Context: an optimization exercise on an open-source flow, tuned for small area. The choices shown serve that exercise and are no tape-out recipe. RTL that was checked went through simulation tests only; none was proved equivalent to the original. Not every run is shown, and edits may drop behaviour that the tests do not exercise. Function not checked in runs 2 to 7: the RTL went through the layout flow alone.

## run.sh

```bash
#!/bin/bash
# synth_recipe.tcl (not shown) runs the flow's synth.tcl, then flattens the netlist and writes it again
# the make line also repeats each setting of config.mk as NAME=value (left out here)
make -C /OpenROAD-flow-scripts/flow DESIGN_CONFIG=/design/flow/config.mk WORK_HOME=/design/flow/orfs CLKGATE_MAP_FILE= SYNTH_SCRIPT=/design/flow/synth_recipe.tcl finish
```

## design.v

```verilog
`timescale 1ns/1ps
module lms_filter #(
    parameter DW = 16,
    parameter M  = 32,
    parameter MU = 16'd32     
)(
    input wire clk,
    input wire rst_n,
    input wire signed [DW-1:0] pcm_in,
    input wire pcm_valid,
    input wire speech,
    output reg signed [DW-1:0] pcm_out,
    output reg pcm_out_valid
);
reg signed [DW-1:0] delay_line [0:M-1];
reg signed [DW-1:0] weights [0:M-1];
integer i;
integer i1;
reg signed [DW-1:0] s1_in;
reg s1_valid, s1_speech;
always @(posedge clk or negedge rst_n) begin
    if (!rst_n) begin
        s1_valid <= 0; s1_speech <= 0; s1_in <= 0;
        for (i1 = 0; i1 < M; i1 = i1 + 1) delay_line[i1] <= 0;
    end else begin
        s1_valid <= pcm_valid;
        s1_speech <= speech;
        s1_in <= pcm_in;
        if (pcm_valid) begin : shift_delay
            integer j;
            for (j = M-1; j > 0; j = j - 1)
                delay_line[j] <= delay_line[j-1];
            delay_line[0] <= pcm_in;
        end
    end
end
reg signed [31:0] y_acc;
reg signed [DW-1:0] s2_in;
reg s2_valid, s2_speech;
always @(posedge clk or negedge rst_n) begin
    if (!rst_n) begin
        y_acc <= 0; s2_valid <= 0; s2_speech <= 0; s2_in <= 0;
    end else begin
        s2_valid <= s1_valid;
        s2_speech <= s1_speech;
        s2_in <= s1_in;
        if (s1_valid) begin : dot_product
            integer k;
            reg signed [31:0] acc;
            acc = 0;
            for (k = 0; k < M; k = k + 1)
                acc = acc + (($signed(weights[k]) * $signed(delay_line[k])) >>> 15);
            y_acc <= acc;
        end
    end
end
wire signed [DW-1:0] y_out = (y_acc > 32767) ? 16'sd32767 :
                                (y_acc < -32768) ? -16'sd32768 : y_acc[15:0];
wire signed [DW-1:0] err_out = s2_in - y_out;
always @(posedge clk or negedge rst_n) begin
    if (!rst_n) begin
        pcm_out <= 0; pcm_out_valid <= 0;
        for (i = 0; i < M; i = i + 1) weights[i] <= 0;
    end else begin
        pcm_out_valid <= s2_valid;
        if (s2_valid) begin
            pcm_out <= err_out;
            if (!s2_speech) begin : weight_update
                integer m;
                reg signed [47:0] upd;
                for (m = 0; m < M; m = m + 1) begin
                    upd = ($signed({32'd0, MU}) * $signed(delay_line[m]) * $signed(err_out)) >>> 30;
                    weights[m] <= weights[m] + upd[DW-1:0];
                end
            end
        end
    end
end
endmodule
```

## config.mk

```make
export PLATFORM = sky130hd
export DESIGN_NAME = lms_filter
export DESIGN_NICKNAME = lms_filter
export VERILOG_FILES = /design/flow/design.v
export SDC_FILE = /design/flow/constraint.sdc
export NUM_CORES = 8
export LEC_CHECK = 0
export CAP_MARGIN = 20
export CORE_MARGIN = 2
export CORE_UTILIZATION = 45
export SLEW_MARGIN = 20
```

## constraint.sdc

```tcl
create_clock -name core_clock -period 14.0 [get_ports {clk}]
set_input_delay 2.8000 -clock core_clock [delete_from_list [all_inputs] [get_ports {clk}]]
set_output_delay 2.8000 -clock core_clock [all_outputs]
set_load 0.01 [all_outputs]
```

run_1/class_map.png
Drawn at 0.5 px/µm.
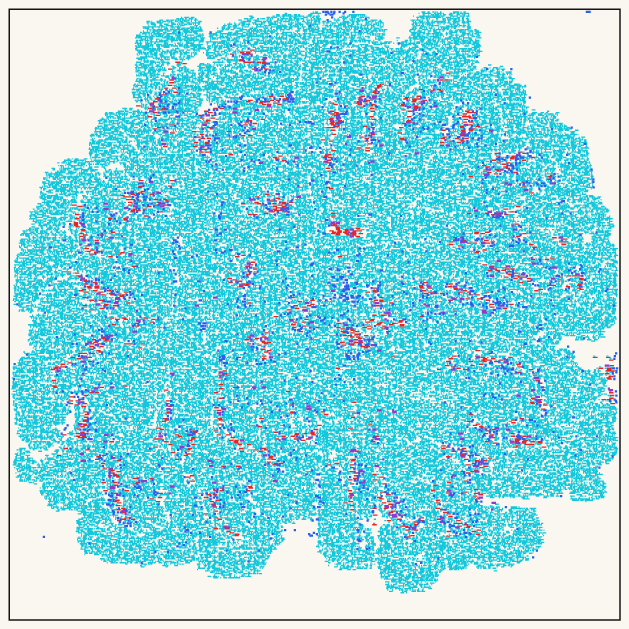
Key: clock drivers and dummy loads = purple [cells 331]; registers = red [cells 1109]; remaining logic cells = cyan [cells 66441]; remaining buffers and delay cells = blue [cells 2086]
Seq area share: 3.97%
Rows: 446
core region area: 1470000 µm²

run_1/port_trees.png
Drawn at 0.5 px/µm.
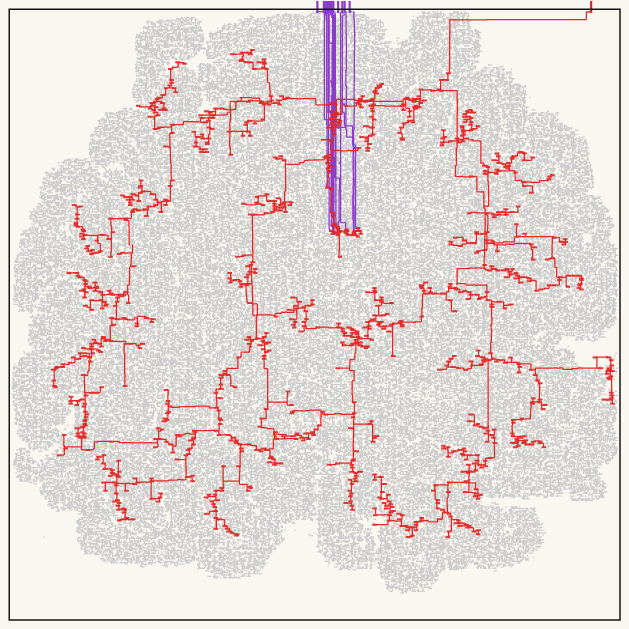
Key: `pcm_in` = purple [bits 16, direction input, end cells 32, buffers 16, wire 6780 µm]; `rst_n` = red [bits 1, direction input, end cells 1109, buffers 18, wire 16500 µm]
I/O Pins: 37
port bufs: 36

run_1/congestion_map.png
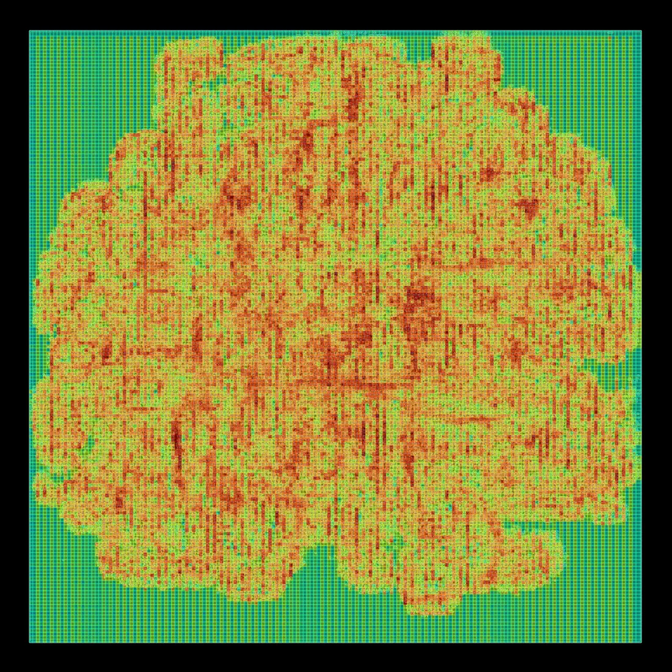
M3 GR Usage: 3.58%
GR peak layer: met2
gr usage total: 25.2%

==> qor.yml, run 1 <==
routed_via_density: 5.08
seq_cell_count: 1109
min_to: "s2_in[2]$_DFF_PN0_"
cap_viol_max_count: 0
postCtsHoldBufs: 0
worst_setup_path_end_kind: "flip-flop"
clockNetworkAreaShare_pct: 0.929
synth_nets: 93596
synth_flop_cell: "dfrtp_1"
yosysSeqAreaShare_pct: 4.18
nNonClkInverters: 18435
n_antenna_cell: 53
max_stage_delay_ps: 910
clkbuf_count: 230
gp_congestion: 0.936
die-area_um2: 1480000
setup_viol_count_final: 0
multi_input_area_share_pct: 79.2
slew_headroom_pct: 19.7
grt_max_degree: 152
wl_mm: 1800
r2r-start: "delay_line[29][11]$_DFFE_PN0P_"
fin_crit_ps: 13520
drt_iter0_markers: 26317
fmax_mhz: 73.9
cp_max_fo: 17
worstHoldPathType: "flip-flop to flip-flop"
status: "finished clean"
dpl.hpwl_mm: 1490
overflow: 0
cts_buffers: 188
synth_warnings: 3
synthDistinctLibCells: 87
crit_top_cell: "fa_1"
layout-drive-gt1-share_pct: 5.16
die_w_mm: 1.22
initial_core_util_pct: 45.1
cts_buffer_depth: 5
synth-edff-count: 0
clock_tree.root_cell: "clkbuf_16"
worst-endpoint-required_ps: 14900
grt_first_pass_wirelength_mm: 2910
rsz0062_at_grt: "no"
syn_avg_cell_area_um2: 9.39
async_reset_ff_share_pct: 100
dominant-cell-class: "multi-input combinational cells"
finalHoldViolCount: 0
vias: 454746
nonClkBufAreaFrac_pct: 2.52
drc: 0
fillers: 140284
run 1: worst max-delay path, delay by kind of cell (launching register included):
kind            cells  cell delay (ps)
compound gates     11             2710
fa+ha+maj          16             7140
buf+inv            11             1190
simple gates        5             1000
xor+xnor            2              390
flops               1              910
run 1: what timing repair did:
item                                    CTS  global route
endpoints found under the setup margin    1            23
buffers inserted                          0             3
hold endpoints to repair                  0             0
pin swaps                                 0             4
gates resized for setup                   1           136
run 1: flip-flops by register name, summed over array words and instances, names as in the netlist:
signal / flops
delay_line: 512
weights: 512
y_acc: 32
pcm_out: 16
s1_in: 16
s2_in: 16
pcm_out_valid: 1
s1_speech: 1
s1_valid: 1
s2_speech: 1
s2_valid: 1
run 1: cell families after synthesis:
family	Yosys count	synth area share (%)
compound gates	3401	3.30
xor+xnor	1775	2.34
fa+ha+maj	22865	62.6
buf+inv	21596	12.2
flops	1109	4.18
mux	566	0.952
simple gates	19399	14.4
run 1: cells in the mapped netlist, types with 36 or more instances:
| cell type | n | area share (%) |
|---|---|---|
| inv_1 | 18426 | 10 |
| fa_1 | 17272 | 52 |
| nand2_1 | 9483 | 5.4 |
| and2_1 | 5882 | 5.5 |
| ha_1 | 5593 | 11 |
| clkbuf_1 | 3075 | 1.7 |
| xnor2_1 | 1318 | 1.7 |
| dfrtp_1 | 1109 | 4.2 |
| o21ai_0 | 895 | 0.67 |
| nor2_1 | 849 | 0.48 |
| a21oi_1 | 839 | 0.63 |
| nor2b_1 | 812 | 0.77 |
| nand2b_1 | 765 | 0.72 |
| mux2_2 | 520 | 0.88 |
| or2_2 | 501 | 0.47 |
| a21o_1 | 457 | 0.52 |
| xor2_1 | 456 | 0.60 |
| nor3_1 | 277 | 0.21 |
| o21a_1 | 221 | 0.25 |
| nand3_1 | 207 | 0.16 |
| o21bai_1 | 138 | 0.16 |
| a211oi_1 | 125 | 0.14 |
| nand4_1 | 123 | 0.12 |
| and3_1 | 118 | 0.11 |
| or3_1 | 114 | 0.11 |
| o211ai_1 | 82 | 0.093 |
| nor4_1 | 70 | 0.066 |
| o31ai_1 | 70 | 0.079 |
| a31oi_1 | 69 | 0.065 |
| a2111oi_0 | 56 | 0.074 |
| buf_2 | 56 | 0.042 |
| and4_1 | 48 | 0.063 |
| mux2i_1 | 46 | 0.069 |
| a211o_1 | 39 | 0.051 |
| o2111ai_1 | 37 | 0.049 |
| a41o_1 | 36 | 0.054 |
| nor3b_1 | 36 | 0.041 |
run 1: worst max path at each step:
stage                             to                            from  slack (ps)  cells after the start
2_1_floorplan  y_acc[24]$_DFFE_PN0P_     weights[29][10]$_DFFE_PN0P_        1450                     44
3_3_place_gp   y_acc[31]$_DFFE_PN0P_       weights[6][8]$_DFFE_PN0P_         140                     46
3_5_place_dp   y_acc[23]$_DFFE_PN0P_       weights[6][8]$_DFFE_PN0P_         130                     45
4_1_cts        y_acc[24]$_DFFE_PN0P_       weights[6][8]$_DFFE_PN0P_         150                     41
5_1_grt        y_acc[22]$_DFFE_PN0P_    delay_line[9][1]$_DFFE_PN0P_         0.2                     47
6_report       y_acc[23]$_DFFE_PN0P_  delay_line[29][11]$_DFFE_PN0P_         480                     45
run 1: through the flow:
step           area, µm²  hold WS [ps]  setup WS [ps]  util, %
2_1_floorplan     664000           331           1450        -
3_3_place_gp      694000           334            144     47.1
3_5_place_dp      694000           335            127     47.1
4_1_cts           700000           343            145     47.6
5_1_grt           701000           351          0.155     47.6
6_report          701000           343            476     47.6
run 1: per-layer routing:
layer / track usage [%] / vias to the layer above / part of all wire, %
li1: - / 202020 / -
met1: 34.3 / 238640 / 42
met5: 0 / - / 0.0068
met4: 8.30 / 18 / 4.0
met3: 3.58 / 2262 / 6.2
met2: 41.7 / 11806 / 47
run_1/ff_map.png
Drawn at 0.5 px/µm.
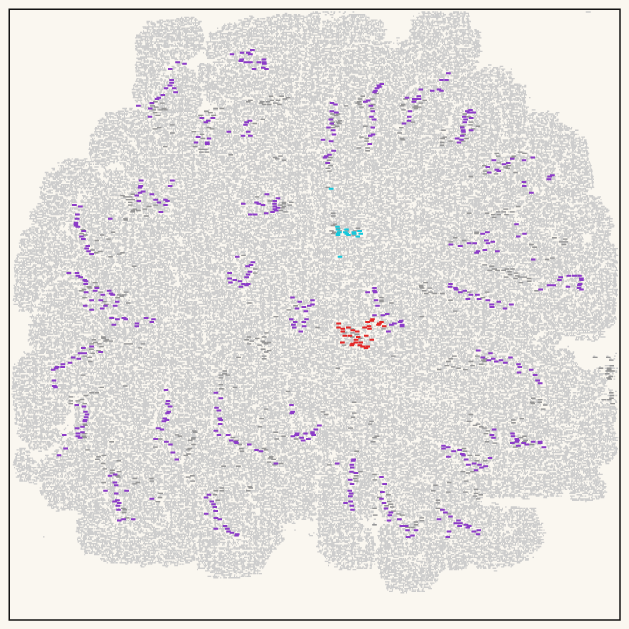

--- run 2 (changed files replaced; the others as in run 1) ---
==> design.v <==
`timescale 1ns/1ps
module lms_filter #(
    parameter DW = 16,
    parameter M  = 32,
    parameter MU = 16'd32     
)(
    input wire clk,
    input wire rst_n,
    input wire signed [DW-1:0] pcm_in,
    input wire pcm_valid,
    input wire speech,
    output reg signed [DW-1:0] pcm_out,
    output reg pcm_out_valid
);
reg [DW-1:0] dr [0:M-1];    
reg [DW-1:0] wr [0:M-1];    
reg [4:0] ph;               
reg clr;                    
reg pend;                   
reg [DW-1:0] xb;            
reg spb, spf;               
reg s0, upd, dot;           
reg [DW-1:0] ex;            
reg [21:0] acc;             
wire [DW-1:0] dh = dr[M-1];
wire [DW-1:0] wh = wr[M-1];
wire [DW-1:0] mb = upd ? pcm_out : (wh & {DW{s0 | dot}});
wire [9:0]  zl = acc[9:0];                         
wire [11:0] zm = acc[21:10] | (wh[11:0] & {12{upd}});
wire [3:0]  zh = wh[15:12];
wire [40:0] r;
wire one0_0 = mb[0] ^ 1'b0;
wire two0_1 = (mb[1] & ~mb[0] & ~1'b0) | (~mb[1] & mb[0] & 1'b0);
wire pp0_0_2 = (one0_0 & ex[0]) ^ mb[1];
wire pp0_1_3 = ((one0_0 & ex[1]) | (two0_1 & ex[0])) ^ mb[1];
wire pp0_2_4 = ((one0_0 & ex[2]) | (two0_1 & ex[1])) ^ mb[1];
wire pp0_3_5 = ((one0_0 & ex[3]) | (two0_1 & ex[2])) ^ mb[1];
wire pp0_4_6 = ((one0_0 & ex[4]) | (two0_1 & ex[3])) ^ mb[1];
wire pp0_5_7 = ((one0_0 & ex[5]) | (two0_1 & ex[4])) ^ mb[1];
wire pp0_6_8 = ((one0_0 & ex[6]) | (two0_1 & ex[5])) ^ mb[1];
wire pp0_7_9 = ((one0_0 & ex[7]) | (two0_1 & ex[6])) ^ mb[1];
wire pp0_8_10 = ((one0_0 & ex[8]) | (two0_1 & ex[7])) ^ mb[1];
wire pp0_9_11 = ((one0_0 & ex[9]) | (two0_1 & ex[8])) ^ mb[1];
wire pp0_10_12 = ((one0_0 & ex[10]) | (two0_1 & ex[9])) ^ mb[1];
wire pp0_11_13 = ((one0_0 & ex[11]) | (two0_1 & ex[10])) ^ mb[1];
wire pp0_12_14 = ((one0_0 & ex[12]) | (two0_1 & ex[11])) ^ mb[1];
wire pp0_13_15 = ((one0_0 & ex[13]) | (two0_1 & ex[12])) ^ mb[1];
wire pp0_14_16 = ((one0_0 & ex[14]) | (two0_1 & ex[13])) ^ mb[1];
wire pp0_15_17 = ((one0_0 & ex[15]) | (two0_1 & ex[14])) ^ mb[1];
wire pp0_16_18 = ((one0_0 & ex[15]) | (two0_1 & ex[15])) ^ mb[1];
wire ppn0_19 = ~pp0_16_18;
wire one1_20 = mb[2] ^ mb[1];
wire two1_21 = (mb[3] & ~mb[2] & ~mb[1]) | (~mb[3] & mb[2] & mb[1]);
wire pp1_0_22 = (one1_20 & ex[0]) ^ mb[3];
wire pp1_1_23 = ((one1_20 & ex[1]) | (two1_21 & ex[0])) ^ mb[3];
wire pp1_2_24 = ((one1_20 & ex[2]) | (two1_21 & ex[1])) ^ mb[3];
wire pp1_3_25 = ((one1_20 & ex[3]) | (two1_21 & ex[2])) ^ mb[3];
wire pp1_4_26 = ((one1_20 & ex[4]) | (two1_21 & ex[3])) ^ mb[3];
wire pp1_5_27 = ((one1_20 & ex[5]) | (two1_21 & ex[4])) ^ mb[3];
wire pp1_6_28 = ((one1_20 & ex[6]) | (two1_21 & ex[5])) ^ mb[3];
wire pp1_7_29 = ((one1_20 & ex[7]) | (two1_21 & ex[6])) ^ mb[3];
wire pp1_8_30 = ((one1_20 & ex[8]) | (two1_21 & ex[7])) ^ mb[3];
wire pp1_9_31 = ((one1_20 & ex[9]) | (two1_21 & ex[8])) ^ mb[3];
wire pp1_10_32 = ((one1_20 & ex[10]) | (two1_21 & ex[9])) ^ mb[3];
wire pp1_11_33 = ((one1_20 & ex[11]) | (two1_21 & ex[10])) ^ mb[3];
wire pp1_12_34 = ((one1_20 & ex[12]) | (two1_21 & ex[11])) ^ mb[3];
wire pp1_13_35 = ((one1_20 & ex[13]) | (two1_21 & ex[12])) ^ mb[3];
wire pp1_14_36 = ((one1_20 & ex[14]) | (two1_21 & ex[13])) ^ mb[3];
wire pp1_15_37 = ((one1_20 & ex[15]) | (two1_21 & ex[14])) ^ mb[3];
wire pp1_16_38 = ((one1_20 & ex[15]) | (two1_21 & ex[15])) ^ mb[3];
wire ppn1_39 = ~pp1_16_38;
wire one2_40 = mb[4] ^ mb[3];
wire two2_41 = (mb[5] & ~mb[4] & ~mb[3]) | (~mb[5] & mb[4] & mb[3]);
wire pp2_0_42 = (one2_40 & ex[0]) ^ mb[5];
wire pp2_1_43 = ((one2_40 & ex[1]) | (two2_41 & ex[0])) ^ mb[5];
wire pp2_2_44 = ((one2_40 & ex[2]) | (two2_41 & ex[1])) ^ mb[5];
wire pp2_3_45 = ((one2_40 & ex[3]) | (two2_41 & ex[2])) ^ mb[5];
wire pp2_4_46 = ((one2_40 & ex[4]) | (two2_41 & ex[3])) ^ mb[5];
wire pp2_5_47 = ((one2_40 & ex[5]) | (two2_41 & ex[4])) ^ mb[5];
wire pp2_6_48 = ((one2_40 & ex[6]) | (two2_41 & ex[5])) ^ mb[5];
wire pp2_7_49 = ((one2_40 & ex[7]) | (two2_41 & ex[6])) ^ mb[5];
wire pp2_8_50 = ((one2_40 & ex[8]) | (two2_41 & ex[7])) ^ mb[5];
wire pp2_9_51 = ((one2_40 & ex[9]) | (two2_41 & ex[8])) ^ mb[5];
wire pp2_10_52 = ((one2_40 & ex[10]) | (two2_41 & ex[9])) ^ mb[5];
wire pp2_11_53 = ((one2_40 & ex[11]) | (two2_41 & ex[10])) ^ mb[5];
wire pp2_12_54 = ((one2_40 & ex[12]) | (two2_41 & ex[11])) ^ mb[5];
wire pp2_13_55 = ((one2_40 & ex[13]) | (two2_41 & ex[12])) ^ mb[5];
wire pp2_14_56 = ((one2_40 & ex[14]) | (two2_41 & ex[13])) ^ mb[5];
wire pp2_15_57 = ((one2_40 & ex[15]) | (two2_41 & ex[14])) ^ mb[5];
wire pp2_16_58 = ((one2_40 & ex[15]) | (two2_41 & ex[15])) ^ mb[5];
wire ppn2_59 = ~pp2_16_58;
wire one3_60 = mb[6] ^ mb[5];
wire two3_61 = (mb[7] & ~mb[6] & ~mb[5]) | (~mb[7] & mb[6] & mb[5]);
wire pp3_0_62 = (one3_60 & ex[0]) ^ mb[7];
wire pp3_1_63 = ((one3_60 & ex[1]) | (two3_61 & ex[0])) ^ mb[7];
wire pp3_2_64 = ((one3_60 & ex[2]) | (two3_61 & ex[1])) ^ mb[7];
wire pp3_3_65 = ((one3_60 & ex[3]) | (two3_61 & ex[2])) ^ mb[7];
wire pp3_4_66 = ((one3_60 & ex[4]) | (two3_61 & ex[3])) ^ mb[7];
wire pp3_5_67 = ((one3_60 & ex[5]) | (two3_61 & ex[4])) ^ mb[7];
wire pp3_6_68 = ((one3_60 & ex[6]) | (two3_61 & ex[5])) ^ mb[7];
wire pp3_7_69 = ((one3_60 & ex[7]) | (two3_61 & ex[6])) ^ mb[7];
wire pp3_8_70 = ((one3_60 & ex[8]) | (two3_61 & ex[7])) ^ mb[7];
wire pp3_9_71 = ((one3_60 & ex[9]) | (two3_61 & ex[8])) ^ mb[7];
wire pp3_10_72 = ((one3_60 & ex[10]) | (two3_61 & ex[9])) ^ mb[7];
wire pp3_11_73 = ((one3_60 & ex[11]) | (two3_61 & ex[10])) ^ mb[7];
wire pp3_12_74 = ((one3_60 & ex[12]) | (two3_61 & ex[11])) ^ mb[7];
wire pp3_13_75 = ((one3_60 & ex[13]) | (two3_61 & ex[12])) ^ mb[7];
wire pp3_14_76 = ((one3_60 & ex[14]) | (two3_61 & ex[13])) ^ mb[7];
wire pp3_15_77 = ((one3_60 & ex[15]) | (two3_61 & ex[14])) ^ mb[7];
wire pp3_16_78 = ((one3_60 & ex[15]) | (two3_61 & ex[15])) ^ mb[7];
wire ppn3_79 = ~pp3_16_78;
wire one4_80 = mb[8] ^ mb[7];
wire two4_81 = (mb[9] & ~mb[8] & ~mb[7]) | (~mb[9] & mb[8] & mb[7]);
wire pp4_0_82 = (one4_80 & ex[0]) ^ mb[9];
wire pp4_1_83 = ((one4_80 & ex[1]) | (two4_81 & ex[0])) ^ mb[9];
wire pp4_2_84 = ((one4_80 & ex[2]) | (two4_81 & ex[1])) ^ mb[9];
wire pp4_3_85 = ((one4_80 & ex[3]) | (two4_81 & ex[2])) ^ mb[9];
wire pp4_4_86 = ((one4_80 & ex[4]) | (two4_81 & ex[3])) ^ mb[9];
wire pp4_5_87 = ((one4_80 & ex[5]) | (two4_81 & ex[4])) ^ mb[9];
wire pp4_6_88 = ((one4_80 & ex[6]) | (two4_81 & ex[5])) ^ mb[9];
wire pp4_7_89 = ((one4_80 & ex[7]) | (two4_81 & ex[6])) ^ mb[9];
wire pp4_8_90 = ((one4_80 & ex[8]) | (two4_81 & ex[7])) ^ mb[9];
wire pp4_9_91 = ((one4_80 & ex[9]) | (two4_81 & ex[8])) ^ mb[9];
wire pp4_10_92 = ((one4_80 & ex[10]) | (two4_81 & ex[9])) ^ mb[9];
wire pp4_11_93 = ((one4_80 & ex[11]) | (two4_81 & ex[10])) ^ mb[9];
wire pp4_12_94 = ((one4_80 & ex[12]) | (two4_81 & ex[11])) ^ mb[9];
wire pp4_13_95 = ((one4_80 & ex[13]) | (two4_81 & ex[12])) ^ mb[9];
wire pp4_14_96 = ((one4_80 & ex[14]) | (two4_81 & ex[13])) ^ mb[9];
wire pp4_15_97 = ((one4_80 & ex[15]) | (two4_81 & ex[14])) ^ mb[9];
wire pp4_16_98 = ((one4_80 & ex[15]) | (two4_81 & ex[15])) ^ mb[9];
wire ppn4_99 = ~pp4_16_98;
wire one5_100 = mb[10] ^ mb[9];
wire two5_101 = (mb[11] & ~mb[10] & ~mb[9]) | (~mb[11] & mb[10] & mb[9]);
wire pp5_0_102 = (one5_100 & ex[0]) ^ mb[11];
wire pp5_1_103 = ((one5_100 & ex[1]) | (two5_101 & ex[0])) ^ mb[11];
wire pp5_2_104 = ((one5_100 & ex[2]) | (two5_101 & ex[1])) ^ mb[11];
wire pp5_3_105 = ((one5_100 & ex[3]) | (two5_101 & ex[2])) ^ mb[11];
wire pp5_4_106 = ((one5_100 & ex[4]) | (two5_101 & ex[3])) ^ mb[11];
wire pp5_5_107 = ((one5_100 & ex[5]) | (two5_101 & ex[4])) ^ mb[11];
wire pp5_6_108 = ((one5_100 & ex[6]) | (two5_101 & ex[5])) ^ mb[11];
wire pp5_7_109 = ((one5_100 & ex[7]) | (two5_101 & ex[6])) ^ mb[11];
wire pp5_8_110 = ((one5_100 & ex[8]) | (two5_101 & ex[7])) ^ mb[11];
wire pp5_9_111 = ((one5_100 & ex[9]) | (two5_101 & ex[8])) ^ mb[11];
wire pp5_10_112 = ((one5_100 & ex[10]) | (two5_101 & ex[9])) ^ mb[11];
wire pp5_11_113 = ((one5_100 & ex[11]) | (two5_101 & ex[10])) ^ mb[11];
wire pp5_12_114 = ((one5_100 & ex[12]) | (two5_101 & ex[11])) ^ mb[11];
wire pp5_13_115 = ((one5_100 & ex[13]) | (two5_101 & ex[12])) ^ mb[11];
wire pp5_14_116 = ((one5_100 & ex[14]) | (two5_101 & ex[13])) ^ mb[11];
wire pp5_15_117 = ((one5_100 & ex[15]) | (two5_101 & ex[14])) ^ mb[11];
wire pp5_16_118 = ((one5_100 & ex[15]) | (two5_101 & ex[15])) ^ mb[11];
wire ppn5_119 = ~pp5_16_118;
wire one6_120 = mb[12] ^ mb[11];
wire two6_121 = (mb[13] & ~mb[12] & ~mb[11]) | (~mb[13] & mb[12] & mb[11]);
wire pp6_0_122 = (one6_120 & ex[0]) ^ mb[13];
wire pp6_1_123 = ((one6_120 & ex[1]) | (two6_121 & ex[0])) ^ mb[13];
wire pp6_2_124 = ((one6_120 & ex[2]) | (two6_121 & ex[1])) ^ mb[13];
wire pp6_3_125 = ((one6_120 & ex[3]) | (two6_121 & ex[2])) ^ mb[13];
wire pp6_4_126 = ((one6_120 & ex[4]) | (two6_121 & ex[3])) ^ mb[13];
wire pp6_5_127 = ((one6_120 & ex[5]) | (two6_121 & ex[4])) ^ mb[13];
wire pp6_6_128 = ((one6_120 & ex[6]) | (two6_121 & ex[5])) ^ mb[13];
wire pp6_7_129 = ((one6_120 & ex[7]) | (two6_121 & ex[6])) ^ mb[13];
wire pp6_8_130 = ((one6_120 & ex[8]) | (two6_121 & ex[7])) ^ mb[13];
wire pp6_9_131 = ((one6_120 & ex[9]) | (two6_121 & ex[8])) ^ mb[13];
wire pp6_10_132 = ((one6_120 & ex[10]) | (two6_121 & ex[9])) ^ mb[13];
wire pp6_11_133 = ((one6_120 & ex[11]) | (two6_121 & ex[10])) ^ mb[13];
wire pp6_12_134 = ((one6_120 & ex[12]) | (two6_121 & ex[11])) ^ mb[13];
wire pp6_13_135 = ((one6_120 & ex[13]) | (two6_121 & ex[12])) ^ mb[13];
wire pp6_14_136 = ((one6_120 & ex[14]) | (two6_121 & ex[13])) ^ mb[13];
wire pp6_15_137 = ((one6_120 & ex[15]) | (two6_121 & ex[14])) ^ mb[13];
wire pp6_16_138 = ((one6_120 & ex[15]) | (two6_121 & ex[15])) ^ mb[13];
wire ppn6_139 = ~pp6_16_138;
wire one7_140 = mb[14] ^ mb[13];
wire two7_141 = (mb[15] & ~mb[14] & ~mb[13]) | (~mb[15] & mb[14] & mb[13]);
wire pp7_0_142 = (one7_140 & ex[0]) ^ mb[15];
wire pp7_1_143 = ((one7_140 & ex[1]) | (two7_141 & ex[0])) ^ mb[15];
wire pp7_2_144 = ((one7_140 & ex[2]) | (two7_141 & ex[1])) ^ mb[15];
wire pp7_3_145 = ((one7_140 & ex[3]) | (two7_141 & ex[2])) ^ mb[15];
wire pp7_4_146 = ((one7_140 & ex[4]) | (two7_141 & ex[3])) ^ mb[15];
wire pp7_5_147 = ((one7_140 & ex[5]) | (two7_141 & ex[4])) ^ mb[15];
wire pp7_6_148 = ((one7_140 & ex[6]) | (two7_141 & ex[5])) ^ mb[15];
wire pp7_7_149 = ((one7_140 & ex[7]) | (two7_141 & ex[6])) ^ mb[15];
wire pp7_8_150 = ((one7_140 & ex[8]) | (two7_141 & ex[7])) ^ mb[15];
wire pp7_9_151 = ((one7_140 & ex[9]) | (two7_141 & ex[8])) ^ mb[15];
wire pp7_10_152 = ((one7_140 & ex[10]) | (two7_141 & ex[9])) ^ mb[15];
wire pp7_11_153 = ((one7_140 & ex[11]) | (two7_141 & ex[10])) ^ mb[15];
wire pp7_12_154 = ((one7_140 & ex[12]) | (two7_141 & ex[11])) ^ mb[15];
wire pp7_13_155 = ((one7_140 & ex[13]) | (two7_141 & ex[12])) ^ mb[15];
wire pp7_14_156 = ((one7_140 & ex[14]) | (two7_141 & ex[13])) ^ mb[15];
wire pp7_15_157 = ((one7_140 & ex[15]) | (two7_141 & ex[14])) ^ mb[15];
wire pp7_16_158 = ((one7_140 & ex[15]) | (two7_141 & ex[15])) ^ mb[15];
wire ppn7_159 = ~pp7_16_158;
wire fs160 = mb[3] ^ pp0_2_4 ^ pp1_0_22;
wire fc161 = (mb[3] & pp0_2_4) | (pp1_0_22 & (mb[3] ^ pp0_2_4));
wire fs162 = pp0_3_5 ^ pp1_1_23 ^ fc161;
wire fc163 = (pp0_3_5 & pp1_1_23) | (fc161 & (pp0_3_5 ^ pp1_1_23));
wire fs164 = mb[5] ^ pp0_4_6 ^ pp1_2_24;
wire fc165 = (mb[5] & pp0_4_6) | (pp1_2_24 & (mb[5] ^ pp0_4_6));
wire fs166 = pp2_0_42 ^ fs164 ^ fc163;
wire fc167 = (pp2_0_42 & fs164) | (fc163 & (pp2_0_42 ^ fs164));
wire fs168 = pp0_5_7 ^ pp1_3_25 ^ pp2_1_43;
wire fc169 = (pp0_5_7 & pp1_3_25) | (pp2_1_43 & (pp0_5_7 ^ pp1_3_25));
wire fs170 = fc165 ^ fs168 ^ fc167;
wire fc171 = (fc165 & fs168) | (fc167 & (fc165 ^ fs168));
wire fs172 = mb[7] ^ pp0_6_8 ^ pp1_4_26;
wire fc173 = (mb[7] & pp0_6_8) | (pp1_4_26 & (mb[7] ^ pp0_6_8));
wire fs174 = pp2_2_44 ^ pp3_0_62 ^ fc169;
wire fc175 = (pp2_2_44 & pp3_0_62) | (fc169 & (pp2_2_44 ^ pp3_0_62));
wire fs176 = fs172 ^ fs174 ^ fc171;
wire fc177 = (fs172 & fs174) | (fc171 & (fs172 ^ fs174));
wire fs178 = pp0_7_9 ^ pp1_5_27 ^ pp2_3_45;
wire fc179 = (pp0_7_9 & pp1_5_27) | (pp2_3_45 & (pp0_7_9 ^ pp1_5_27));
wire fs180 = pp3_1_63 ^ fc173 ^ fs178;
wire fc181 = (pp3_1_63 & fc173) | (fs178 & (pp3_1_63 ^ fc173));
wire fs182 = fc175 ^ fs180 ^ fc177;
wire fc183 = (fc175 & fs180) | (fc177 & (fc175 ^ fs180));
wire fs184 = mb[9] ^ pp0_8_10 ^ pp1_6_28;
wire fc185 = (mb[9] & pp0_8_10) | (pp1_6_28 & (mb[9] ^ pp0_8_10));
wire fs186 = pp2_4_46 ^ pp3_2_64 ^ pp4_0_82;
wire fc187 = (pp2_4_46 & pp3_2_64) | (pp4_0_82 & (pp2_4_46 ^ pp3_2_64));
wire fs188 = fc179 ^ fs184 ^ fs186;
wire fc189 = (fc179 & fs184) | (fs186 & (fc179 ^ fs184));
wire fs190 = fc181 ^ fs188 ^ fc183;
wire fc191 = (fc181 & fs188) | (fc183 & (fc181 ^ fs188));
wire fs192 = pp0_9_11 ^ pp1_7_29 ^ pp2_5_47;
wire fc193 = (pp0_9_11 & pp1_7_29) | (pp2_5_47 & (pp0_9_11 ^ pp1_7_29));
wire fs194 = pp3_3_65 ^ pp4_1_83 ^ fc185;
wire fc195 = (pp3_3_65 & pp4_1_83) | (fc185 & (pp3_3_65 ^ pp4_1_83));
wire fs196 = fc187 ^ fs192 ^ fs194;
wire fc197 = (fc187 & fs192) | (fs194 & (fc187 ^ fs192));
wire fs198 = fc189 ^ fs196 ^ fc191;
wire fc199 = (fc189 & fs196) | (fc191 & (fc189 ^ fs196));
wire fs200 = mb[11] ^ pp0_10_12 ^ pp1_8_30;
wire fc201 = (mb[11] & pp0_10_12) | (pp1_8_30 & (mb[11] ^ pp0_10_12));
wire fs202 = pp2_6_48 ^ pp3_4_66 ^ pp4_2_84;
wire fc203 = (pp2_6_48 & pp3_4_66) | (pp4_2_84 & (pp2_6_48 ^ pp3_4_66));
wire fs204 = pp5_0_102 ^ fc193 ^ fs200;
wire fc205 = (pp5_0_102 & fc193) | (fs200 & (pp5_0_102 ^ fc193));
wire fs206 = fs202 ^ fc195 ^ fs204;
wire fc207 = (fs202 & fc195) | (fs204 & (fs202 ^ fc195));
wire fs208 = fc197 ^ fs206 ^ fc199;
wire fc209 = (fc197 & fs206) | (fc199 & (fc197 ^ fs206));
wire fs210 = pp0_11_13 ^ pp1_9_31 ^ pp2_7_49;
wire fc211 = (pp0_11_13 & pp1_9_31) | (pp2_7_49 & (pp0_11_13 ^ pp1_9_31));
wire fs212 = pp3_5_67 ^ pp4_3_85 ^ pp5_1_103;
wire fc213 = (pp3_5_67 & pp4_3_85) | (pp5_1_103 & (pp3_5_67 ^ pp4_3_85));
wire fs214 = fc201 ^ fc203 ^ fs210;
wire fc215 = (fc201 & fc203) | (fs210 & (fc201 ^ fc203));
wire fs216 = fs212 ^ fc205 ^ fs214;
wire fc217 = (fs212 & fc205) | (fs214 & (fs212 ^ fc205));
wire fs218 = fc207 ^ fs216 ^ fc209;
wire fc219 = (fc207 & fs216) | (fc209 & (fc207 ^ fs216));
wire fs220 = mb[13] ^ pp0_12_14 ^ pp1_10_32;
wire fc221 = (mb[13] & pp0_12_14) | (pp1_10_32 & (mb[13] ^ pp0_12_14));
wire fs222 = pp2_8_50 ^ pp3_6_68 ^ pp4_4_86;
wire fc223 = (pp2_8_50 & pp3_6_68) | (pp4_4_86 & (pp2_8_50 ^ pp3_6_68));
wire fs224 = pp5_2_104 ^ pp6_0_122 ^ fc211;
wire fc225 = (pp5_2_104 & pp6_0_122) | (fc211 & (pp5_2_104 ^ pp6_0_122));
wire fs226 = fc213 ^ fs220 ^ fs222;
wire fc227 = (fc213 & fs220) | (fs222 & (fc213 ^ fs220));
wire fs228 = fs224 ^ fc215 ^ fs226;
wire fc229 = (fs224 & fc215) | (fs226 & (fs224 ^ fc215));
wire fs230 = fc217 ^ fs228 ^ fc219;
wire fc231 = (fc217 & fs228) | (fc219 & (fc217 ^ fs228));
wire fs232 = pp0_13_15 ^ pp1_11_33 ^ pp2_9_51;
wire fc233 = (pp0_13_15 & pp1_11_33) | (pp2_9_51 & (pp0_13_15 ^ pp1_11_33));
wire fs234 = pp3_7_69 ^ pp4_5_87 ^ pp5_3_105;
wire fc235 = (pp3_7_69 & pp4_5_87) | (pp5_3_105 & (pp3_7_69 ^ pp4_5_87));
wire fs236 = pp6_1_123 ^ fc221 ^ fc223;
wire fc237 = (pp6_1_123 & fc221) | (fc223 & (pp6_1_123 ^ fc221));
wire fs238 = fs232 ^ fs234 ^ fc225;
wire fc239 = (fs232 & fs234) | (fc225 & (fs232 ^ fs234));
wire fs240 = fs236 ^ fc227 ^ fs238;
wire fc241 = (fs236 & fc227) | (fs238 & (fs236 ^ fc227));
wire fs242 = fc229 ^ fs240 ^ fc231;
wire fc243 = (fc229 & fs240) | (fc231 & (fc229 ^ fs240));
wire fs244 = mb[15] ^ pp0_14_16 ^ pp1_12_34;
wire fc245 = (mb[15] & pp0_14_16) | (pp1_12_34 & (mb[15] ^ pp0_14_16));
wire fs246 = pp2_10_52 ^ pp3_8_70 ^ pp4_6_88;
wire fc247 = (pp2_10_52 & pp3_8_70) | (pp4_6_88 & (pp2_10_52 ^ pp3_8_70));
wire fs248 = pp5_4_106 ^ pp6_2_124 ^ pp7_0_142;
wire fc249 = (pp5_4_106 & pp6_2_124) | (pp7_0_142 & (pp5_4_106 ^ pp6_2_124));
wire fs250 = fc233 ^ fc235 ^ fs244;
wire fc251 = (fc233 & fc235) | (fs244 & (fc233 ^ fc235));
wire fs252 = fs246 ^ fs248 ^ fc237;
wire fc253 = (fs246 & fs248) | (fc237 & (fs246 ^ fs248));
wire fs254 = fs250 ^ fc239 ^ fs252;
wire fc255 = (fs250 & fc239) | (fs252 & (fs250 ^ fc239));
wire fs256 = fc241 ^ fs254 ^ fc243;
wire fc257 = (fc241 & fs254) | (fc243 & (fc241 ^ fs254));
wire fs258 = zl[0] ^ pp0_15_17 ^ pp1_13_35;
wire fc259 = (zl[0] & pp0_15_17) | (pp1_13_35 & (zl[0] ^ pp0_15_17));
wire fs260 = pp2_11_53 ^ pp3_9_71 ^ pp4_7_89;
wire fc261 = (pp2_11_53 & pp3_9_71) | (pp4_7_89 & (pp2_11_53 ^ pp3_9_71));
wire fs262 = pp5_5_107 ^ pp6_3_125 ^ pp7_1_143;
wire fc263 = (pp5_5_107 & pp6_3_125) | (pp7_1_143 & (pp5_5_107 ^ pp6_3_125));
wire fs264 = fc245 ^ fc247 ^ fc249;
wire fc265 = (fc245 & fc247) | (fc249 & (fc245 ^ fc247));
wire fs266 = fs258 ^ fs260 ^ fs262;
wire fc267 = (fs258 & fs260) | (fs262 & (fs258 ^ fs260));
wire fs268 = fs264 ^ fc251 ^ fs266;
wire fc269 = (fs264 & fc251) | (fs266 & (fs264 ^ fc251));
wire fs270 = fc253 ^ fs268 ^ fc255;
wire fc271 = (fc253 & fs268) | (fc255 & (fc253 ^ fs268));
wire fs272 = 1'b1 ^ zl[1] ^ pp1_14_36;
wire fc273 = (1'b1 & zl[1]) | (pp1_14_36 & (1'b1 ^ zl[1]));
wire fs274 = pp2_12_54 ^ pp3_10_72 ^ pp4_8_90;
wire fc275 = (pp2_12_54 & pp3_10_72) | (pp4_8_90 & (pp2_12_54 ^ pp3_10_72));
wire fs276 = pp5_6_108 ^ pp6_4_126 ^ pp7_2_144;
wire fc277 = (pp5_6_108 & pp6_4_126) | (pp7_2_144 & (pp5_6_108 ^ pp6_4_126));
wire fs278 = ppn0_19 ^ fc259 ^ fc261;
wire fc279 = (ppn0_19 & fc259) | (fc261 & (ppn0_19 ^ fc259));
wire fs280 = fc263 ^ fs272 ^ fs274;
wire fc281 = (fc263 & fs272) | (fs274 & (fc263 ^ fs272));
wire fs282 = fs276 ^ fc265 ^ fs278;
wire fc283 = (fs276 & fc265) | (fs278 & (fs276 ^ fc265));
wire fs284 = fc267 ^ fs280 ^ fc269;
wire fc285 = (fc267 & fs280) | (fc269 & (fc267 ^ fs280));
wire fs286 = fs282 ^ fs284 ^ fc271;
wire fc287 = (fs282 & fs284) | (fc271 & (fs282 ^ fs284));
wire fs288 = 1'b1 ^ zl[2] ^ pp1_15_37;
wire fc289 = (1'b1 & zl[2]) | (pp1_15_37 & (1'b1 ^ zl[2]));
wire fs290 = pp2_13_55 ^ pp3_11_73 ^ pp4_9_91;
wire fc291 = (pp2_13_55 & pp3_11_73) | (pp4_9_91 & (pp2_13_55 ^ pp3_11_73));
wire fs292 = pp5_7_109 ^ pp6_5_127 ^ pp7_3_145;
wire fc293 = (pp5_7_109 & pp6_5_127) | (pp7_3_145 & (pp5_7_109 ^ pp6_5_127));
wire fs294 = fc273 ^ fc275 ^ fc277;
wire fc295 = (fc273 & fc275) | (fc277 & (fc273 ^ fc275));
wire fs296 = fs288 ^ fs290 ^ fs292;
wire fc297 = (fs288 & fs290) | (fs292 & (fs288 ^ fs290));
wire fs298 = fc279 ^ fs294 ^ fc281;
wire fc299 = (fc279 & fs294) | (fc281 & (fc279 ^ fs294));
wire fs300 = fs296 ^ fc283 ^ fs298;
wire fc301 = (fs296 & fc283) | (fs298 & (fs296 ^ fc283));
wire fs302 = fc285 ^ fs300 ^ fc287;
wire fc303 = (fc285 & fs300) | (fc287 & (fc285 ^ fs300));
wire fs304 = zl[3] ^ pp2_14_56 ^ pp3_12_74;
wire fc305 = (zl[3] & pp2_14_56) | (pp3_12_74 & (zl[3] ^ pp2_14_56));
wire fs306 = pp4_10_92 ^ pp5_8_110 ^ pp6_6_128;
wire fc307 = (pp4_10_92 & pp5_8_110) | (pp6_6_128 & (pp4_10_92 ^ pp5_8_110));
wire fs308 = pp7_4_146 ^ ppn1_39 ^ fc289;
wire fc309 = (pp7_4_146 & ppn1_39) | (fc289 & (pp7_4_146 ^ ppn1_39));
wire fs310 = fc291 ^ fc293 ^ fs304;
wire fc311 = (fc291 & fc293) | (fs304 & (fc291 ^ fc293));
wire fs312 = fs306 ^ fc295 ^ fs308;
wire fc313 = (fs306 & fc295) | (fs308 & (fs306 ^ fc295));
wire fs314 = fc297 ^ fs310 ^ fc299;
wire fc315 = (fc297 & fs310) | (fc299 & (fc297 ^ fs310));
wire fs316 = fs312 ^ fc301 ^ fs314;
wire fc317 = (fs312 & fc301) | (fs314 & (fs312 ^ fc301));
wire fs318 = 1'b1 ^ zl[4] ^ pp2_15_57;
wire fc319 = (1'b1 & zl[4]) | (pp2_15_57 & (1'b1 ^ zl[4]));
wire fs320 = pp3_13_75 ^ pp4_11_93 ^ pp5_9_111;
wire fc321 = (pp3_13_75 & pp4_11_93) | (pp5_9_111 & (pp3_13_75 ^ pp4_11_93));
wire fs322 = pp6_7_129 ^ pp7_5_147 ^ fc305;
wire fc323 = (pp6_7_129 & pp7_5_147) | (fc305 & (pp6_7_129 ^ pp7_5_147));
wire fs324 = fc307 ^ fs318 ^ fs320;
wire fc325 = (fc307 & fs318) | (fs320 & (fc307 ^ fs318));
wire fs326 = fc309 ^ fs322 ^ fc311;
wire fc327 = (fc309 & fs322) | (fc311 & (fc309 ^ fs322));
wire fs328 = fs324 ^ fc313 ^ fs326;
wire fc329 = (fs324 & fc313) | (fs326 & (fs324 ^ fc313));
wire fs330 = fc315 ^ fs328 ^ fc317;
wire fc331 = (fc315 & fs328) | (fc317 & (fc315 ^ fs328));
wire fs332 = zl[5] ^ pp3_14_76 ^ pp4_12_94;
wire fc333 = (zl[5] & pp3_14_76) | (pp4_12_94 & (zl[5] ^ pp3_14_76));
wire fs334 = pp5_10_112 ^ pp6_8_130 ^ pp7_6_148;
wire fc335 = (pp5_10_112 & pp6_8_130) | (pp7_6_148 & (pp5_10_112 ^ pp6_8_130));
wire fs336 = ppn2_59 ^ fc319 ^ fc321;
wire fc337 = (ppn2_59 & fc319) | (fc321 & (ppn2_59 ^ fc319));
wire fs338 = fs332 ^ fs334 ^ fc323;
wire fc339 = (fs332 & fs334) | (fc323 & (fs332 ^ fs334));
wire fs340 = fs336 ^ fc325 ^ fs338;
wire fc341 = (fs336 & fc325) | (fs338 & (fs336 ^ fc325));
wire fs342 = fc327 ^ fs340 ^ fc329;
wire fc343 = (fc327 & fs340) | (fc329 & (fc327 ^ fs340));
wire fs344 = 1'b1 ^ zl[6] ^ pp3_15_77;
wire fc345 = (1'b1 & zl[6]) | (pp3_15_77 & (1'b1 ^ zl[6]));
wire fs346 = pp4_13_95 ^ pp5_11_113 ^ pp6_9_131;
wire fc347 = (pp4_13_95 & pp5_11_113) | (pp6_9_131 & (pp4_13_95 ^ pp5_11_113));
wire fs348 = pp7_7_149 ^ fc333 ^ fc335;
wire fc349 = (pp7_7_149 & fc333) | (fc335 & (pp7_7_149 ^ fc333));
wire fs350 = fs344 ^ fs346 ^ fc337;
wire fc351 = (fs344 & fs346) | (fc337 & (fs344 ^ fs346));
wire fs352 = fs348 ^ fc339 ^ fs350;
wire fc353 = (fs348 & fc339) | (fs350 & (fs348 ^ fc339));
wire fs354 = fc341 ^ fs352 ^ fc343;
wire fc355 = (fc341 & fs352) | (fc343 & (fc341 ^ fs352));
wire fs356 = zl[7] ^ pp4_14_96 ^ pp5_12_114;
wire fc357 = (zl[7] & pp4_14_96) | (pp5_12_114 & (zl[7] ^ pp4_14_96));
wire fs358 = pp6_10_132 ^ pp7_8_150 ^ ppn3_79;
wire fc359 = (pp6_10_132 & pp7_8_150) | (ppn3_79 & (pp6_10_132 ^ pp7_8_150));
wire fs360 = fc345 ^ fc347 ^ fs356;
wire fc361 = (fc345 & fc347) | (fs356 & (fc345 ^ fc347));
wire fs362 = fs358 ^ fc349 ^ fs360;
wire fc363 = (fs358 & fc349) | (fs360 & (fs358 ^ fc349));
wire fs364 = fc351 ^ fs362 ^ fc353;
wire fc365 = (fc351 & fs362) | (fc353 & (fc351 ^ fs362));
wire fs366 = 1'b1 ^ zl[8] ^ pp4_15_97;
wire fc367 = (1'b1 & zl[8]) | (pp4_15_97 & (1'b1 ^ zl[8]));
wire fs368 = pp5_13_115 ^ pp6_11_133 ^ pp7_9_151;
wire fc369 = (pp5_13_115 & pp6_11_133) | (pp7_9_151 & (pp5_13_115 ^ pp6_11_133));
wire fs370 = fc357 ^ fs366 ^ fs368;
wire fc371 = (fc357 & fs366) | (fs368 & (fc357 ^ fs366));
wire fs372 = fc359 ^ fc361 ^ fs370;
wire fc373 = (fc359 & fc361) | (fs370 & (fc359 ^ fc361));
wire fs374 = fc363 ^ fs372 ^ fc365;
wire fc375 = (fc363 & fs372) | (fc365 & (fc363 ^ fs372));
wire fs376 = zl[9] ^ pp5_14_116 ^ pp6_12_134;
wire fc377 = (zl[9] & pp5_14_116) | (pp6_12_134 & (zl[9] ^ pp5_14_116));
wire fs378 = pp7_10_152 ^ ppn4_99 ^ fc367;
wire fc379 = (pp7_10_152 & ppn4_99) | (fc367 & (pp7_10_152 ^ ppn4_99));
wire fs380 = fc369 ^ fs376 ^ fs378;
wire fc381 = (fc369 & fs376) | (fs378 & (fc369 ^ fs376));
wire fs382 = fc371 ^ fc373 ^ fs380;
wire fc383 = (fc371 & fc373) | (fs380 & (fc371 ^ fc373));
wire fs384 = 1'b1 ^ zm[0] ^ pp5_15_117;
wire fc385 = (1'b1 & zm[0]) | (pp5_15_117 & (1'b1 ^ zm[0]));
wire fs386 = pp6_13_135 ^ pp7_11_153 ^ fc377;
wire fc387 = (pp6_13_135 & pp7_11_153) | (fc377 & (pp6_13_135 ^ pp7_11_153));
wire fs388 = fs384 ^ fc379 ^ fs386;
wire fc389 = (fs384 & fc379) | (fs386 & (fs384 ^ fc379));
wire fs390 = fc381 ^ fs388 ^ fc383;
wire fc391 = (fc381 & fs388) | (fc383 & (fc381 ^ fs388));
wire fs392 = zm[1] ^ pp6_14_136 ^ pp7_12_154;
wire fc393 = (zm[1] & pp6_14_136) | (pp7_12_154 & (zm[1] ^ pp6_14_136));
wire fs394 = ppn5_119 ^ fc385 ^ fs392;
wire fc395 = (ppn5_119 & fc385) | (fs392 & (ppn5_119 ^ fc385));
wire fs396 = fc387 ^ fs394 ^ fc389;
wire fc397 = (fc387 & fs394) | (fc389 & (fc387 ^ fs394));
wire fs398 = 1'b1 ^ zm[2] ^ pp6_15_137;
wire fc399 = (1'b1 & zm[2]) | (pp6_15_137 & (1'b1 ^ zm[2]));
wire fs400 = pp7_13_155 ^ fc393 ^ fs398;
wire fc401 = (pp7_13_155 & fc393) | (fs398 & (pp7_13_155 ^ fc393));
wire fs402 = fc395 ^ fs400 ^ fc397;
wire fc403 = (fc395 & fs400) | (fc397 & (fc395 ^ fs400));
wire fs404 = zm[3] ^ pp7_14_156 ^ ppn6_139;
wire fc405 = (zm[3] & pp7_14_156) | (ppn6_139 & (zm[3] ^ pp7_14_156));
wire fs406 = fc399 ^ fs404 ^ fc401;
wire fc407 = (fc399 & fs404) | (fc401 & (fc399 ^ fs404));
wire fs408 = 1'b1 ^ zm[4] ^ pp7_15_157;
wire fc409 = (1'b1 & zm[4]) | (pp7_15_157 & (1'b1 ^ zm[4]));
wire fs410 = fs408 ^ fc405 ^ fc407;
wire fc411 = (fs408 & fc405) | (fc407 & (fs408 ^ fc405));
wire fs412 = zm[5] ^ ppn7_159 ^ fc409;
wire fc413 = (zm[5] & ppn7_159) | (fc409 & (zm[5] ^ ppn7_159));
wire fs414 = 1'b1 ^ zm[6] ^ fc413;
wire fc415 = (1'b1 & zm[6]) | (fc413 & (1'b1 ^ zm[6]));
wire fs416 = 1'b1 ^ zm[7] ^ fc415;
wire fc417 = (1'b1 & zm[7]) | (fc415 & (1'b1 ^ zm[7]));
wire fs418 = 1'b1 ^ zm[8] ^ fc417;
wire fc419 = (1'b1 & zm[8]) | (fc417 & (1'b1 ^ zm[8]));
wire fs420 = 1'b1 ^ zm[9] ^ fc419;
wire fc421 = (1'b1 & zm[9]) | (fc419 & (1'b1 ^ zm[9]));
wire fs422 = 1'b1 ^ zm[10] ^ fc421;
wire fc423 = (1'b1 & zm[10]) | (fc421 & (1'b1 ^ zm[10]));
wire fs424 = 1'b1 ^ zm[11] ^ fc423;
wire fc425 = (1'b1 & zm[11]) | (fc423 & (1'b1 ^ zm[11]));
wire fs426 = 1'b1 ^ zh[0] ^ fc425;
wire fc427 = (1'b1 & zh[0]) | (fc425 & (1'b1 ^ zh[0]));
wire fs428 = 1'b1 ^ zh[1] ^ fc427;
wire fc429 = (1'b1 & zh[1]) | (fc427 & (1'b1 ^ zh[1]));
wire fs430 = 1'b1 ^ zh[2] ^ fc429;
wire fc431 = (1'b1 & zh[2]) | (fc429 & (1'b1 ^ zh[2]));
wire fs432 = 1'b1 ^ zh[3] ^ fc431;
wire fc433 = (1'b1 & zh[3]) | (fc431 & (1'b1 ^ zh[3]));
wire rs434 = mb[1] ^ pp0_0_2;
wire rc435 = mb[1] & pp0_0_2;
wire rs436 = pp0_1_3 ^ rc435;
wire rc437 = pp0_1_3 & rc435;
wire rs438 = fs160 ^ rc437;
wire rc439 = fs160 & rc437;
wire rs440 = fs162 ^ rc439;
wire rc441 = fs162 & rc439;
wire rs442 = fs166 ^ rc441;
wire rc443 = fs166 & rc441;
wire rs444 = fs170 ^ rc443;
wire rc445 = fs170 & rc443;
wire rs446 = fs176 ^ rc445;
wire rc447 = fs176 & rc445;
wire rs448 = fs182 ^ rc447;
wire rc449 = fs182 & rc447;
wire rs450 = fs190 ^ rc449;
wire rc451 = fs190 & rc449;
wire rs452 = fs198 ^ rc451;
wire rc453 = fs198 & rc451;
wire rs454 = fs208 ^ rc453;
wire rc455 = fs208 & rc453;
wire rs456 = fs218 ^ rc455;
wire rc457 = fs218 & rc455;
wire rs458 = fs230 ^ rc457;
wire rc459 = fs230 & rc457;
wire rs460 = fs242 ^ rc459;
wire rc461 = fs242 & rc459;
wire rs462 = fs256 ^ rc461;
wire rc463 = fs256 & rc461;
wire rs464 = fs270 ^ fc257 ^ rc463;
wire rc465 = (fs270 & fc257) | (rc463 & (fs270 ^ fc257));
wire rs466 = fs286 ^ rc465;
wire rc467 = fs286 & rc465;
wire rs468 = fs302 ^ rc467;
wire rc469 = fs302 & rc467;
wire rs470 = fs316 ^ fc303 ^ rc469;
wire rc471 = (fs316 & fc303) | (rc469 & (fs316 ^ fc303));
wire rs472 = fs330 ^ rc471;
wire rc473 = fs330 & rc471;
wire rs474 = fs342 ^ fc331 ^ rc473;
wire rc475 = (fs342 & fc331) | (rc473 & (fs342 ^ fc331));
wire rs476 = fs354 ^ rc475;
wire rc477 = fs354 & rc475;
wire rs478 = fs364 ^ fc355 ^ rc477;
wire rc479 = (fs364 & fc355) | (rc477 & (fs364 ^ fc355));
wire rs480 = fs374 ^ rc479;
wire rc481 = fs374 & rc479;
wire rs482 = fs382 ^ fc375 ^ rc481;
wire rc483 = (fs382 & fc375) | (rc481 & (fs382 ^ fc375));
wire rs484 = fs390 ^ rc483;
wire rc485 = fs390 & rc483;
wire rs486 = fs396 ^ fc391 ^ rc485;
wire rc487 = (fs396 & fc391) | (rc485 & (fs396 ^ fc391));
wire rs488 = fs402 ^ rc487;
wire rc489 = fs402 & rc487;
wire rs490 = fs406 ^ fc403 ^ rc489;
wire rc491 = (fs406 & fc403) | (rc489 & (fs406 ^ fc403));
wire rs492 = fs410 ^ rc491;
wire rc493 = fs410 & rc491;
wire rs494 = fs412 ^ fc411 ^ rc493;
wire rc495 = (fs412 & fc411) | (rc493 & (fs412 ^ fc411));
wire rs496 = fs414 ^ rc495;
wire rc497 = fs414 & rc495;
wire rs498 = fs416 ^ rc497;
wire rc499 = fs416 & rc497;
wire rs500 = fs418 ^ rc499;
wire rc501 = fs418 & rc499;
wire rs502 = fs420 ^ rc501;
wire rc503 = fs420 & rc501;
wire rs504 = fs422 ^ rc503;
wire rc505 = fs422 & rc503;
wire rs506 = fs424 ^ rc505;
wire rc507 = fs424 & rc505;
wire rs508 = fs426 ^ rc507;
wire rc509 = fs426 & rc507;
wire rs510 = fs428 ^ rc509;
wire rc511 = fs428 & rc509;
wire rs512 = fs430 ^ rc511;
wire rc513 = fs430 & rc511;
wire rs514 = fs432 ^ rc513;
wire rc515 = fs432 & rc513;
assign r = {rs514, rs512, rs510, rs508, rs506, rs504, rs502, rs500, rs498, rs496, rs494, rs492, rs490, rs488, rs486, rs484, rs482, rs480, rs478, rs476, rs474, rs472, rs470, rs468, rs466, rs464, rs462, rs460, rs458, rs456, rs454, rs452, rs450, rs448, rs446, rs444, rs442, rs440, rs438, rs436, rs434};
wire [21:0] asum = r[36:15];
wire ovp = ~asum[21] & (|asum[20:15]);
wire ovn = asum[21] & ~(&asum[20:15]);
wire [16:0] sc;             
wire [15:0] eraw;
wire [16:0] ic;             
wire [15:0] einc;
assign sc[0] = 1'b1;
assign ic[0] = 1'b1;
genvar g;
generate for (g = 0; g < 16; g = g + 1) begin : esub
    wire nb = ~asum[g];
    assign eraw[g] = ex[g] ^ nb ^ sc[g];
    assign sc[g+1] = (ex[g] & nb) | (sc[g] & (ex[g] ^ nb));
    assign einc[g] = ex[g] ^ ic[g];
    assign ic[g+1] = ex[g] & ic[g];
end endgenerate
wire [15:0] e = ovp ? (einc ^ 16'h8000) : ovn ? (ex ^ 16'h8000) : eraw;
wire [DW-1:0] din = (s0 | upd) ? ex : (dh & {DW{~clr}});
wire [DW-1:0] win = (upd & ~spf) ? r[40:25] : (wh & {DW{~clr}});
wire start = (ph == 5'd31) & pend & ~upd;
integer i;
always @(posedge clk) begin
    for (i = M-1; i > 0; i = i - 1) begin
        dr[i] <= dr[i-1];
        wr[i] <= wr[i-1];
    end
    dr[0] <= din;
    wr[0] <= win;
    ex <= (ph == 5'd31) ? xb : dh;
    if (pcm_valid) begin
        xb <= pcm_in;
        spb <= speech;
    end
    if (start) spf <= spb;
    if (s0) pcm_out <= e;
    acc <= r[36:15] & {22{~(s0 | upd | clr)}};
end
always @(posedge clk or negedge rst_n) begin
    if (!rst_n) begin
        ph <= 0; clr <= 1; pend <= 0;
        s0 <= 0; upd <= 0; dot <= 0;
        pcm_out_valid <= 0;
    end else begin
        ph <= ph + 5'd1;
        if (ph == 5'd31) clr <= 0;
        if (pcm_valid) pend <= 1;
        else if (start) pend <= 0;
        s0 <= start;
        upd <= s0 | (upd & (ph != 5'd0));
        dot <= (upd & (ph == 5'd0)) | (dot & (ph != 5'd31));
        pcm_out_valid <= s0;
    end
end
endmodule
run_2/ff_map.png
Drawn at 2 px/µm.
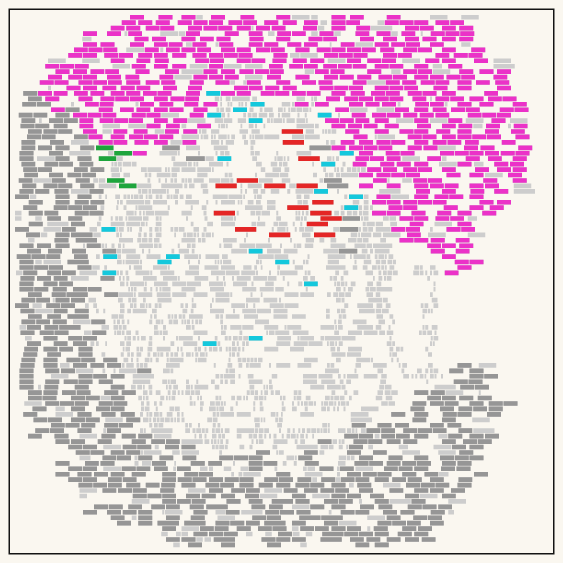
Key: `wr` = magenta [sequential cells 512]; `pcm_out` = red [sequential cells 16]; `acc` = cyan [sequential cells 22]; `ph` = green [sequential cells 5, where north-west]
Seq area share: 60.2%
final core utilization: 52.7%

run_2/port_trees.png
Drawn at 1.5 px/µm.
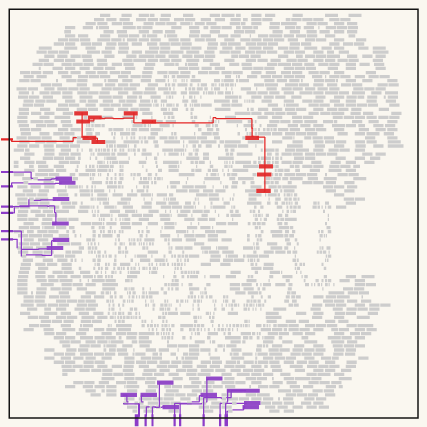
Key: `rst_n` = red [bits 1, direction input, end cells 11, buffers 1, wire 251 µm]; `pcm_in` = purple [bits 16, direction input, end cells 16, buffers 16, wire 482 µm]

run_2/class_map.png
Drawn at 1.5 px/µm.
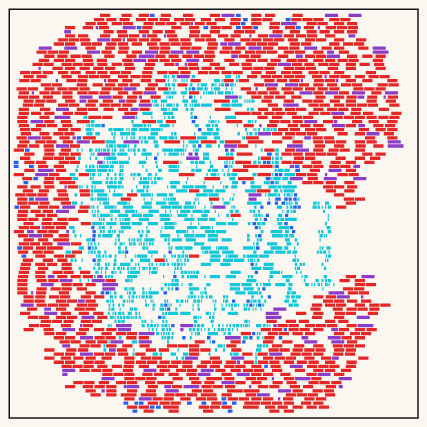
Key: remaining buffers and delay cells = blue [cells 110]; clock drivers and dummy loads = purple [cells 189]; registers = red [cells 1107]; remaining logic cells = cyan [cells 1156]
design area: 37500 µm²
core region area: 71100 µm²
Rows: 98

==> qor.yml, run 2 <==
status: "finished clean"
dpl.hpwl_mm: 41.9
clock_tree.root_cell: "clkbuf_16"
synth_flop_cell: "dfxtp_1"
worstPathArrival_ps: 14040
synth-edff-count: 34
die_w_um: 272
cts_buffer_depth: 3
yosysMostFrequentCell: "dfxtp_1"
fin_crit_ps: 13630
routed_via_density: 4.91
max_stage_delay_ps: 440
synth_simple_gate_area_share_pct: 8.00
yosys.area_share.adder_pct: 10.8
fmax_mhz: 73.4
top_regs: "dr x512, wr x512, acc x22"
io_buffers: 36
grt_first_pass_wirelength_mm: 101
slew_headroom_pct: 30.8
overflow: 0
drt_iter0_markers: 1191
syn_avg_cell_area_um2: 13.4
synth_top_area_cell: "dfxtp_1"
setup_ws_ps: 371
synth.area.mux_share_pct: 0.901
synth-compound-area-share_pct: 6.39
dp_worst_setup_slack_ps: -238
wl_mm: 63.9
tightest_slew_ps: 1030
synth_top_family_by_area: "adder cells"
synthTopCellsByArea: "dfxtp_1 66%, fa_1 8.7%, edfxtp_1 3.2%"
yosysSeqAreaShare_pct: 70.0
synth.cells.most_frequent: "1062 x dfxtp_1, 140 x fa_1, 136 x nand3_1"
synth-xor-area-share_pct: 0.688
cap_viol_max_count: 0
n_antenna_cell: 0
synth_nets: 2613
grt_max_degree: 40
cts_buffers: 100
worst-endpoint-required_ps: 14410
layout_commonest_cell: "dfxtp_1"
skew_ps: 53.7
grt_usage_pct: 17.6
setup_viol_count_final: 0
clkSlewWorstSetupHoldPaths_ps: 70
cp_max_fo: 14
layout-drive-gt1-share_pct: 13.3
worstHoldPathType: "flip-flop to flip-flop"
io_pins: 37
synth_warnings: 3
vias: 17259
synthDistinctLibCells: 63
initial_core_util_pct: 45.3
yosys.area.top_type_share_pct: 66.0
worst_setup_path_end_kind: "flip-flop"
[run 2: cell types whose count changed after synthesis, moves of 1099 or more]
cell	change
clkbuf_1	-2996
fa_1	-17132
nand2_1	-9355
inv_1	-18321
dfrtp_1	-1099
xnor2_1	-1309
ha_1	-5541
and2_1	-5871
[run 2: worst paths after layout]
path | from | to
max | s0$_DFF_PN0_ | pcm_out[9]$_DFFE_PP_
min | dr[21][9]$_DFF_P_ | dr[22][9]$_DFF_P_
max reg2reg | s0$_DFF_PN0_ | pcm_out[9]$_DFFE_PP_
min reg2reg | dr[21][9]$_DFF_P_ | dr[22][9]$_DFF_P_
max in group asynchronous | rst_n | upd$_DFF_PN0_
min in group asynchronous | rst_n | ph[4]$_DFF_PN0_
[run 2: metrics by stage]
stage / hold WS, ps / TNS, ps / utilization (%)
CTS: 303 / 0 / 52.5
global route: 312 / -330 / 52.7
finish: 306 / 0 / 52.7
detailed placement: 312 / -2880 / 47.3
floorplan: 310 / 0 / -
global placement: 310 / -864 / 47.3
[run 2: routing by layer]
metal	global-route usage, %	share of wire, %	up-vias
li1	-	-	8126
met1	25.1	47	8448
met2	26.8	44	548
met3	3.41	6.1	137
met4	6.69	3.2	0
met5	0	0	-
[run 2: logic make-up after synthesis]
kind of cell / count (synthesis)
buf+inv: 249
xor+xnor: 18
flops: 1107
fa+ha+maj: 193
mux: 27
compound gates: 282
simple gates: 525
[run 2: critical path: cells and delay by family (launching register included)]
kind | cells | cell delay (ps)
buf+inv | 2 | 350
flops | 1 | 430
simple gates | 4 | 430
compound gates | 7 | 1390
fa+ha+maj | 34 | 10750
[run 2: final cells by class]
class | instances | area (µm²)
flip-flops and latches | 1107 | 22600
repair buffers | 110 | 920
clock buffers | 133 | 2880
inverters | 111 | 417
multi-input cells | 1045 | 8720
clock inverters | 56 | 802
fillers | 6003 | 33600
well taps | 950 | 1190
[run 2: what timing repair did]
item	4_1_cts	5_1_grt
hold buffers	0	0
resized for setup	3	30
setup buffers	0	3
pin swaps	0	11
setup endpoints to repair	15	19
run_2/congestion_map.png
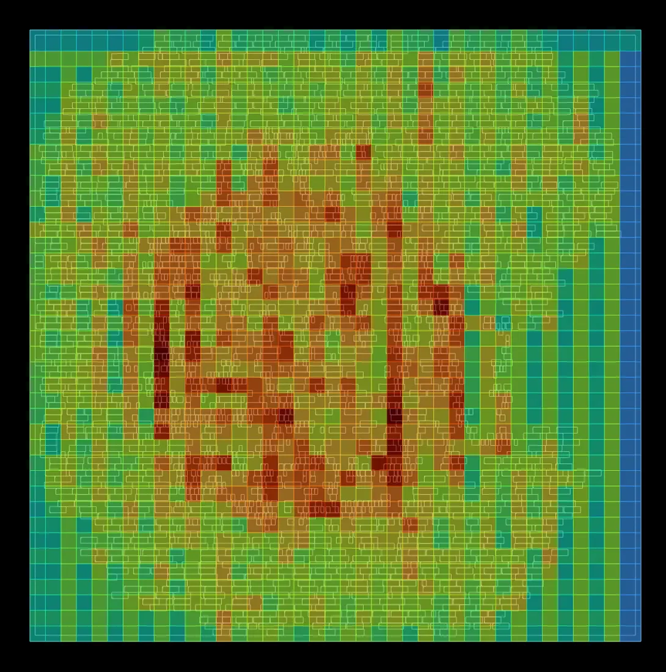

==> run 3, diff against run 2 <==
--- a/config.mk
+++ b/config.mk
@@ -8,4 +8,6 @@
 export CAP_MARGIN = 20
 export CORE_MARGIN = 2
-export CORE_UTILIZATION = 45
+export CORE_UTILIZATION = 70
+export CTS_BUF_LIST = sky130_fd_sc_hd__clkbuf_4
+export PLACE_DENSITY = 0.8
 export SLEW_MARGIN = 20
run_3/congestion_map.png
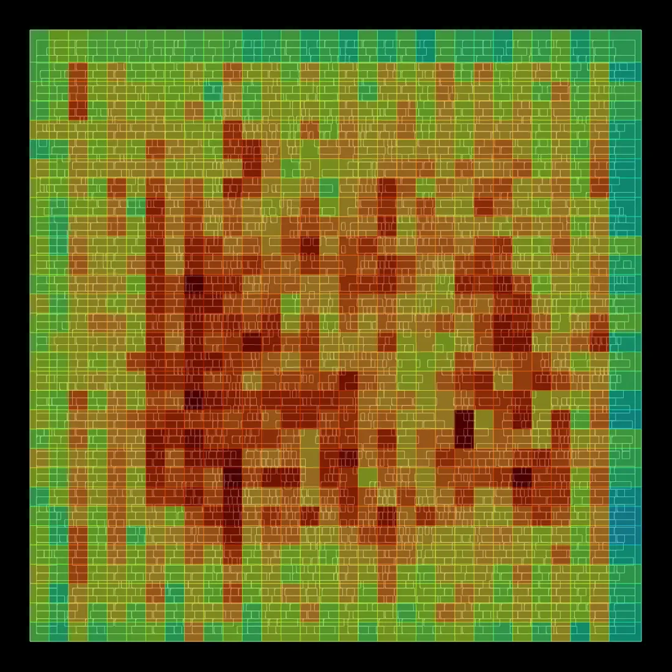
met1 Use GR: 41.6%
routed len/inst: 22.0 µm

run_3/ff_map.png
Drawn at 2 px/µm.
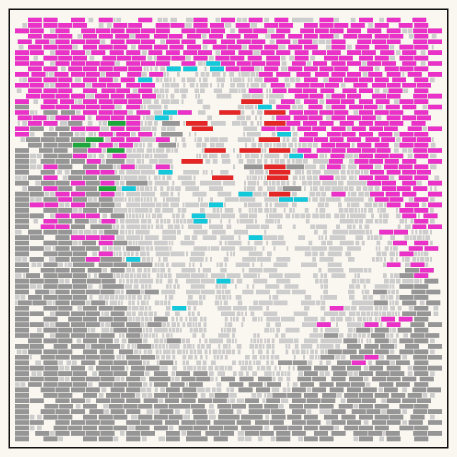
Key: `ph` = green [sequential cells 5]; `acc` = cyan [sequential cells 22]; `wr` = magenta [sequential cells 512]; `pcm_out` = red [sequential cells 16]
Another 552 sequential cells are not coloured.
final core utilization: 80.3%
Seq area share: 61.9%
Reg area: 22600 µm²

run_3/gates.png
Drawn at 2 px/µm.
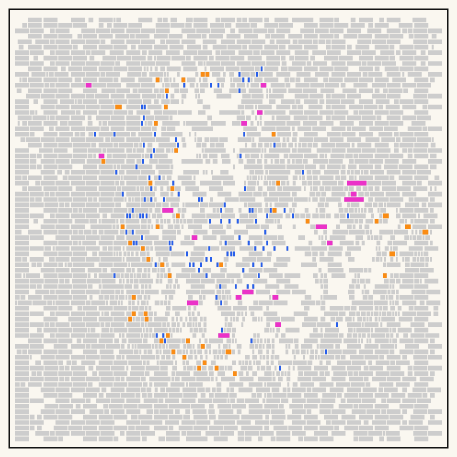
Key: xor and xnor cells = magenta [cells 18]; and/or cells = orange [cells 47]; inv cells = blue [cells 111, where centre]
multi-input logic portion of the cell area: 23.9%
commonest non-fill, non-tap cell in the layout: dfxtp_1
Cell Count, Final, Fillers Out: 3388

==> qor.yml, run 3 <==
gp_congestion: 0.956
die-area_um2: 47700
worst-endpoint-required_ps: 14850
skew_ps: 48.2
crit_family: "adder cells"
worst_setup_path_end_kind: "flip-flop"
top_regs: "dr x512, wr x512, acc x22"
synth.cells.most_frequent: "1062 x dfxtp_1, 140 x fa_1, 136 x nand3_1"
synth_warnings: 3
drt_iter0_markers: 1921
rows: 78
grt_first_pass_wirelength_mm: 115
grt_max_degree: 40
grt_usage_pct: 32.8
synth_top_area_cell: "dfxtp_1"
design_area_um2: 36400
finalHoldViolCount: 0
cap_viol_max_count: 0
worstHoldPathType: "flip-flop to flip-flop"
synth_nets: 2613
postCtsHoldBufs: 0
setup_viol_count_final: 0
fmax_mhz: 73.8
yosysMostFrequentCell: "dfxtp_1"
fillers: 2373
vias: 19059
status: "finished clean"
cts_buffer_depth: 3
overflow: 0
cp_max_fo: 11
tightest_slew_ps: 1170
post_dp_cell_area_um2: 33200
dpl.hpwl_mm: 46.1
async_reset_ff_share_pct: 0.994
max_stage_delay_ps: 450
wl_mm: 74.6
fin_crit_ps: 13550
routed_via_density: 5.63
initial_core_util_pct: 71.0
layout-drive-gt1-share_pct: 19.1
synthDistinctLibCells: 63
io_buffers: 36
clkSlewWorstSetupHoldPaths_ps: 70
cts_buffers: 231
-- run 3: final timing paths --
| kind | to | slack [ps] | depth (start not counted) | startpoint |
|---|---|---|---|---|
| worst max-delay path | pcm_out[12]$_DFFE_PP_ | 450 | 47 | upd$_DFF_PN0_ |
| worst min-delay path | dr[10][15]$_DFF_P_ | 300 | 0 | dr[9][15]$_DFF_P_ |
| worst max register to register | pcm_out[12]$_DFFE_PP_ | 450 | 47 | upd$_DFF_PN0_ |
| worst min register to register | dr[10][15]$_DFF_P_ | 300 | 0 | dr[9][15]$_DFF_P_ |
| max in group asynchronous | s0$_DFF_PN0_ | 11320 | 1 | rst_n |
| min in group asynchronous | ph[3]$_DFF_PN0_ | 2130 | 1 | rst_n |
-- run 3: layout make-up --
| type | count | share of cell area [%] |
|---|---|---|
| Sequential cell | 1107 | 61.9 |
| Multi-Input combinational cell | 1045 | 23.9 |
| Clock buffer | 339 | 6.99 |
| Timing Repair Buffer | 117 | 2.71 |
| Tap cell | 600 | 2.06 |
| Clock inverter | 61 | 1.18 |
| Inverter | 111 | 1.14 |
| Antenna cell | 8 | 0.0549 |
-- run 3: per-stage QoR --
stage / instances / TNS (ps) / hold slack, ps / setup slack [ps]
6_report: 3388 / 0 / 304 / 449
5_1_grt: 3384 / -0.306 / 291 / -0.306
4_1_cts: 3372 / 0 / 295 / 7.19
3_5_place_dp: 2971 / -3420 / 312 / -285
3_3_place_gp: 2971 / 0 / 309 / 30.4
2_1_floorplan: 2401 / 0 / 310 / 39.2
-- run 3: timing repair --
action | CTS | global route
buffers inserted | 1 | 8
pin swaps | 1 | 10
gates resized for setup | 5 | 32
endpoints found under the setup margin | 16 | 19
-- run 3: logic make-up after synthesis --
| kind of cell | count (synthesis) | share of synthesized area, % |
|---|---|---|
| buf+inv | 249 | 3.23 |
| mux | 27 | 0.901 |
| simple gates | 525 | 8.00 |
| flops | 1107 | 70.0 |
| fa+ha+maj | 193 | 10.8 |
| xor+xnor | 18 | 0.688 |
| compound gates | 282 | 6.39 |
-- run 3: metal layers --
| metal | wire [µm] | track usage (%) | share of wire [%] |
|---|---|---|---|
| met5 | 0 | 0 | 0 |
| met4 | 3650 | 17.4 | 4.9 |
| met1 | 29700 | 41.6 | 40 |
| met3 | 6180 | 9.13 | 8.3 |
| met2 | 35100 | 51.6 | 47 |
run_3/class_map.png
Drawn at 1.5 px/µm.
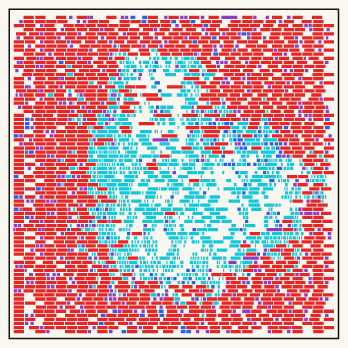

==> run 4, diff against run 3 <==
--- a/config.mk
+++ b/config.mk
@@ -9,5 +9,6 @@
 export CORE_MARGIN = 2
 export CORE_UTILIZATION = 70
-export CTS_BUF_LIST = sky130_fd_sc_hd__clkbuf_4
+export CTS_BUF_LIST = sky130_fd_sc_hd__clkbuf_2 sky130_fd_sc_hd__clkbuf_4 sky130_fd_sc_hd__clkbuf_8
+export CTS_CLUSTER_SIZE = 20
 export PLACE_DENSITY = 0.8
 export SLEW_MARGIN = 20
run_4/class_map.png
Drawn at 1.5 px/µm.
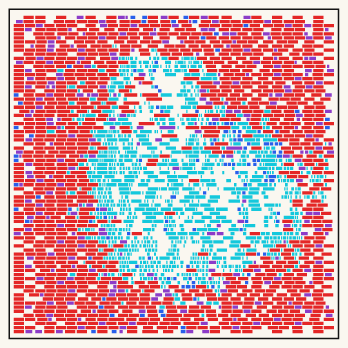
Key: clock drivers and dummy loads = purple [cells 272]; registers = red [cells 1107]; remaining logic cells = cyan [cells 1156]; remaining buffers and delay cells = blue [cells 115]
design area: 36700 µm²
final core utilization: 80.8%
Seq area share: 61.5%
core region area: 45400 µm²
Rows: 78

run_4/gates.png
Drawn at 2 px/µm.
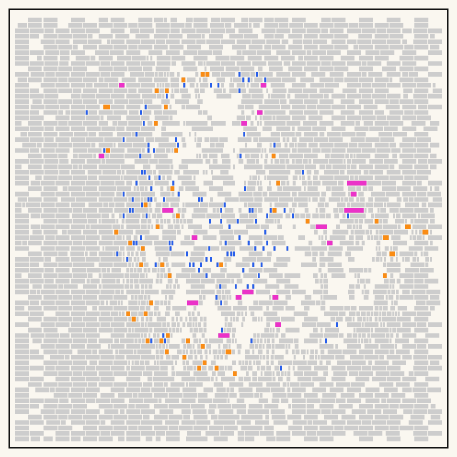
Key: inv cells = blue [cells 111, where centre]; and/or cells = orange [cells 47]; xor and xnor cells = magenta [cells 18]
Cell Count, Final, Fillers Out: 3250
multi-input logic portion of the cell area: 23.8%

==> qor.yml, run 4 <==
status: "finished clean"
worst_setup_path_end_kind: "flip-flop"
async_reset_ff_share_pct: 0.994
wl_mm: 73.8
cap_viol_max_count: 0
worstHoldPathType: "flip-flop to flip-flop"
synth-edff-count: 34
drt_iter0_markers: 1820
fin_crit_ps: 13660
synth_top_area_cell: "dfxtp_1"
clkSlewWorstSetupHoldPaths_ps: 60
ys_ff_latch: 1107
clock_tree.root_cell: "clkbuf_8"
max_stage_delay_ps: 490
cts_buffer_depth: 3
yosys.area.top_type_share_pct: 66.0
r2r-start: "s0$_DFF_PN0_"
gp_congestion: 0.956
yosysMostFrequentCell: "dfxtp_1"
worstHoldStart: "dr[29][8]$_DFF_P_"
slew_headroom_pct: 23.7
crit_start: "s0$_DFF_PN0_"
synth_flop_cell: "dfxtp_1"
syn_avg_cell_area_um2: 13.4
fmax_mhz: 73.2
yosysSeqAreaShare_pct: 70.0
die-area_um2: 47700
crit_family: "adder cells"
io_pins: 37
crit_buf_inv: 3
vias: 18519
n_antenna_cell: 0
fillers: 2265
io_buffers: 36
synth_warnings: 3
grt_usage_pct: 32.4
grt_max_degree: 40
multiInputGateArea_um2: 8720
initial_core_util_pct: 71.0
overflow: 0
worst-endpoint-required_ps: 14550
worstPathArrival_ps: 14210
synth_nets: 2613
layout_commonest_cell: "dfxtp_1"
cts_buffers: 151
die_w_um: 219
setup_ws_ps: 344
finalHoldViolCount: 0
grt_first_pass_wirelength_mm: 114
synthTopCellsByArea: "dfxtp_1 66%, fa_1 8.7%, edfxtp_1 3.2%"
path_class: "flip-flop to flip-flop"
dp_worst_setup_slack_ps: -285
top_regs: "dr x512, wr x512, acc x22"
run_4/port_trees.png
Drawn at 2 px/µm.
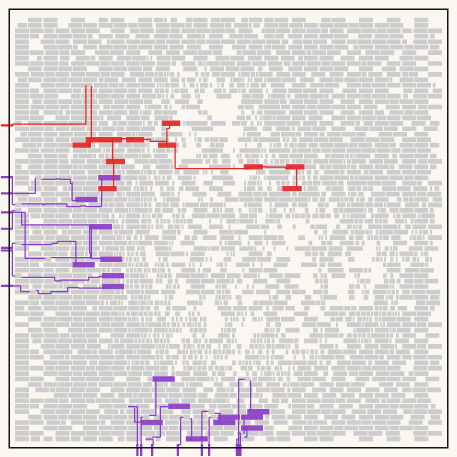
Key: `rst_n` = red [bits 1, direction input, end cells 11, buffers 1, wire 239 µm]; `pcm_in` = purple [bits 16, direction input, end cells 16, buffers 16, wire 697 µm]

[run 4: worst paths after layout]
check                                  endpoint  slack, ps  cells past startpoint
max in group asynchronous         upd$_DFF_PN0_      11120                      1
max                        pcm_out[9]$_DFFE_PP_        340                     48
min                           dr[30][8]$_DFF_P_        310                      0
min in group asynchronous       ph[4]$_DFF_PN0_       2390                      1
max reg2reg                pcm_out[9]$_DFFE_PP_        340                     48
min reg2reg                   dr[30][8]$_DFF_P_        310                      0
[run 4: cell type report]
type	instances	share of cell area, %
clock inverter	33	0.788
tap	600	2.05
multi-input combinational	1045	23.8
sequential	1107	61.5
timing repair buffer	115	2.67
clock buffer	239	8.10
inverter	111	1.14
[run 4: timing repair]
action	4_1_cts	5_1_grt
endpoints found under the setup margin	16	19
hold endpoints to repair	0	0
pin swaps	1	9
buffers inserted	1	6
resized for setup	5	30
[run 4: kinds of logic (layout without fill, tap and decap cells)]
kind of cell             after synthesis  after routing  synth area share [%]
AO/OA/AOI/OAI                        282            282                  6.39
XOR/XNOR                              18             18                 0.688
adder cells (fa/ha/maj)              193            193                  10.8
buffers and inverters                249            498                  3.23
flip-flops                          1107           1107                  70.0
multiplexers                          27             27                 0.901
AND/OR/NAND/NOR                      525            525                  8.00
[run 4: routing by layer]
layer  global-route usage (%)  vias up  wire length (µm)  share of wire [%]
met1                     42.2     9029             29400                 40
met5                        0        -                 0                  0
met2                     51.0      975             35000                 47
met3                     8.07      254              6020                8.2
li1                         -     8261                 -                  -
met4                     15.8        0              3330                4.5
[run 4: per-stage QoR]
step / util, % / area (µm²) / instances / hold slack (ps) / TNS [ps]
after global routing: 80.8 / 36700 / 3250 / 313 / -21.4
after floorplan: - / 32200 / 2401 / 310 / 0
after detailed placement: 73.2 / 33200 / 2971 / 312 / -3420
after global placement: 73.2 / 33200 / 2971 / 309 / 0
after CTS: 80.5 / 36500 / 3244 / 307 / 0
final: 80.8 / 36700 / 3250 / 313 / 0
run_4/congestion_map.png
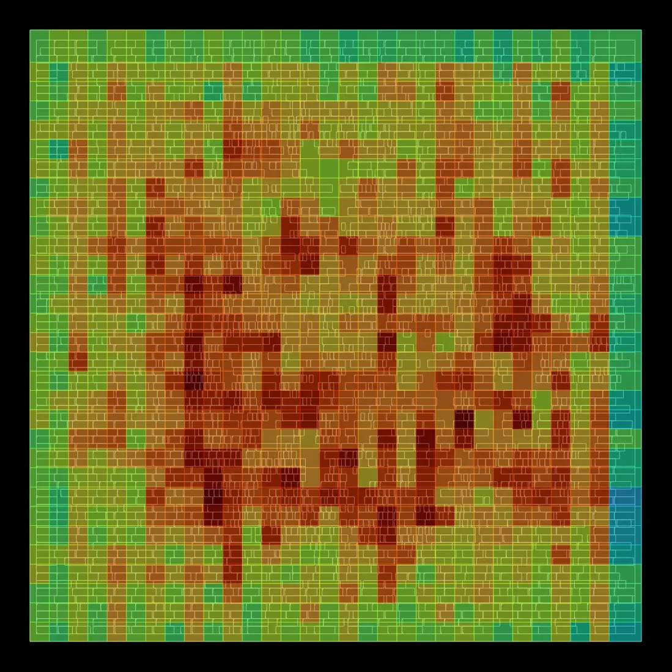

==> run 5, diff against run 4 <==
--- a/config.mk
+++ b/config.mk
@@ -9,5 +9,6 @@
 export CORE_MARGIN = 2
 export CORE_UTILIZATION = 70
-export CTS_BUF_LIST = sky130_fd_sc_hd__clkbuf_2 sky130_fd_sc_hd__clkbuf_4 sky130_fd_sc_hd__clkbuf_8
+export CTS_BUF_LIST = sky130_fd_sc_hd__clkbuf_8
+export CTS_CLUSTER_DIAMETER = 50
 export CTS_CLUSTER_SIZE = 20
 export PLACE_DENSITY = 0.8
run_5/congestion_map.png
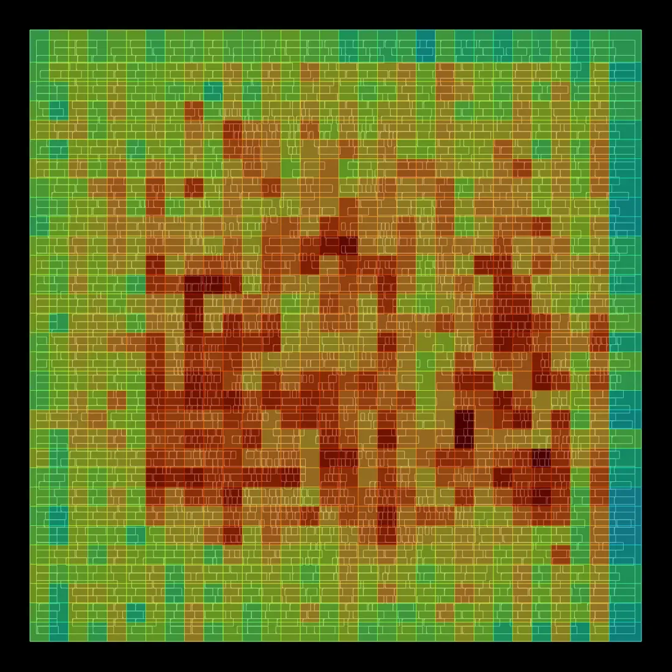
routed len/inst: 21.7 µm
final core utilization: 76.8%

run_5/class_map.png
Drawn at 1.5 px/µm.
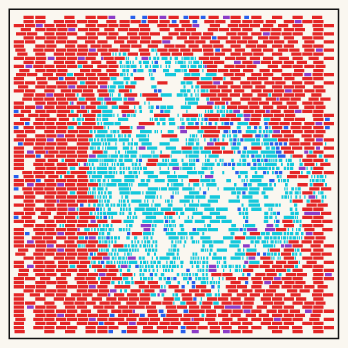
Key: remaining logic cells = cyan [cells 1156]; registers = red [cells 1107]; clock drivers and dummy loads = purple [cells 109]; remaining buffers and delay cells = blue [cells 117]
design area: 34800 µm²
Seq area share: 64.8%

run_5/port_trees.png
Drawn at 2 px/µm.
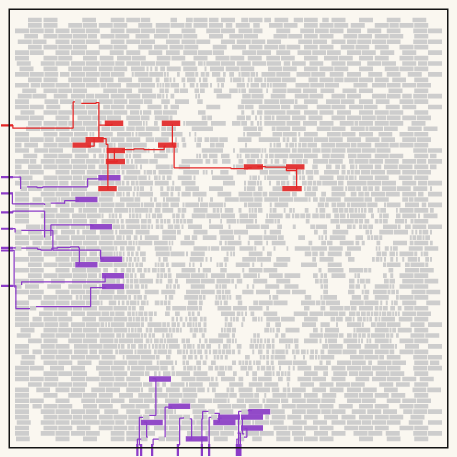
Key: `rst_n` = red [bits 1, direction input, end cells 11, buffers 1, wire 246 µm]; `pcm_in` = purple [bits 16, direction input, end cells 16, buffers 16, wire 589 µm]

==> qor.yml, run 5 <==
drt_iter0_markers: 1733
yosysMostFrequentCell: "dfxtp_1"
cp_max_fo: 14
crit_top_cell: "ha_1"
layout-drive-gt1-share_pct: 10.6
io_buffers: 36
top_regs: "dr x512, wr x512, acc x22"
syn_avg_cell_area_um2: 13.4
finalHoldViolCount: 0
yosysSeqAreaShare_pct: 70.0
grt_first_pass_wirelength_mm: 104
tightest_slew_ps: 1090
overflow: 0
setup_viol_count_final: 0
grt_usage_pct: 29.3
synth.cells.most_frequent: "1062 x dfxtp_1, 140 x fa_1, 136 x nand3_1"
ys_ff_latch: 1107
drc: 0
routed_via_density: 5.66
cts_buffers: 74
grt_max_degree: 40
layout_commonest_cell: "dfxtp_1"
status: "finished clean"
coreArea_um2: 45400
synthTopCellsByArea: "dfxtp_1 66%, fa_1 8.7%, edfxtp_1 3.2%"
cts_buffer_depth: 3
initial_core_util_pct: 71.0
## run 5: cell counts after synthesis
No cell type changed its count.
## run 5: worst register-to-register path: cells and delay by family, from the launching register on
family	cells	cell delay (ps)
AO/OA/AOI/OAI	4	740
XOR/XNOR	1	140
adder cells (fa/ha/maj)	34	10830
buffers and inverters	3	510
flip-flops	1	460
AND/OR/NAND/NOR	6	710
## run 5: logic make-up (layout without fill, tap and decap cells)
kind of cell	Yosys count	after routing	synth area share [%]
xor+xnor	18	18	0.688
fa+ha+maj	193	193	10.8
flops	1107	1107	70.0
simple gates	525	525	8.00
buf+inv	249	337	3.23
mux	27	27	0.901
compound gates	282	282	6.39
## run 5: through the flow
step	instances	setup TNS (ps)	instance area (µm²)	setup slack (ps)
CTS	3081	0	34600	31.2
floorplan	2401	0	32200	39.2
finish	3089	0	34800	403
global route	3089	-24.9	34800	-9.20
global placement	2971	0	33200	30.4
detailed placement	2971	-3420	33200	-285
## run 5: per-layer routing
| layer | wire (µm) | track usage [%] |
|---|---|---|
| met5 | 0 | 0 |
| met2 | 30900 | 45.7 |
| met3 | 5260 | 6.03 |
| met1 | 27700 | 39.7 |
| met4 | 3110 | 13.7 |
## run 5: path summary, 6_finish.rpt
check	startpoint	end	slack, ps	depth (start not counted)
min	wr[0][11]$_DFF_P_	wr[1][11]$_DFF_P_	310	0
max in group asynchronous	rst_n	upd$_DFF_PN0_	10980	1
max reg2reg	s0$_DFF_PN0_	pcm_out[9]$_DFFE_PP_	400	48
max	s0$_DFF_PN0_	pcm_out[9]$_DFFE_PP_	400	48
min reg2reg	wr[0][11]$_DFF_P_	wr[1][11]$_DFF_P_	310	0
min in group asynchronous	rst_n	ph[3]$_DFF_PN0_	2500	1
## run 5: cell type report
type	count	area [µm²]
clock inverter	33	345
fill	2605	10600
tap	600	751
timing repair buffer	117	991
multi-input combinational	1045	8720
inverter	111	417
clock buffer	76	1050
sequential	1107	22600
## run 5: what timing repair did
| item | in CTS | in global routing |
|---|---|---|
| setup endpoints to repair | 16 | 19 |
| setup buffers | 1 | 8 |
| pin swaps | 0 | 10 |
| gates resized for setup | 3 | 33 |
run_5/ff_map.png
Drawn at 2 px/µm.
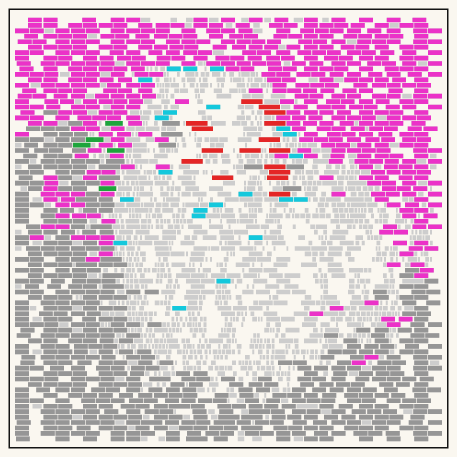

==> run 6, diff against run 5 <==
--- a/config.mk
+++ b/config.mk
@@ -6,5 +6,5 @@
 export NUM_CORES = 8
 export LEC_CHECK = 0
-export CAP_MARGIN = 20
+export CAP_MARGIN = 0
 export CORE_MARGIN = 2
 export CORE_UTILIZATION = 70
@@ -13,3 +13,3 @@
 export CTS_CLUSTER_SIZE = 20
 export PLACE_DENSITY = 0.8
-export SLEW_MARGIN = 20
+export SLEW_MARGIN = 0
run_6/ff_map.png
Drawn at 2 px/µm.
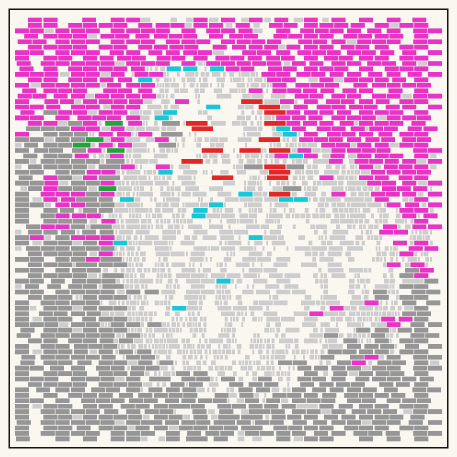
Key: `pcm_out` = red [sequential cells 16]; `ph` = green [sequential cells 5]; `acc` = cyan [sequential cells 22]; `wr` = magenta [sequential cells 512]
Another 552 sequential cells are not coloured.
final core utilization: 76.8%
Seq area share: 64.8%

run_6/class_map.png
Drawn at 1.5 px/µm.
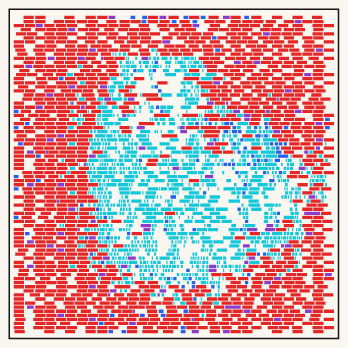
Key: remaining buffers and delay cells = blue [cells 117]; remaining logic cells = cyan [cells 1156]; clock drivers and dummy loads = purple [cells 109]; registers = red [cells 1107]
design area: 34800 µm²

==> qor.yml, run 6 <==
status: "finished clean"
finalHoldViolCount: 0
seq_area_um2: 22600
grt_first_pass_wirelength_mm: 104
hold-worst-slack_ps: 308
multiInputGateArea_um2: 8710
cts_buffer_depth: 3
crit_top_cell: "ha_1"
wl_mm: 67.0
placedCellCount: 2971
vias: 17532
skew_ps: 42.5
finalSetupTns_ps: 0
grt_usage_pct: 29.3
initial_core_util_pct: 71.0
layout-drive-gt1-share_pct: 10.6
tightest_slew_ps: 1250
fillers: 2605
synthTopCellsByArea: "dfxtp_1 66%, fa_1 8.7%, edfxtp_1 3.2%"
yosys.area.top_type_share_pct: 66.0
cts_buffers: 74
async_reset_ff_share_pct: 0.994
routed_via_density: 5.67
yosysMostFrequentCell: "dfxtp_1"
layout_commonest_cell: "dfxtp_1"
syn_avg_cell_area_um2: 13.4
worst_setup_path_end_kind: "flip-flop"
worstPathArrival_ps: 14010
setup_viol_count_final: 0
slew_headroom_pct: 16.5
worst-endpoint-required_ps: 14460
fmax_mhz: 73.8
top_regs: "dr x512, wr x512, acc x22"
coreArea_um2: 45400
drt_iter0_markers: 1727
synth.cells.most_frequent: "1062 x dfxtp_1, 140 x fa_1, 136 x nand3_1"
gp_congestion: 0.956
crit_family: "adder cells"
clkSlewWorstSetupHoldPaths_ps: 110
rows: 78
synth-edff-count: 34
dpl.hpwl_mm: 46.1
die_w_um: 219
drc: 0
drt-wirelength-per-cell_um: 21.7
post_dp_cell_area_um2: 33200
synth_flop_cell: "dfxtp_1"
synth_warnings: 3
run_6/gates.png
Drawn at 2 px/µm.
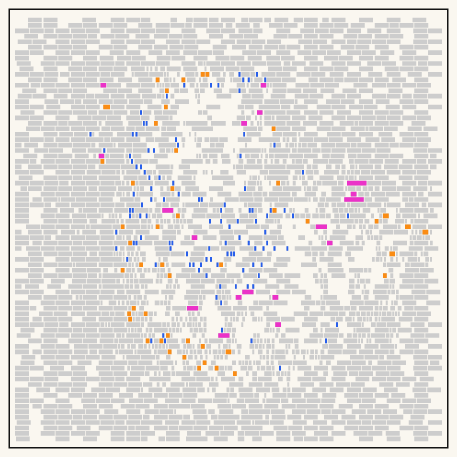
Key: and/or cells = orange [cells 47]; xor and xnor cells = magenta [cells 18]; inv cells = blue [cells 111, where centre]
Cell Count, Final, Fillers Out: 3090
multi-input logic portion of the cell area: 25.0%

==> run 6: cell counts after synthesis <==
Identical to the previous run, type by type.
==> run 6: final timing paths <==
path	end	startpoint	cells after the start	slack, ps
setup / recovery	pcm_out[12]$_DFFE_PP_	s0$_DFF_PN0_	47	440
hold / removal	wr[23][7]$_DFF_P_	wr[22][7]$_DFF_P_	0	310
setup reg to reg	pcm_out[12]$_DFFE_PP_	s0$_DFF_PN0_	47	440
hold reg to reg	wr[23][7]$_DFF_P_	wr[22][7]$_DFF_P_	0	310
max in group asynchronous	upd$_DFF_PN0_	rst_n	1	10960
min in group asynchronous	ph[3]$_DFF_PN0_	rst_n	1	2510
==> run 6: final cells by class <==
class,instances,share of cell area (%)
Timing Repair Buffer,117,2.88
Clock buffer,76,3.00
Multi-Input combinational cell,1045,25.0
Sequential cell,1107,64.8
Tap cell,600,2.16
Inverter,111,1.20
Clock inverter,33,0.991
Antenna cell,1,0.00718
==> run 6: kinds of logic after synthesis <==
| logic type | Yosys count | synth area share (%) |
|---|---|---|
| buffers and inverters | 249 | 3.23 |
| xor gates and xnor gates | 18 | 0.688 |
| muxes | 27 | 0.901 |
| adders and majority gates | 193 | 10.8 |
| DFF | 1107 | 70.0 |
| and+or+nand+nor | 525 | 8.00 |
| AOI/OAI and AO/OA | 282 | 6.39 |
==> run 6: worst register-to-register path, delay by kind of cell (launching register included) <==
kind	cells	cell delay, ps
buffers and inverters	2	390
and+or+nand+nor	7	740
AOI/OAI and AO/OA	4	960
DFF	1	460
adders and majority gates	34	10810
==> run 6: repair_timing <==
item                                    CTS  global route
setup buffers                             1             8
cloned                                    0             0
endpoints found under the setup margin   16            19
gates resized for setup                   3            36
pin swaps                                 0            10
==> run 6: per-layer routing <==
layer / routed length (µm) / GRT usage [%] / share of wire, %
met2: 30900 / 45.7 / 46
met1: 27600 / 39.7 / 41
met4: 3050 / 13.7 / 4.6
met5: 0 / 0 / 0
met3: 5480 / 6.03 / 8.2
==> run 6: metrics by stage <==
| step | utilization [%] | worst slack, ps |
|---|---|---|
| finish | 76.8 | 443 |
| global route | 76.8 | -64.0 |
| CTS | 76.3 | 31.2 |
| detailed placement | 73.2 | -285 |
| global placement | 73.2 | 30.4 |
| floorplan | - | 39.2 |
run_6/congestion_map.png
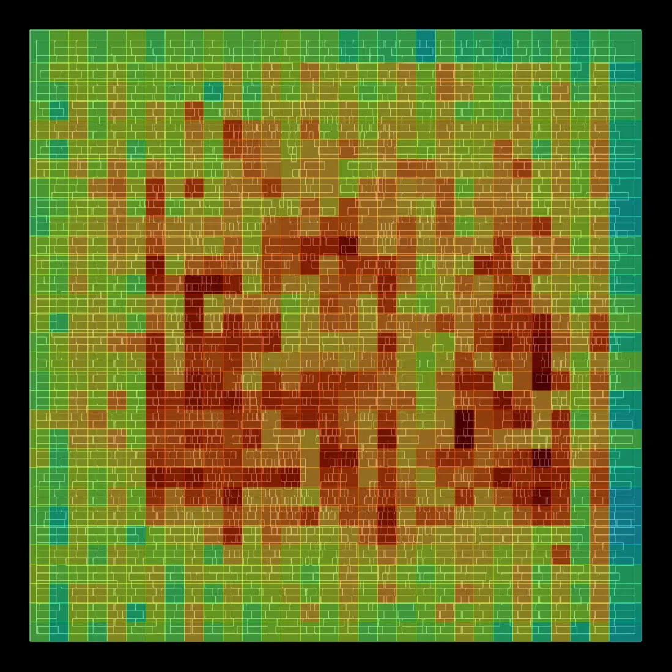

==> run 7, diff against run 6 <==
==> config.mk (replaced) <==
export PLATFORM = sky130hd
export DESIGN_NAME = lms_filter
export DESIGN_NICKNAME = lms_filter
export VERILOG_FILES = /design/flow/design.v
export SDC_FILE = /design/flow/constraint.sdc
export NUM_CORES = 8
export LEC_CHECK = 0
export CAP_MARGIN = 20
export CORE_MARGIN = 2
export CORE_UTILIZATION = 70
export CTS_BUF_LIST = sky130_fd_sc_hd__clkbuf_16
export CTS_CLUSTER_DIAMETER = 60
export CTS_CLUSTER_SIZE = 25
export PLACE_DENSITY = 0.8
export SLEW_MARGIN = 20
run_7/congestion_map.png
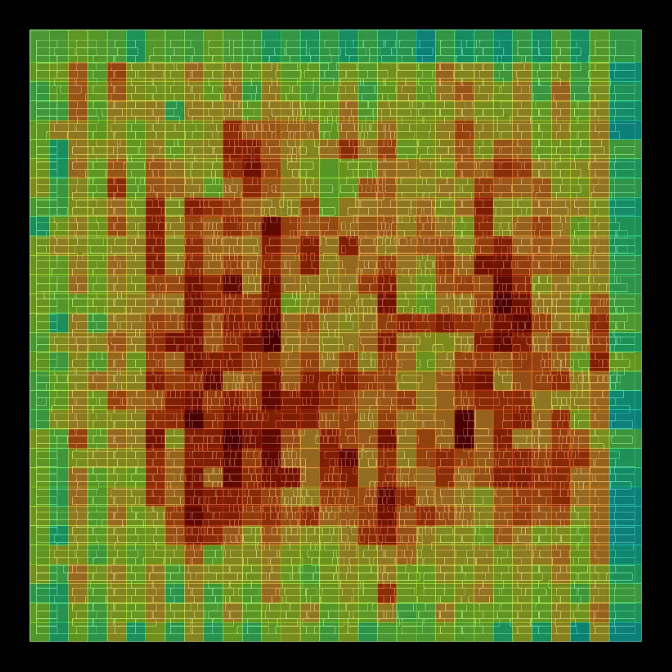
grt met2 use: 51.3%
met1 Use GR: 42.2%

run_7/port_trees.png
Drawn at 2 px/µm.
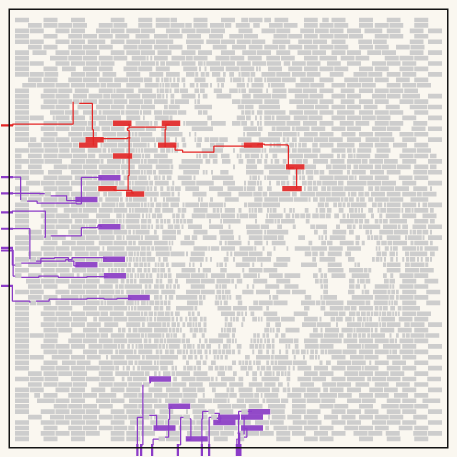
Key: `rst_n` = red [bits 1, direction input, end cells 11, buffers 1, wire 254 µm]; `pcm_in` = purple [bits 16, direction input, end cells 16, buffers 16, wire 614 µm]

==> qor.yml, run 7 <==
clock_tree.root_cell: "clkbuf_16"
status: "finished clean"
drt_iter0_markers: 2144
cts_buffer_depth: 3
synth_flop_cell: "dfxtp_1"
vias: 17974
rsz0062_at_grt: "no"
hold-worst-slack_ps: 313
layout_commonest_cell: "dfxtp_1"
async_reset_ff_share_pct: 0.994
syn_avg_cell_area_um2: 13.4
fin_crit_ps: 13540
cts_buffers: 58
io_pins: 37
skew_ps: 43.2
tightest_slew_ps: 1090
cp_max_fo: 5
yosysMostFrequentCell: "dfxtp_1"
stdcell_count: 3066
dpl.hpwl_mm: 46.1
initial_core_util_pct: 71.0
worst_setup_path_end_kind: "flip-flop"
worstHoldPathType: "flip-flop to flip-flop"
routed_via_density: 5.86
yosys.area.top_type_share_pct: 66.0
grt_usage_pct: 31.8
run_7/class_map.png
Drawn at 1.5 px/µm.
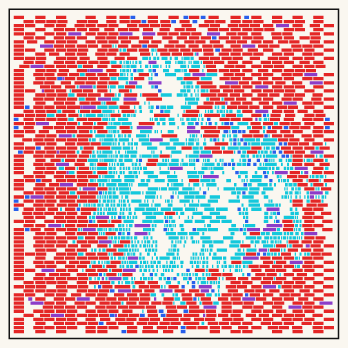
Key: remaining logic cells = cyan [cells 1156]; remaining buffers and delay cells = blue [cells 115]; registers = red [cells 1107]; clock drivers and dummy loads = purple [cells 87]
final core utilization: 77.5%
design area: 35200 µm²
Seq area share: 64.1%

## run 7: cell count changes in the layout (fill, tap and decap cells not counted), sizes merged
cell,before,now
buf,81,79
clkbuf,76,59
inv,135,129
bufinv,2,0
clkinv,6,10
clkinvlp,1,0
## run 7: per-layer routing
layer	vias to the layer above	global-route usage (%)	share of wire [%]
met1	8735	42.2	40
li1	7994	-	-
met5	-	0	0.0095
met4	2	13.8	4.8
met3	277	6.40	8.4
met2	966	51.3	47
## run 7: layout make-up
cell class                 instances  share of cell area (%)
antenna                            1                 0.00711
clock buffer                      59                    4.20
clock inverter                    28                   0.957
inverter                         111                    1.18
multi-input combinational       1045                    24.7
sequential                      1107                    64.1
tap                              600                    2.13
timing repair buffer             115                    2.72
## run 7: cell families (layout without fill, tap and decap cells)
logic type / after synthesis / after routing / synth area share (%)
mux: 27 / 27 / 0.901
xor+xnor: 18 / 18 / 0.688
flops: 1107 / 1107 / 70.0
other cells: 0 / 1 / 0
buf+inv: 249 / 313 / 3.23
simple gates: 525 / 525 / 8.00
compound gates: 282 / 282 / 6.39
fa+ha+maj: 193 / 193 / 10.8
## run 7: path summary, 6_finish.rpt
| check | from | end | slack, ps | depth (start not counted) |
|---|---|---|---|---|
| min | wr[15][1]$_DFF_P_ | wr[16][1]$_DFF_P_ | 310 | 0 |
| min in group asynchronous | rst_n | ph[0]$_DFF_PN0_ | 2590 | 1 |
| min reg2reg | wr[15][1]$_DFF_P_ | wr[16][1]$_DFF_P_ | 310 | 0 |
| max in group asynchronous | rst_n | s0$_DFF_PN0_ | 10890 | 1 |
| max reg2reg | s0$_DFF_PN0_ | wr[0][15]$_DFF_P_ | 460 | 50 |
| max | s0$_DFF_PN0_ | wr[0][15]$_DFF_P_ | 460 | 50 |
## run 7: repair_timing
item / in CTS / in global routing
buffers inserted: 3 / 4
resized for setup: 8 / 18
setup endpoints to repair: 17 / 18
pin swaps: 5 / 6
## run 7: stage by stage
step                      area [µm²]  util (%)  TNS [ps]
after floorplan                32200         -         0
after global placement         33200      73.2         0
after detailed placement       33200      73.2     -3420
after CTS                      35100      77.3         0
after global routing           35200      77.5         0
final                          35200      77.5         0
## run 7: worst reg2reg max path: cells and delay by family (launching register included)
family | cells | cell delay (ps)
adders and majority gates | 37 | 11160
and+or+nand+nor | 7 | 800
AOI/OAI and AO/OA | 4 | 700
DFF | 1 | 450
xor gates and xnor gates | 1 | 170
buffers and inverters | 1 | 150

## re-timing with driven ports
No port has a modelled driver above. Below, the same layouts with a new extraction and two added sets of constraints. Step 1 (the two cells are an assumption about what drives the block):
set clk [get_ports {clk}]
set_driving_cell -lib_cell sky130_fd_sc_hd__clkbuf_16 $clk
set_driving_cell -lib_cell sky130_fd_sc_hd__buf_2 [delete_from_list [all_inputs] $clk]
Step 2 adds t to the input delays and takes it off the output delays; t is the mean of the earliest and latest rising clock arrival at the registers after step 1. Input paths then give back, and output paths get back, about the clock's delay inside the block. Three values: no drivers, after step 1, after step 2; two values: the first two.
| run | shift t [ns] | setup slack, ns | worst setup path at the end | cell pins on the clock port's net |
|---|---|---|---|---|
| run 1 | 1.262 | 0.476 / 0.476 / 0.476 | register to register | 1 |
| run 2 | 0.716 | 0.371 / 0.371 / 0.371 | register to register | 1 |
| run 3 | 1.143 | 0.449 / 0.449 / 0.449 | register to register | 1 |
| run 4 | 0.861 | 0.344 / 0.344 / 0.344 | register to register | 1 |
| run 5 | 0.728 | 0.403 / 0.403 / 0.403 | register to register | 1 |
| run 6 | 0.730 | 0.443 / 0.443 / 0.443 | register to register | 1 |
| run 7 | 0.683 | 0.459 / 0.459 / 0.459 | register to register | 1 |
After both steps every run listed still meets setup and hold.
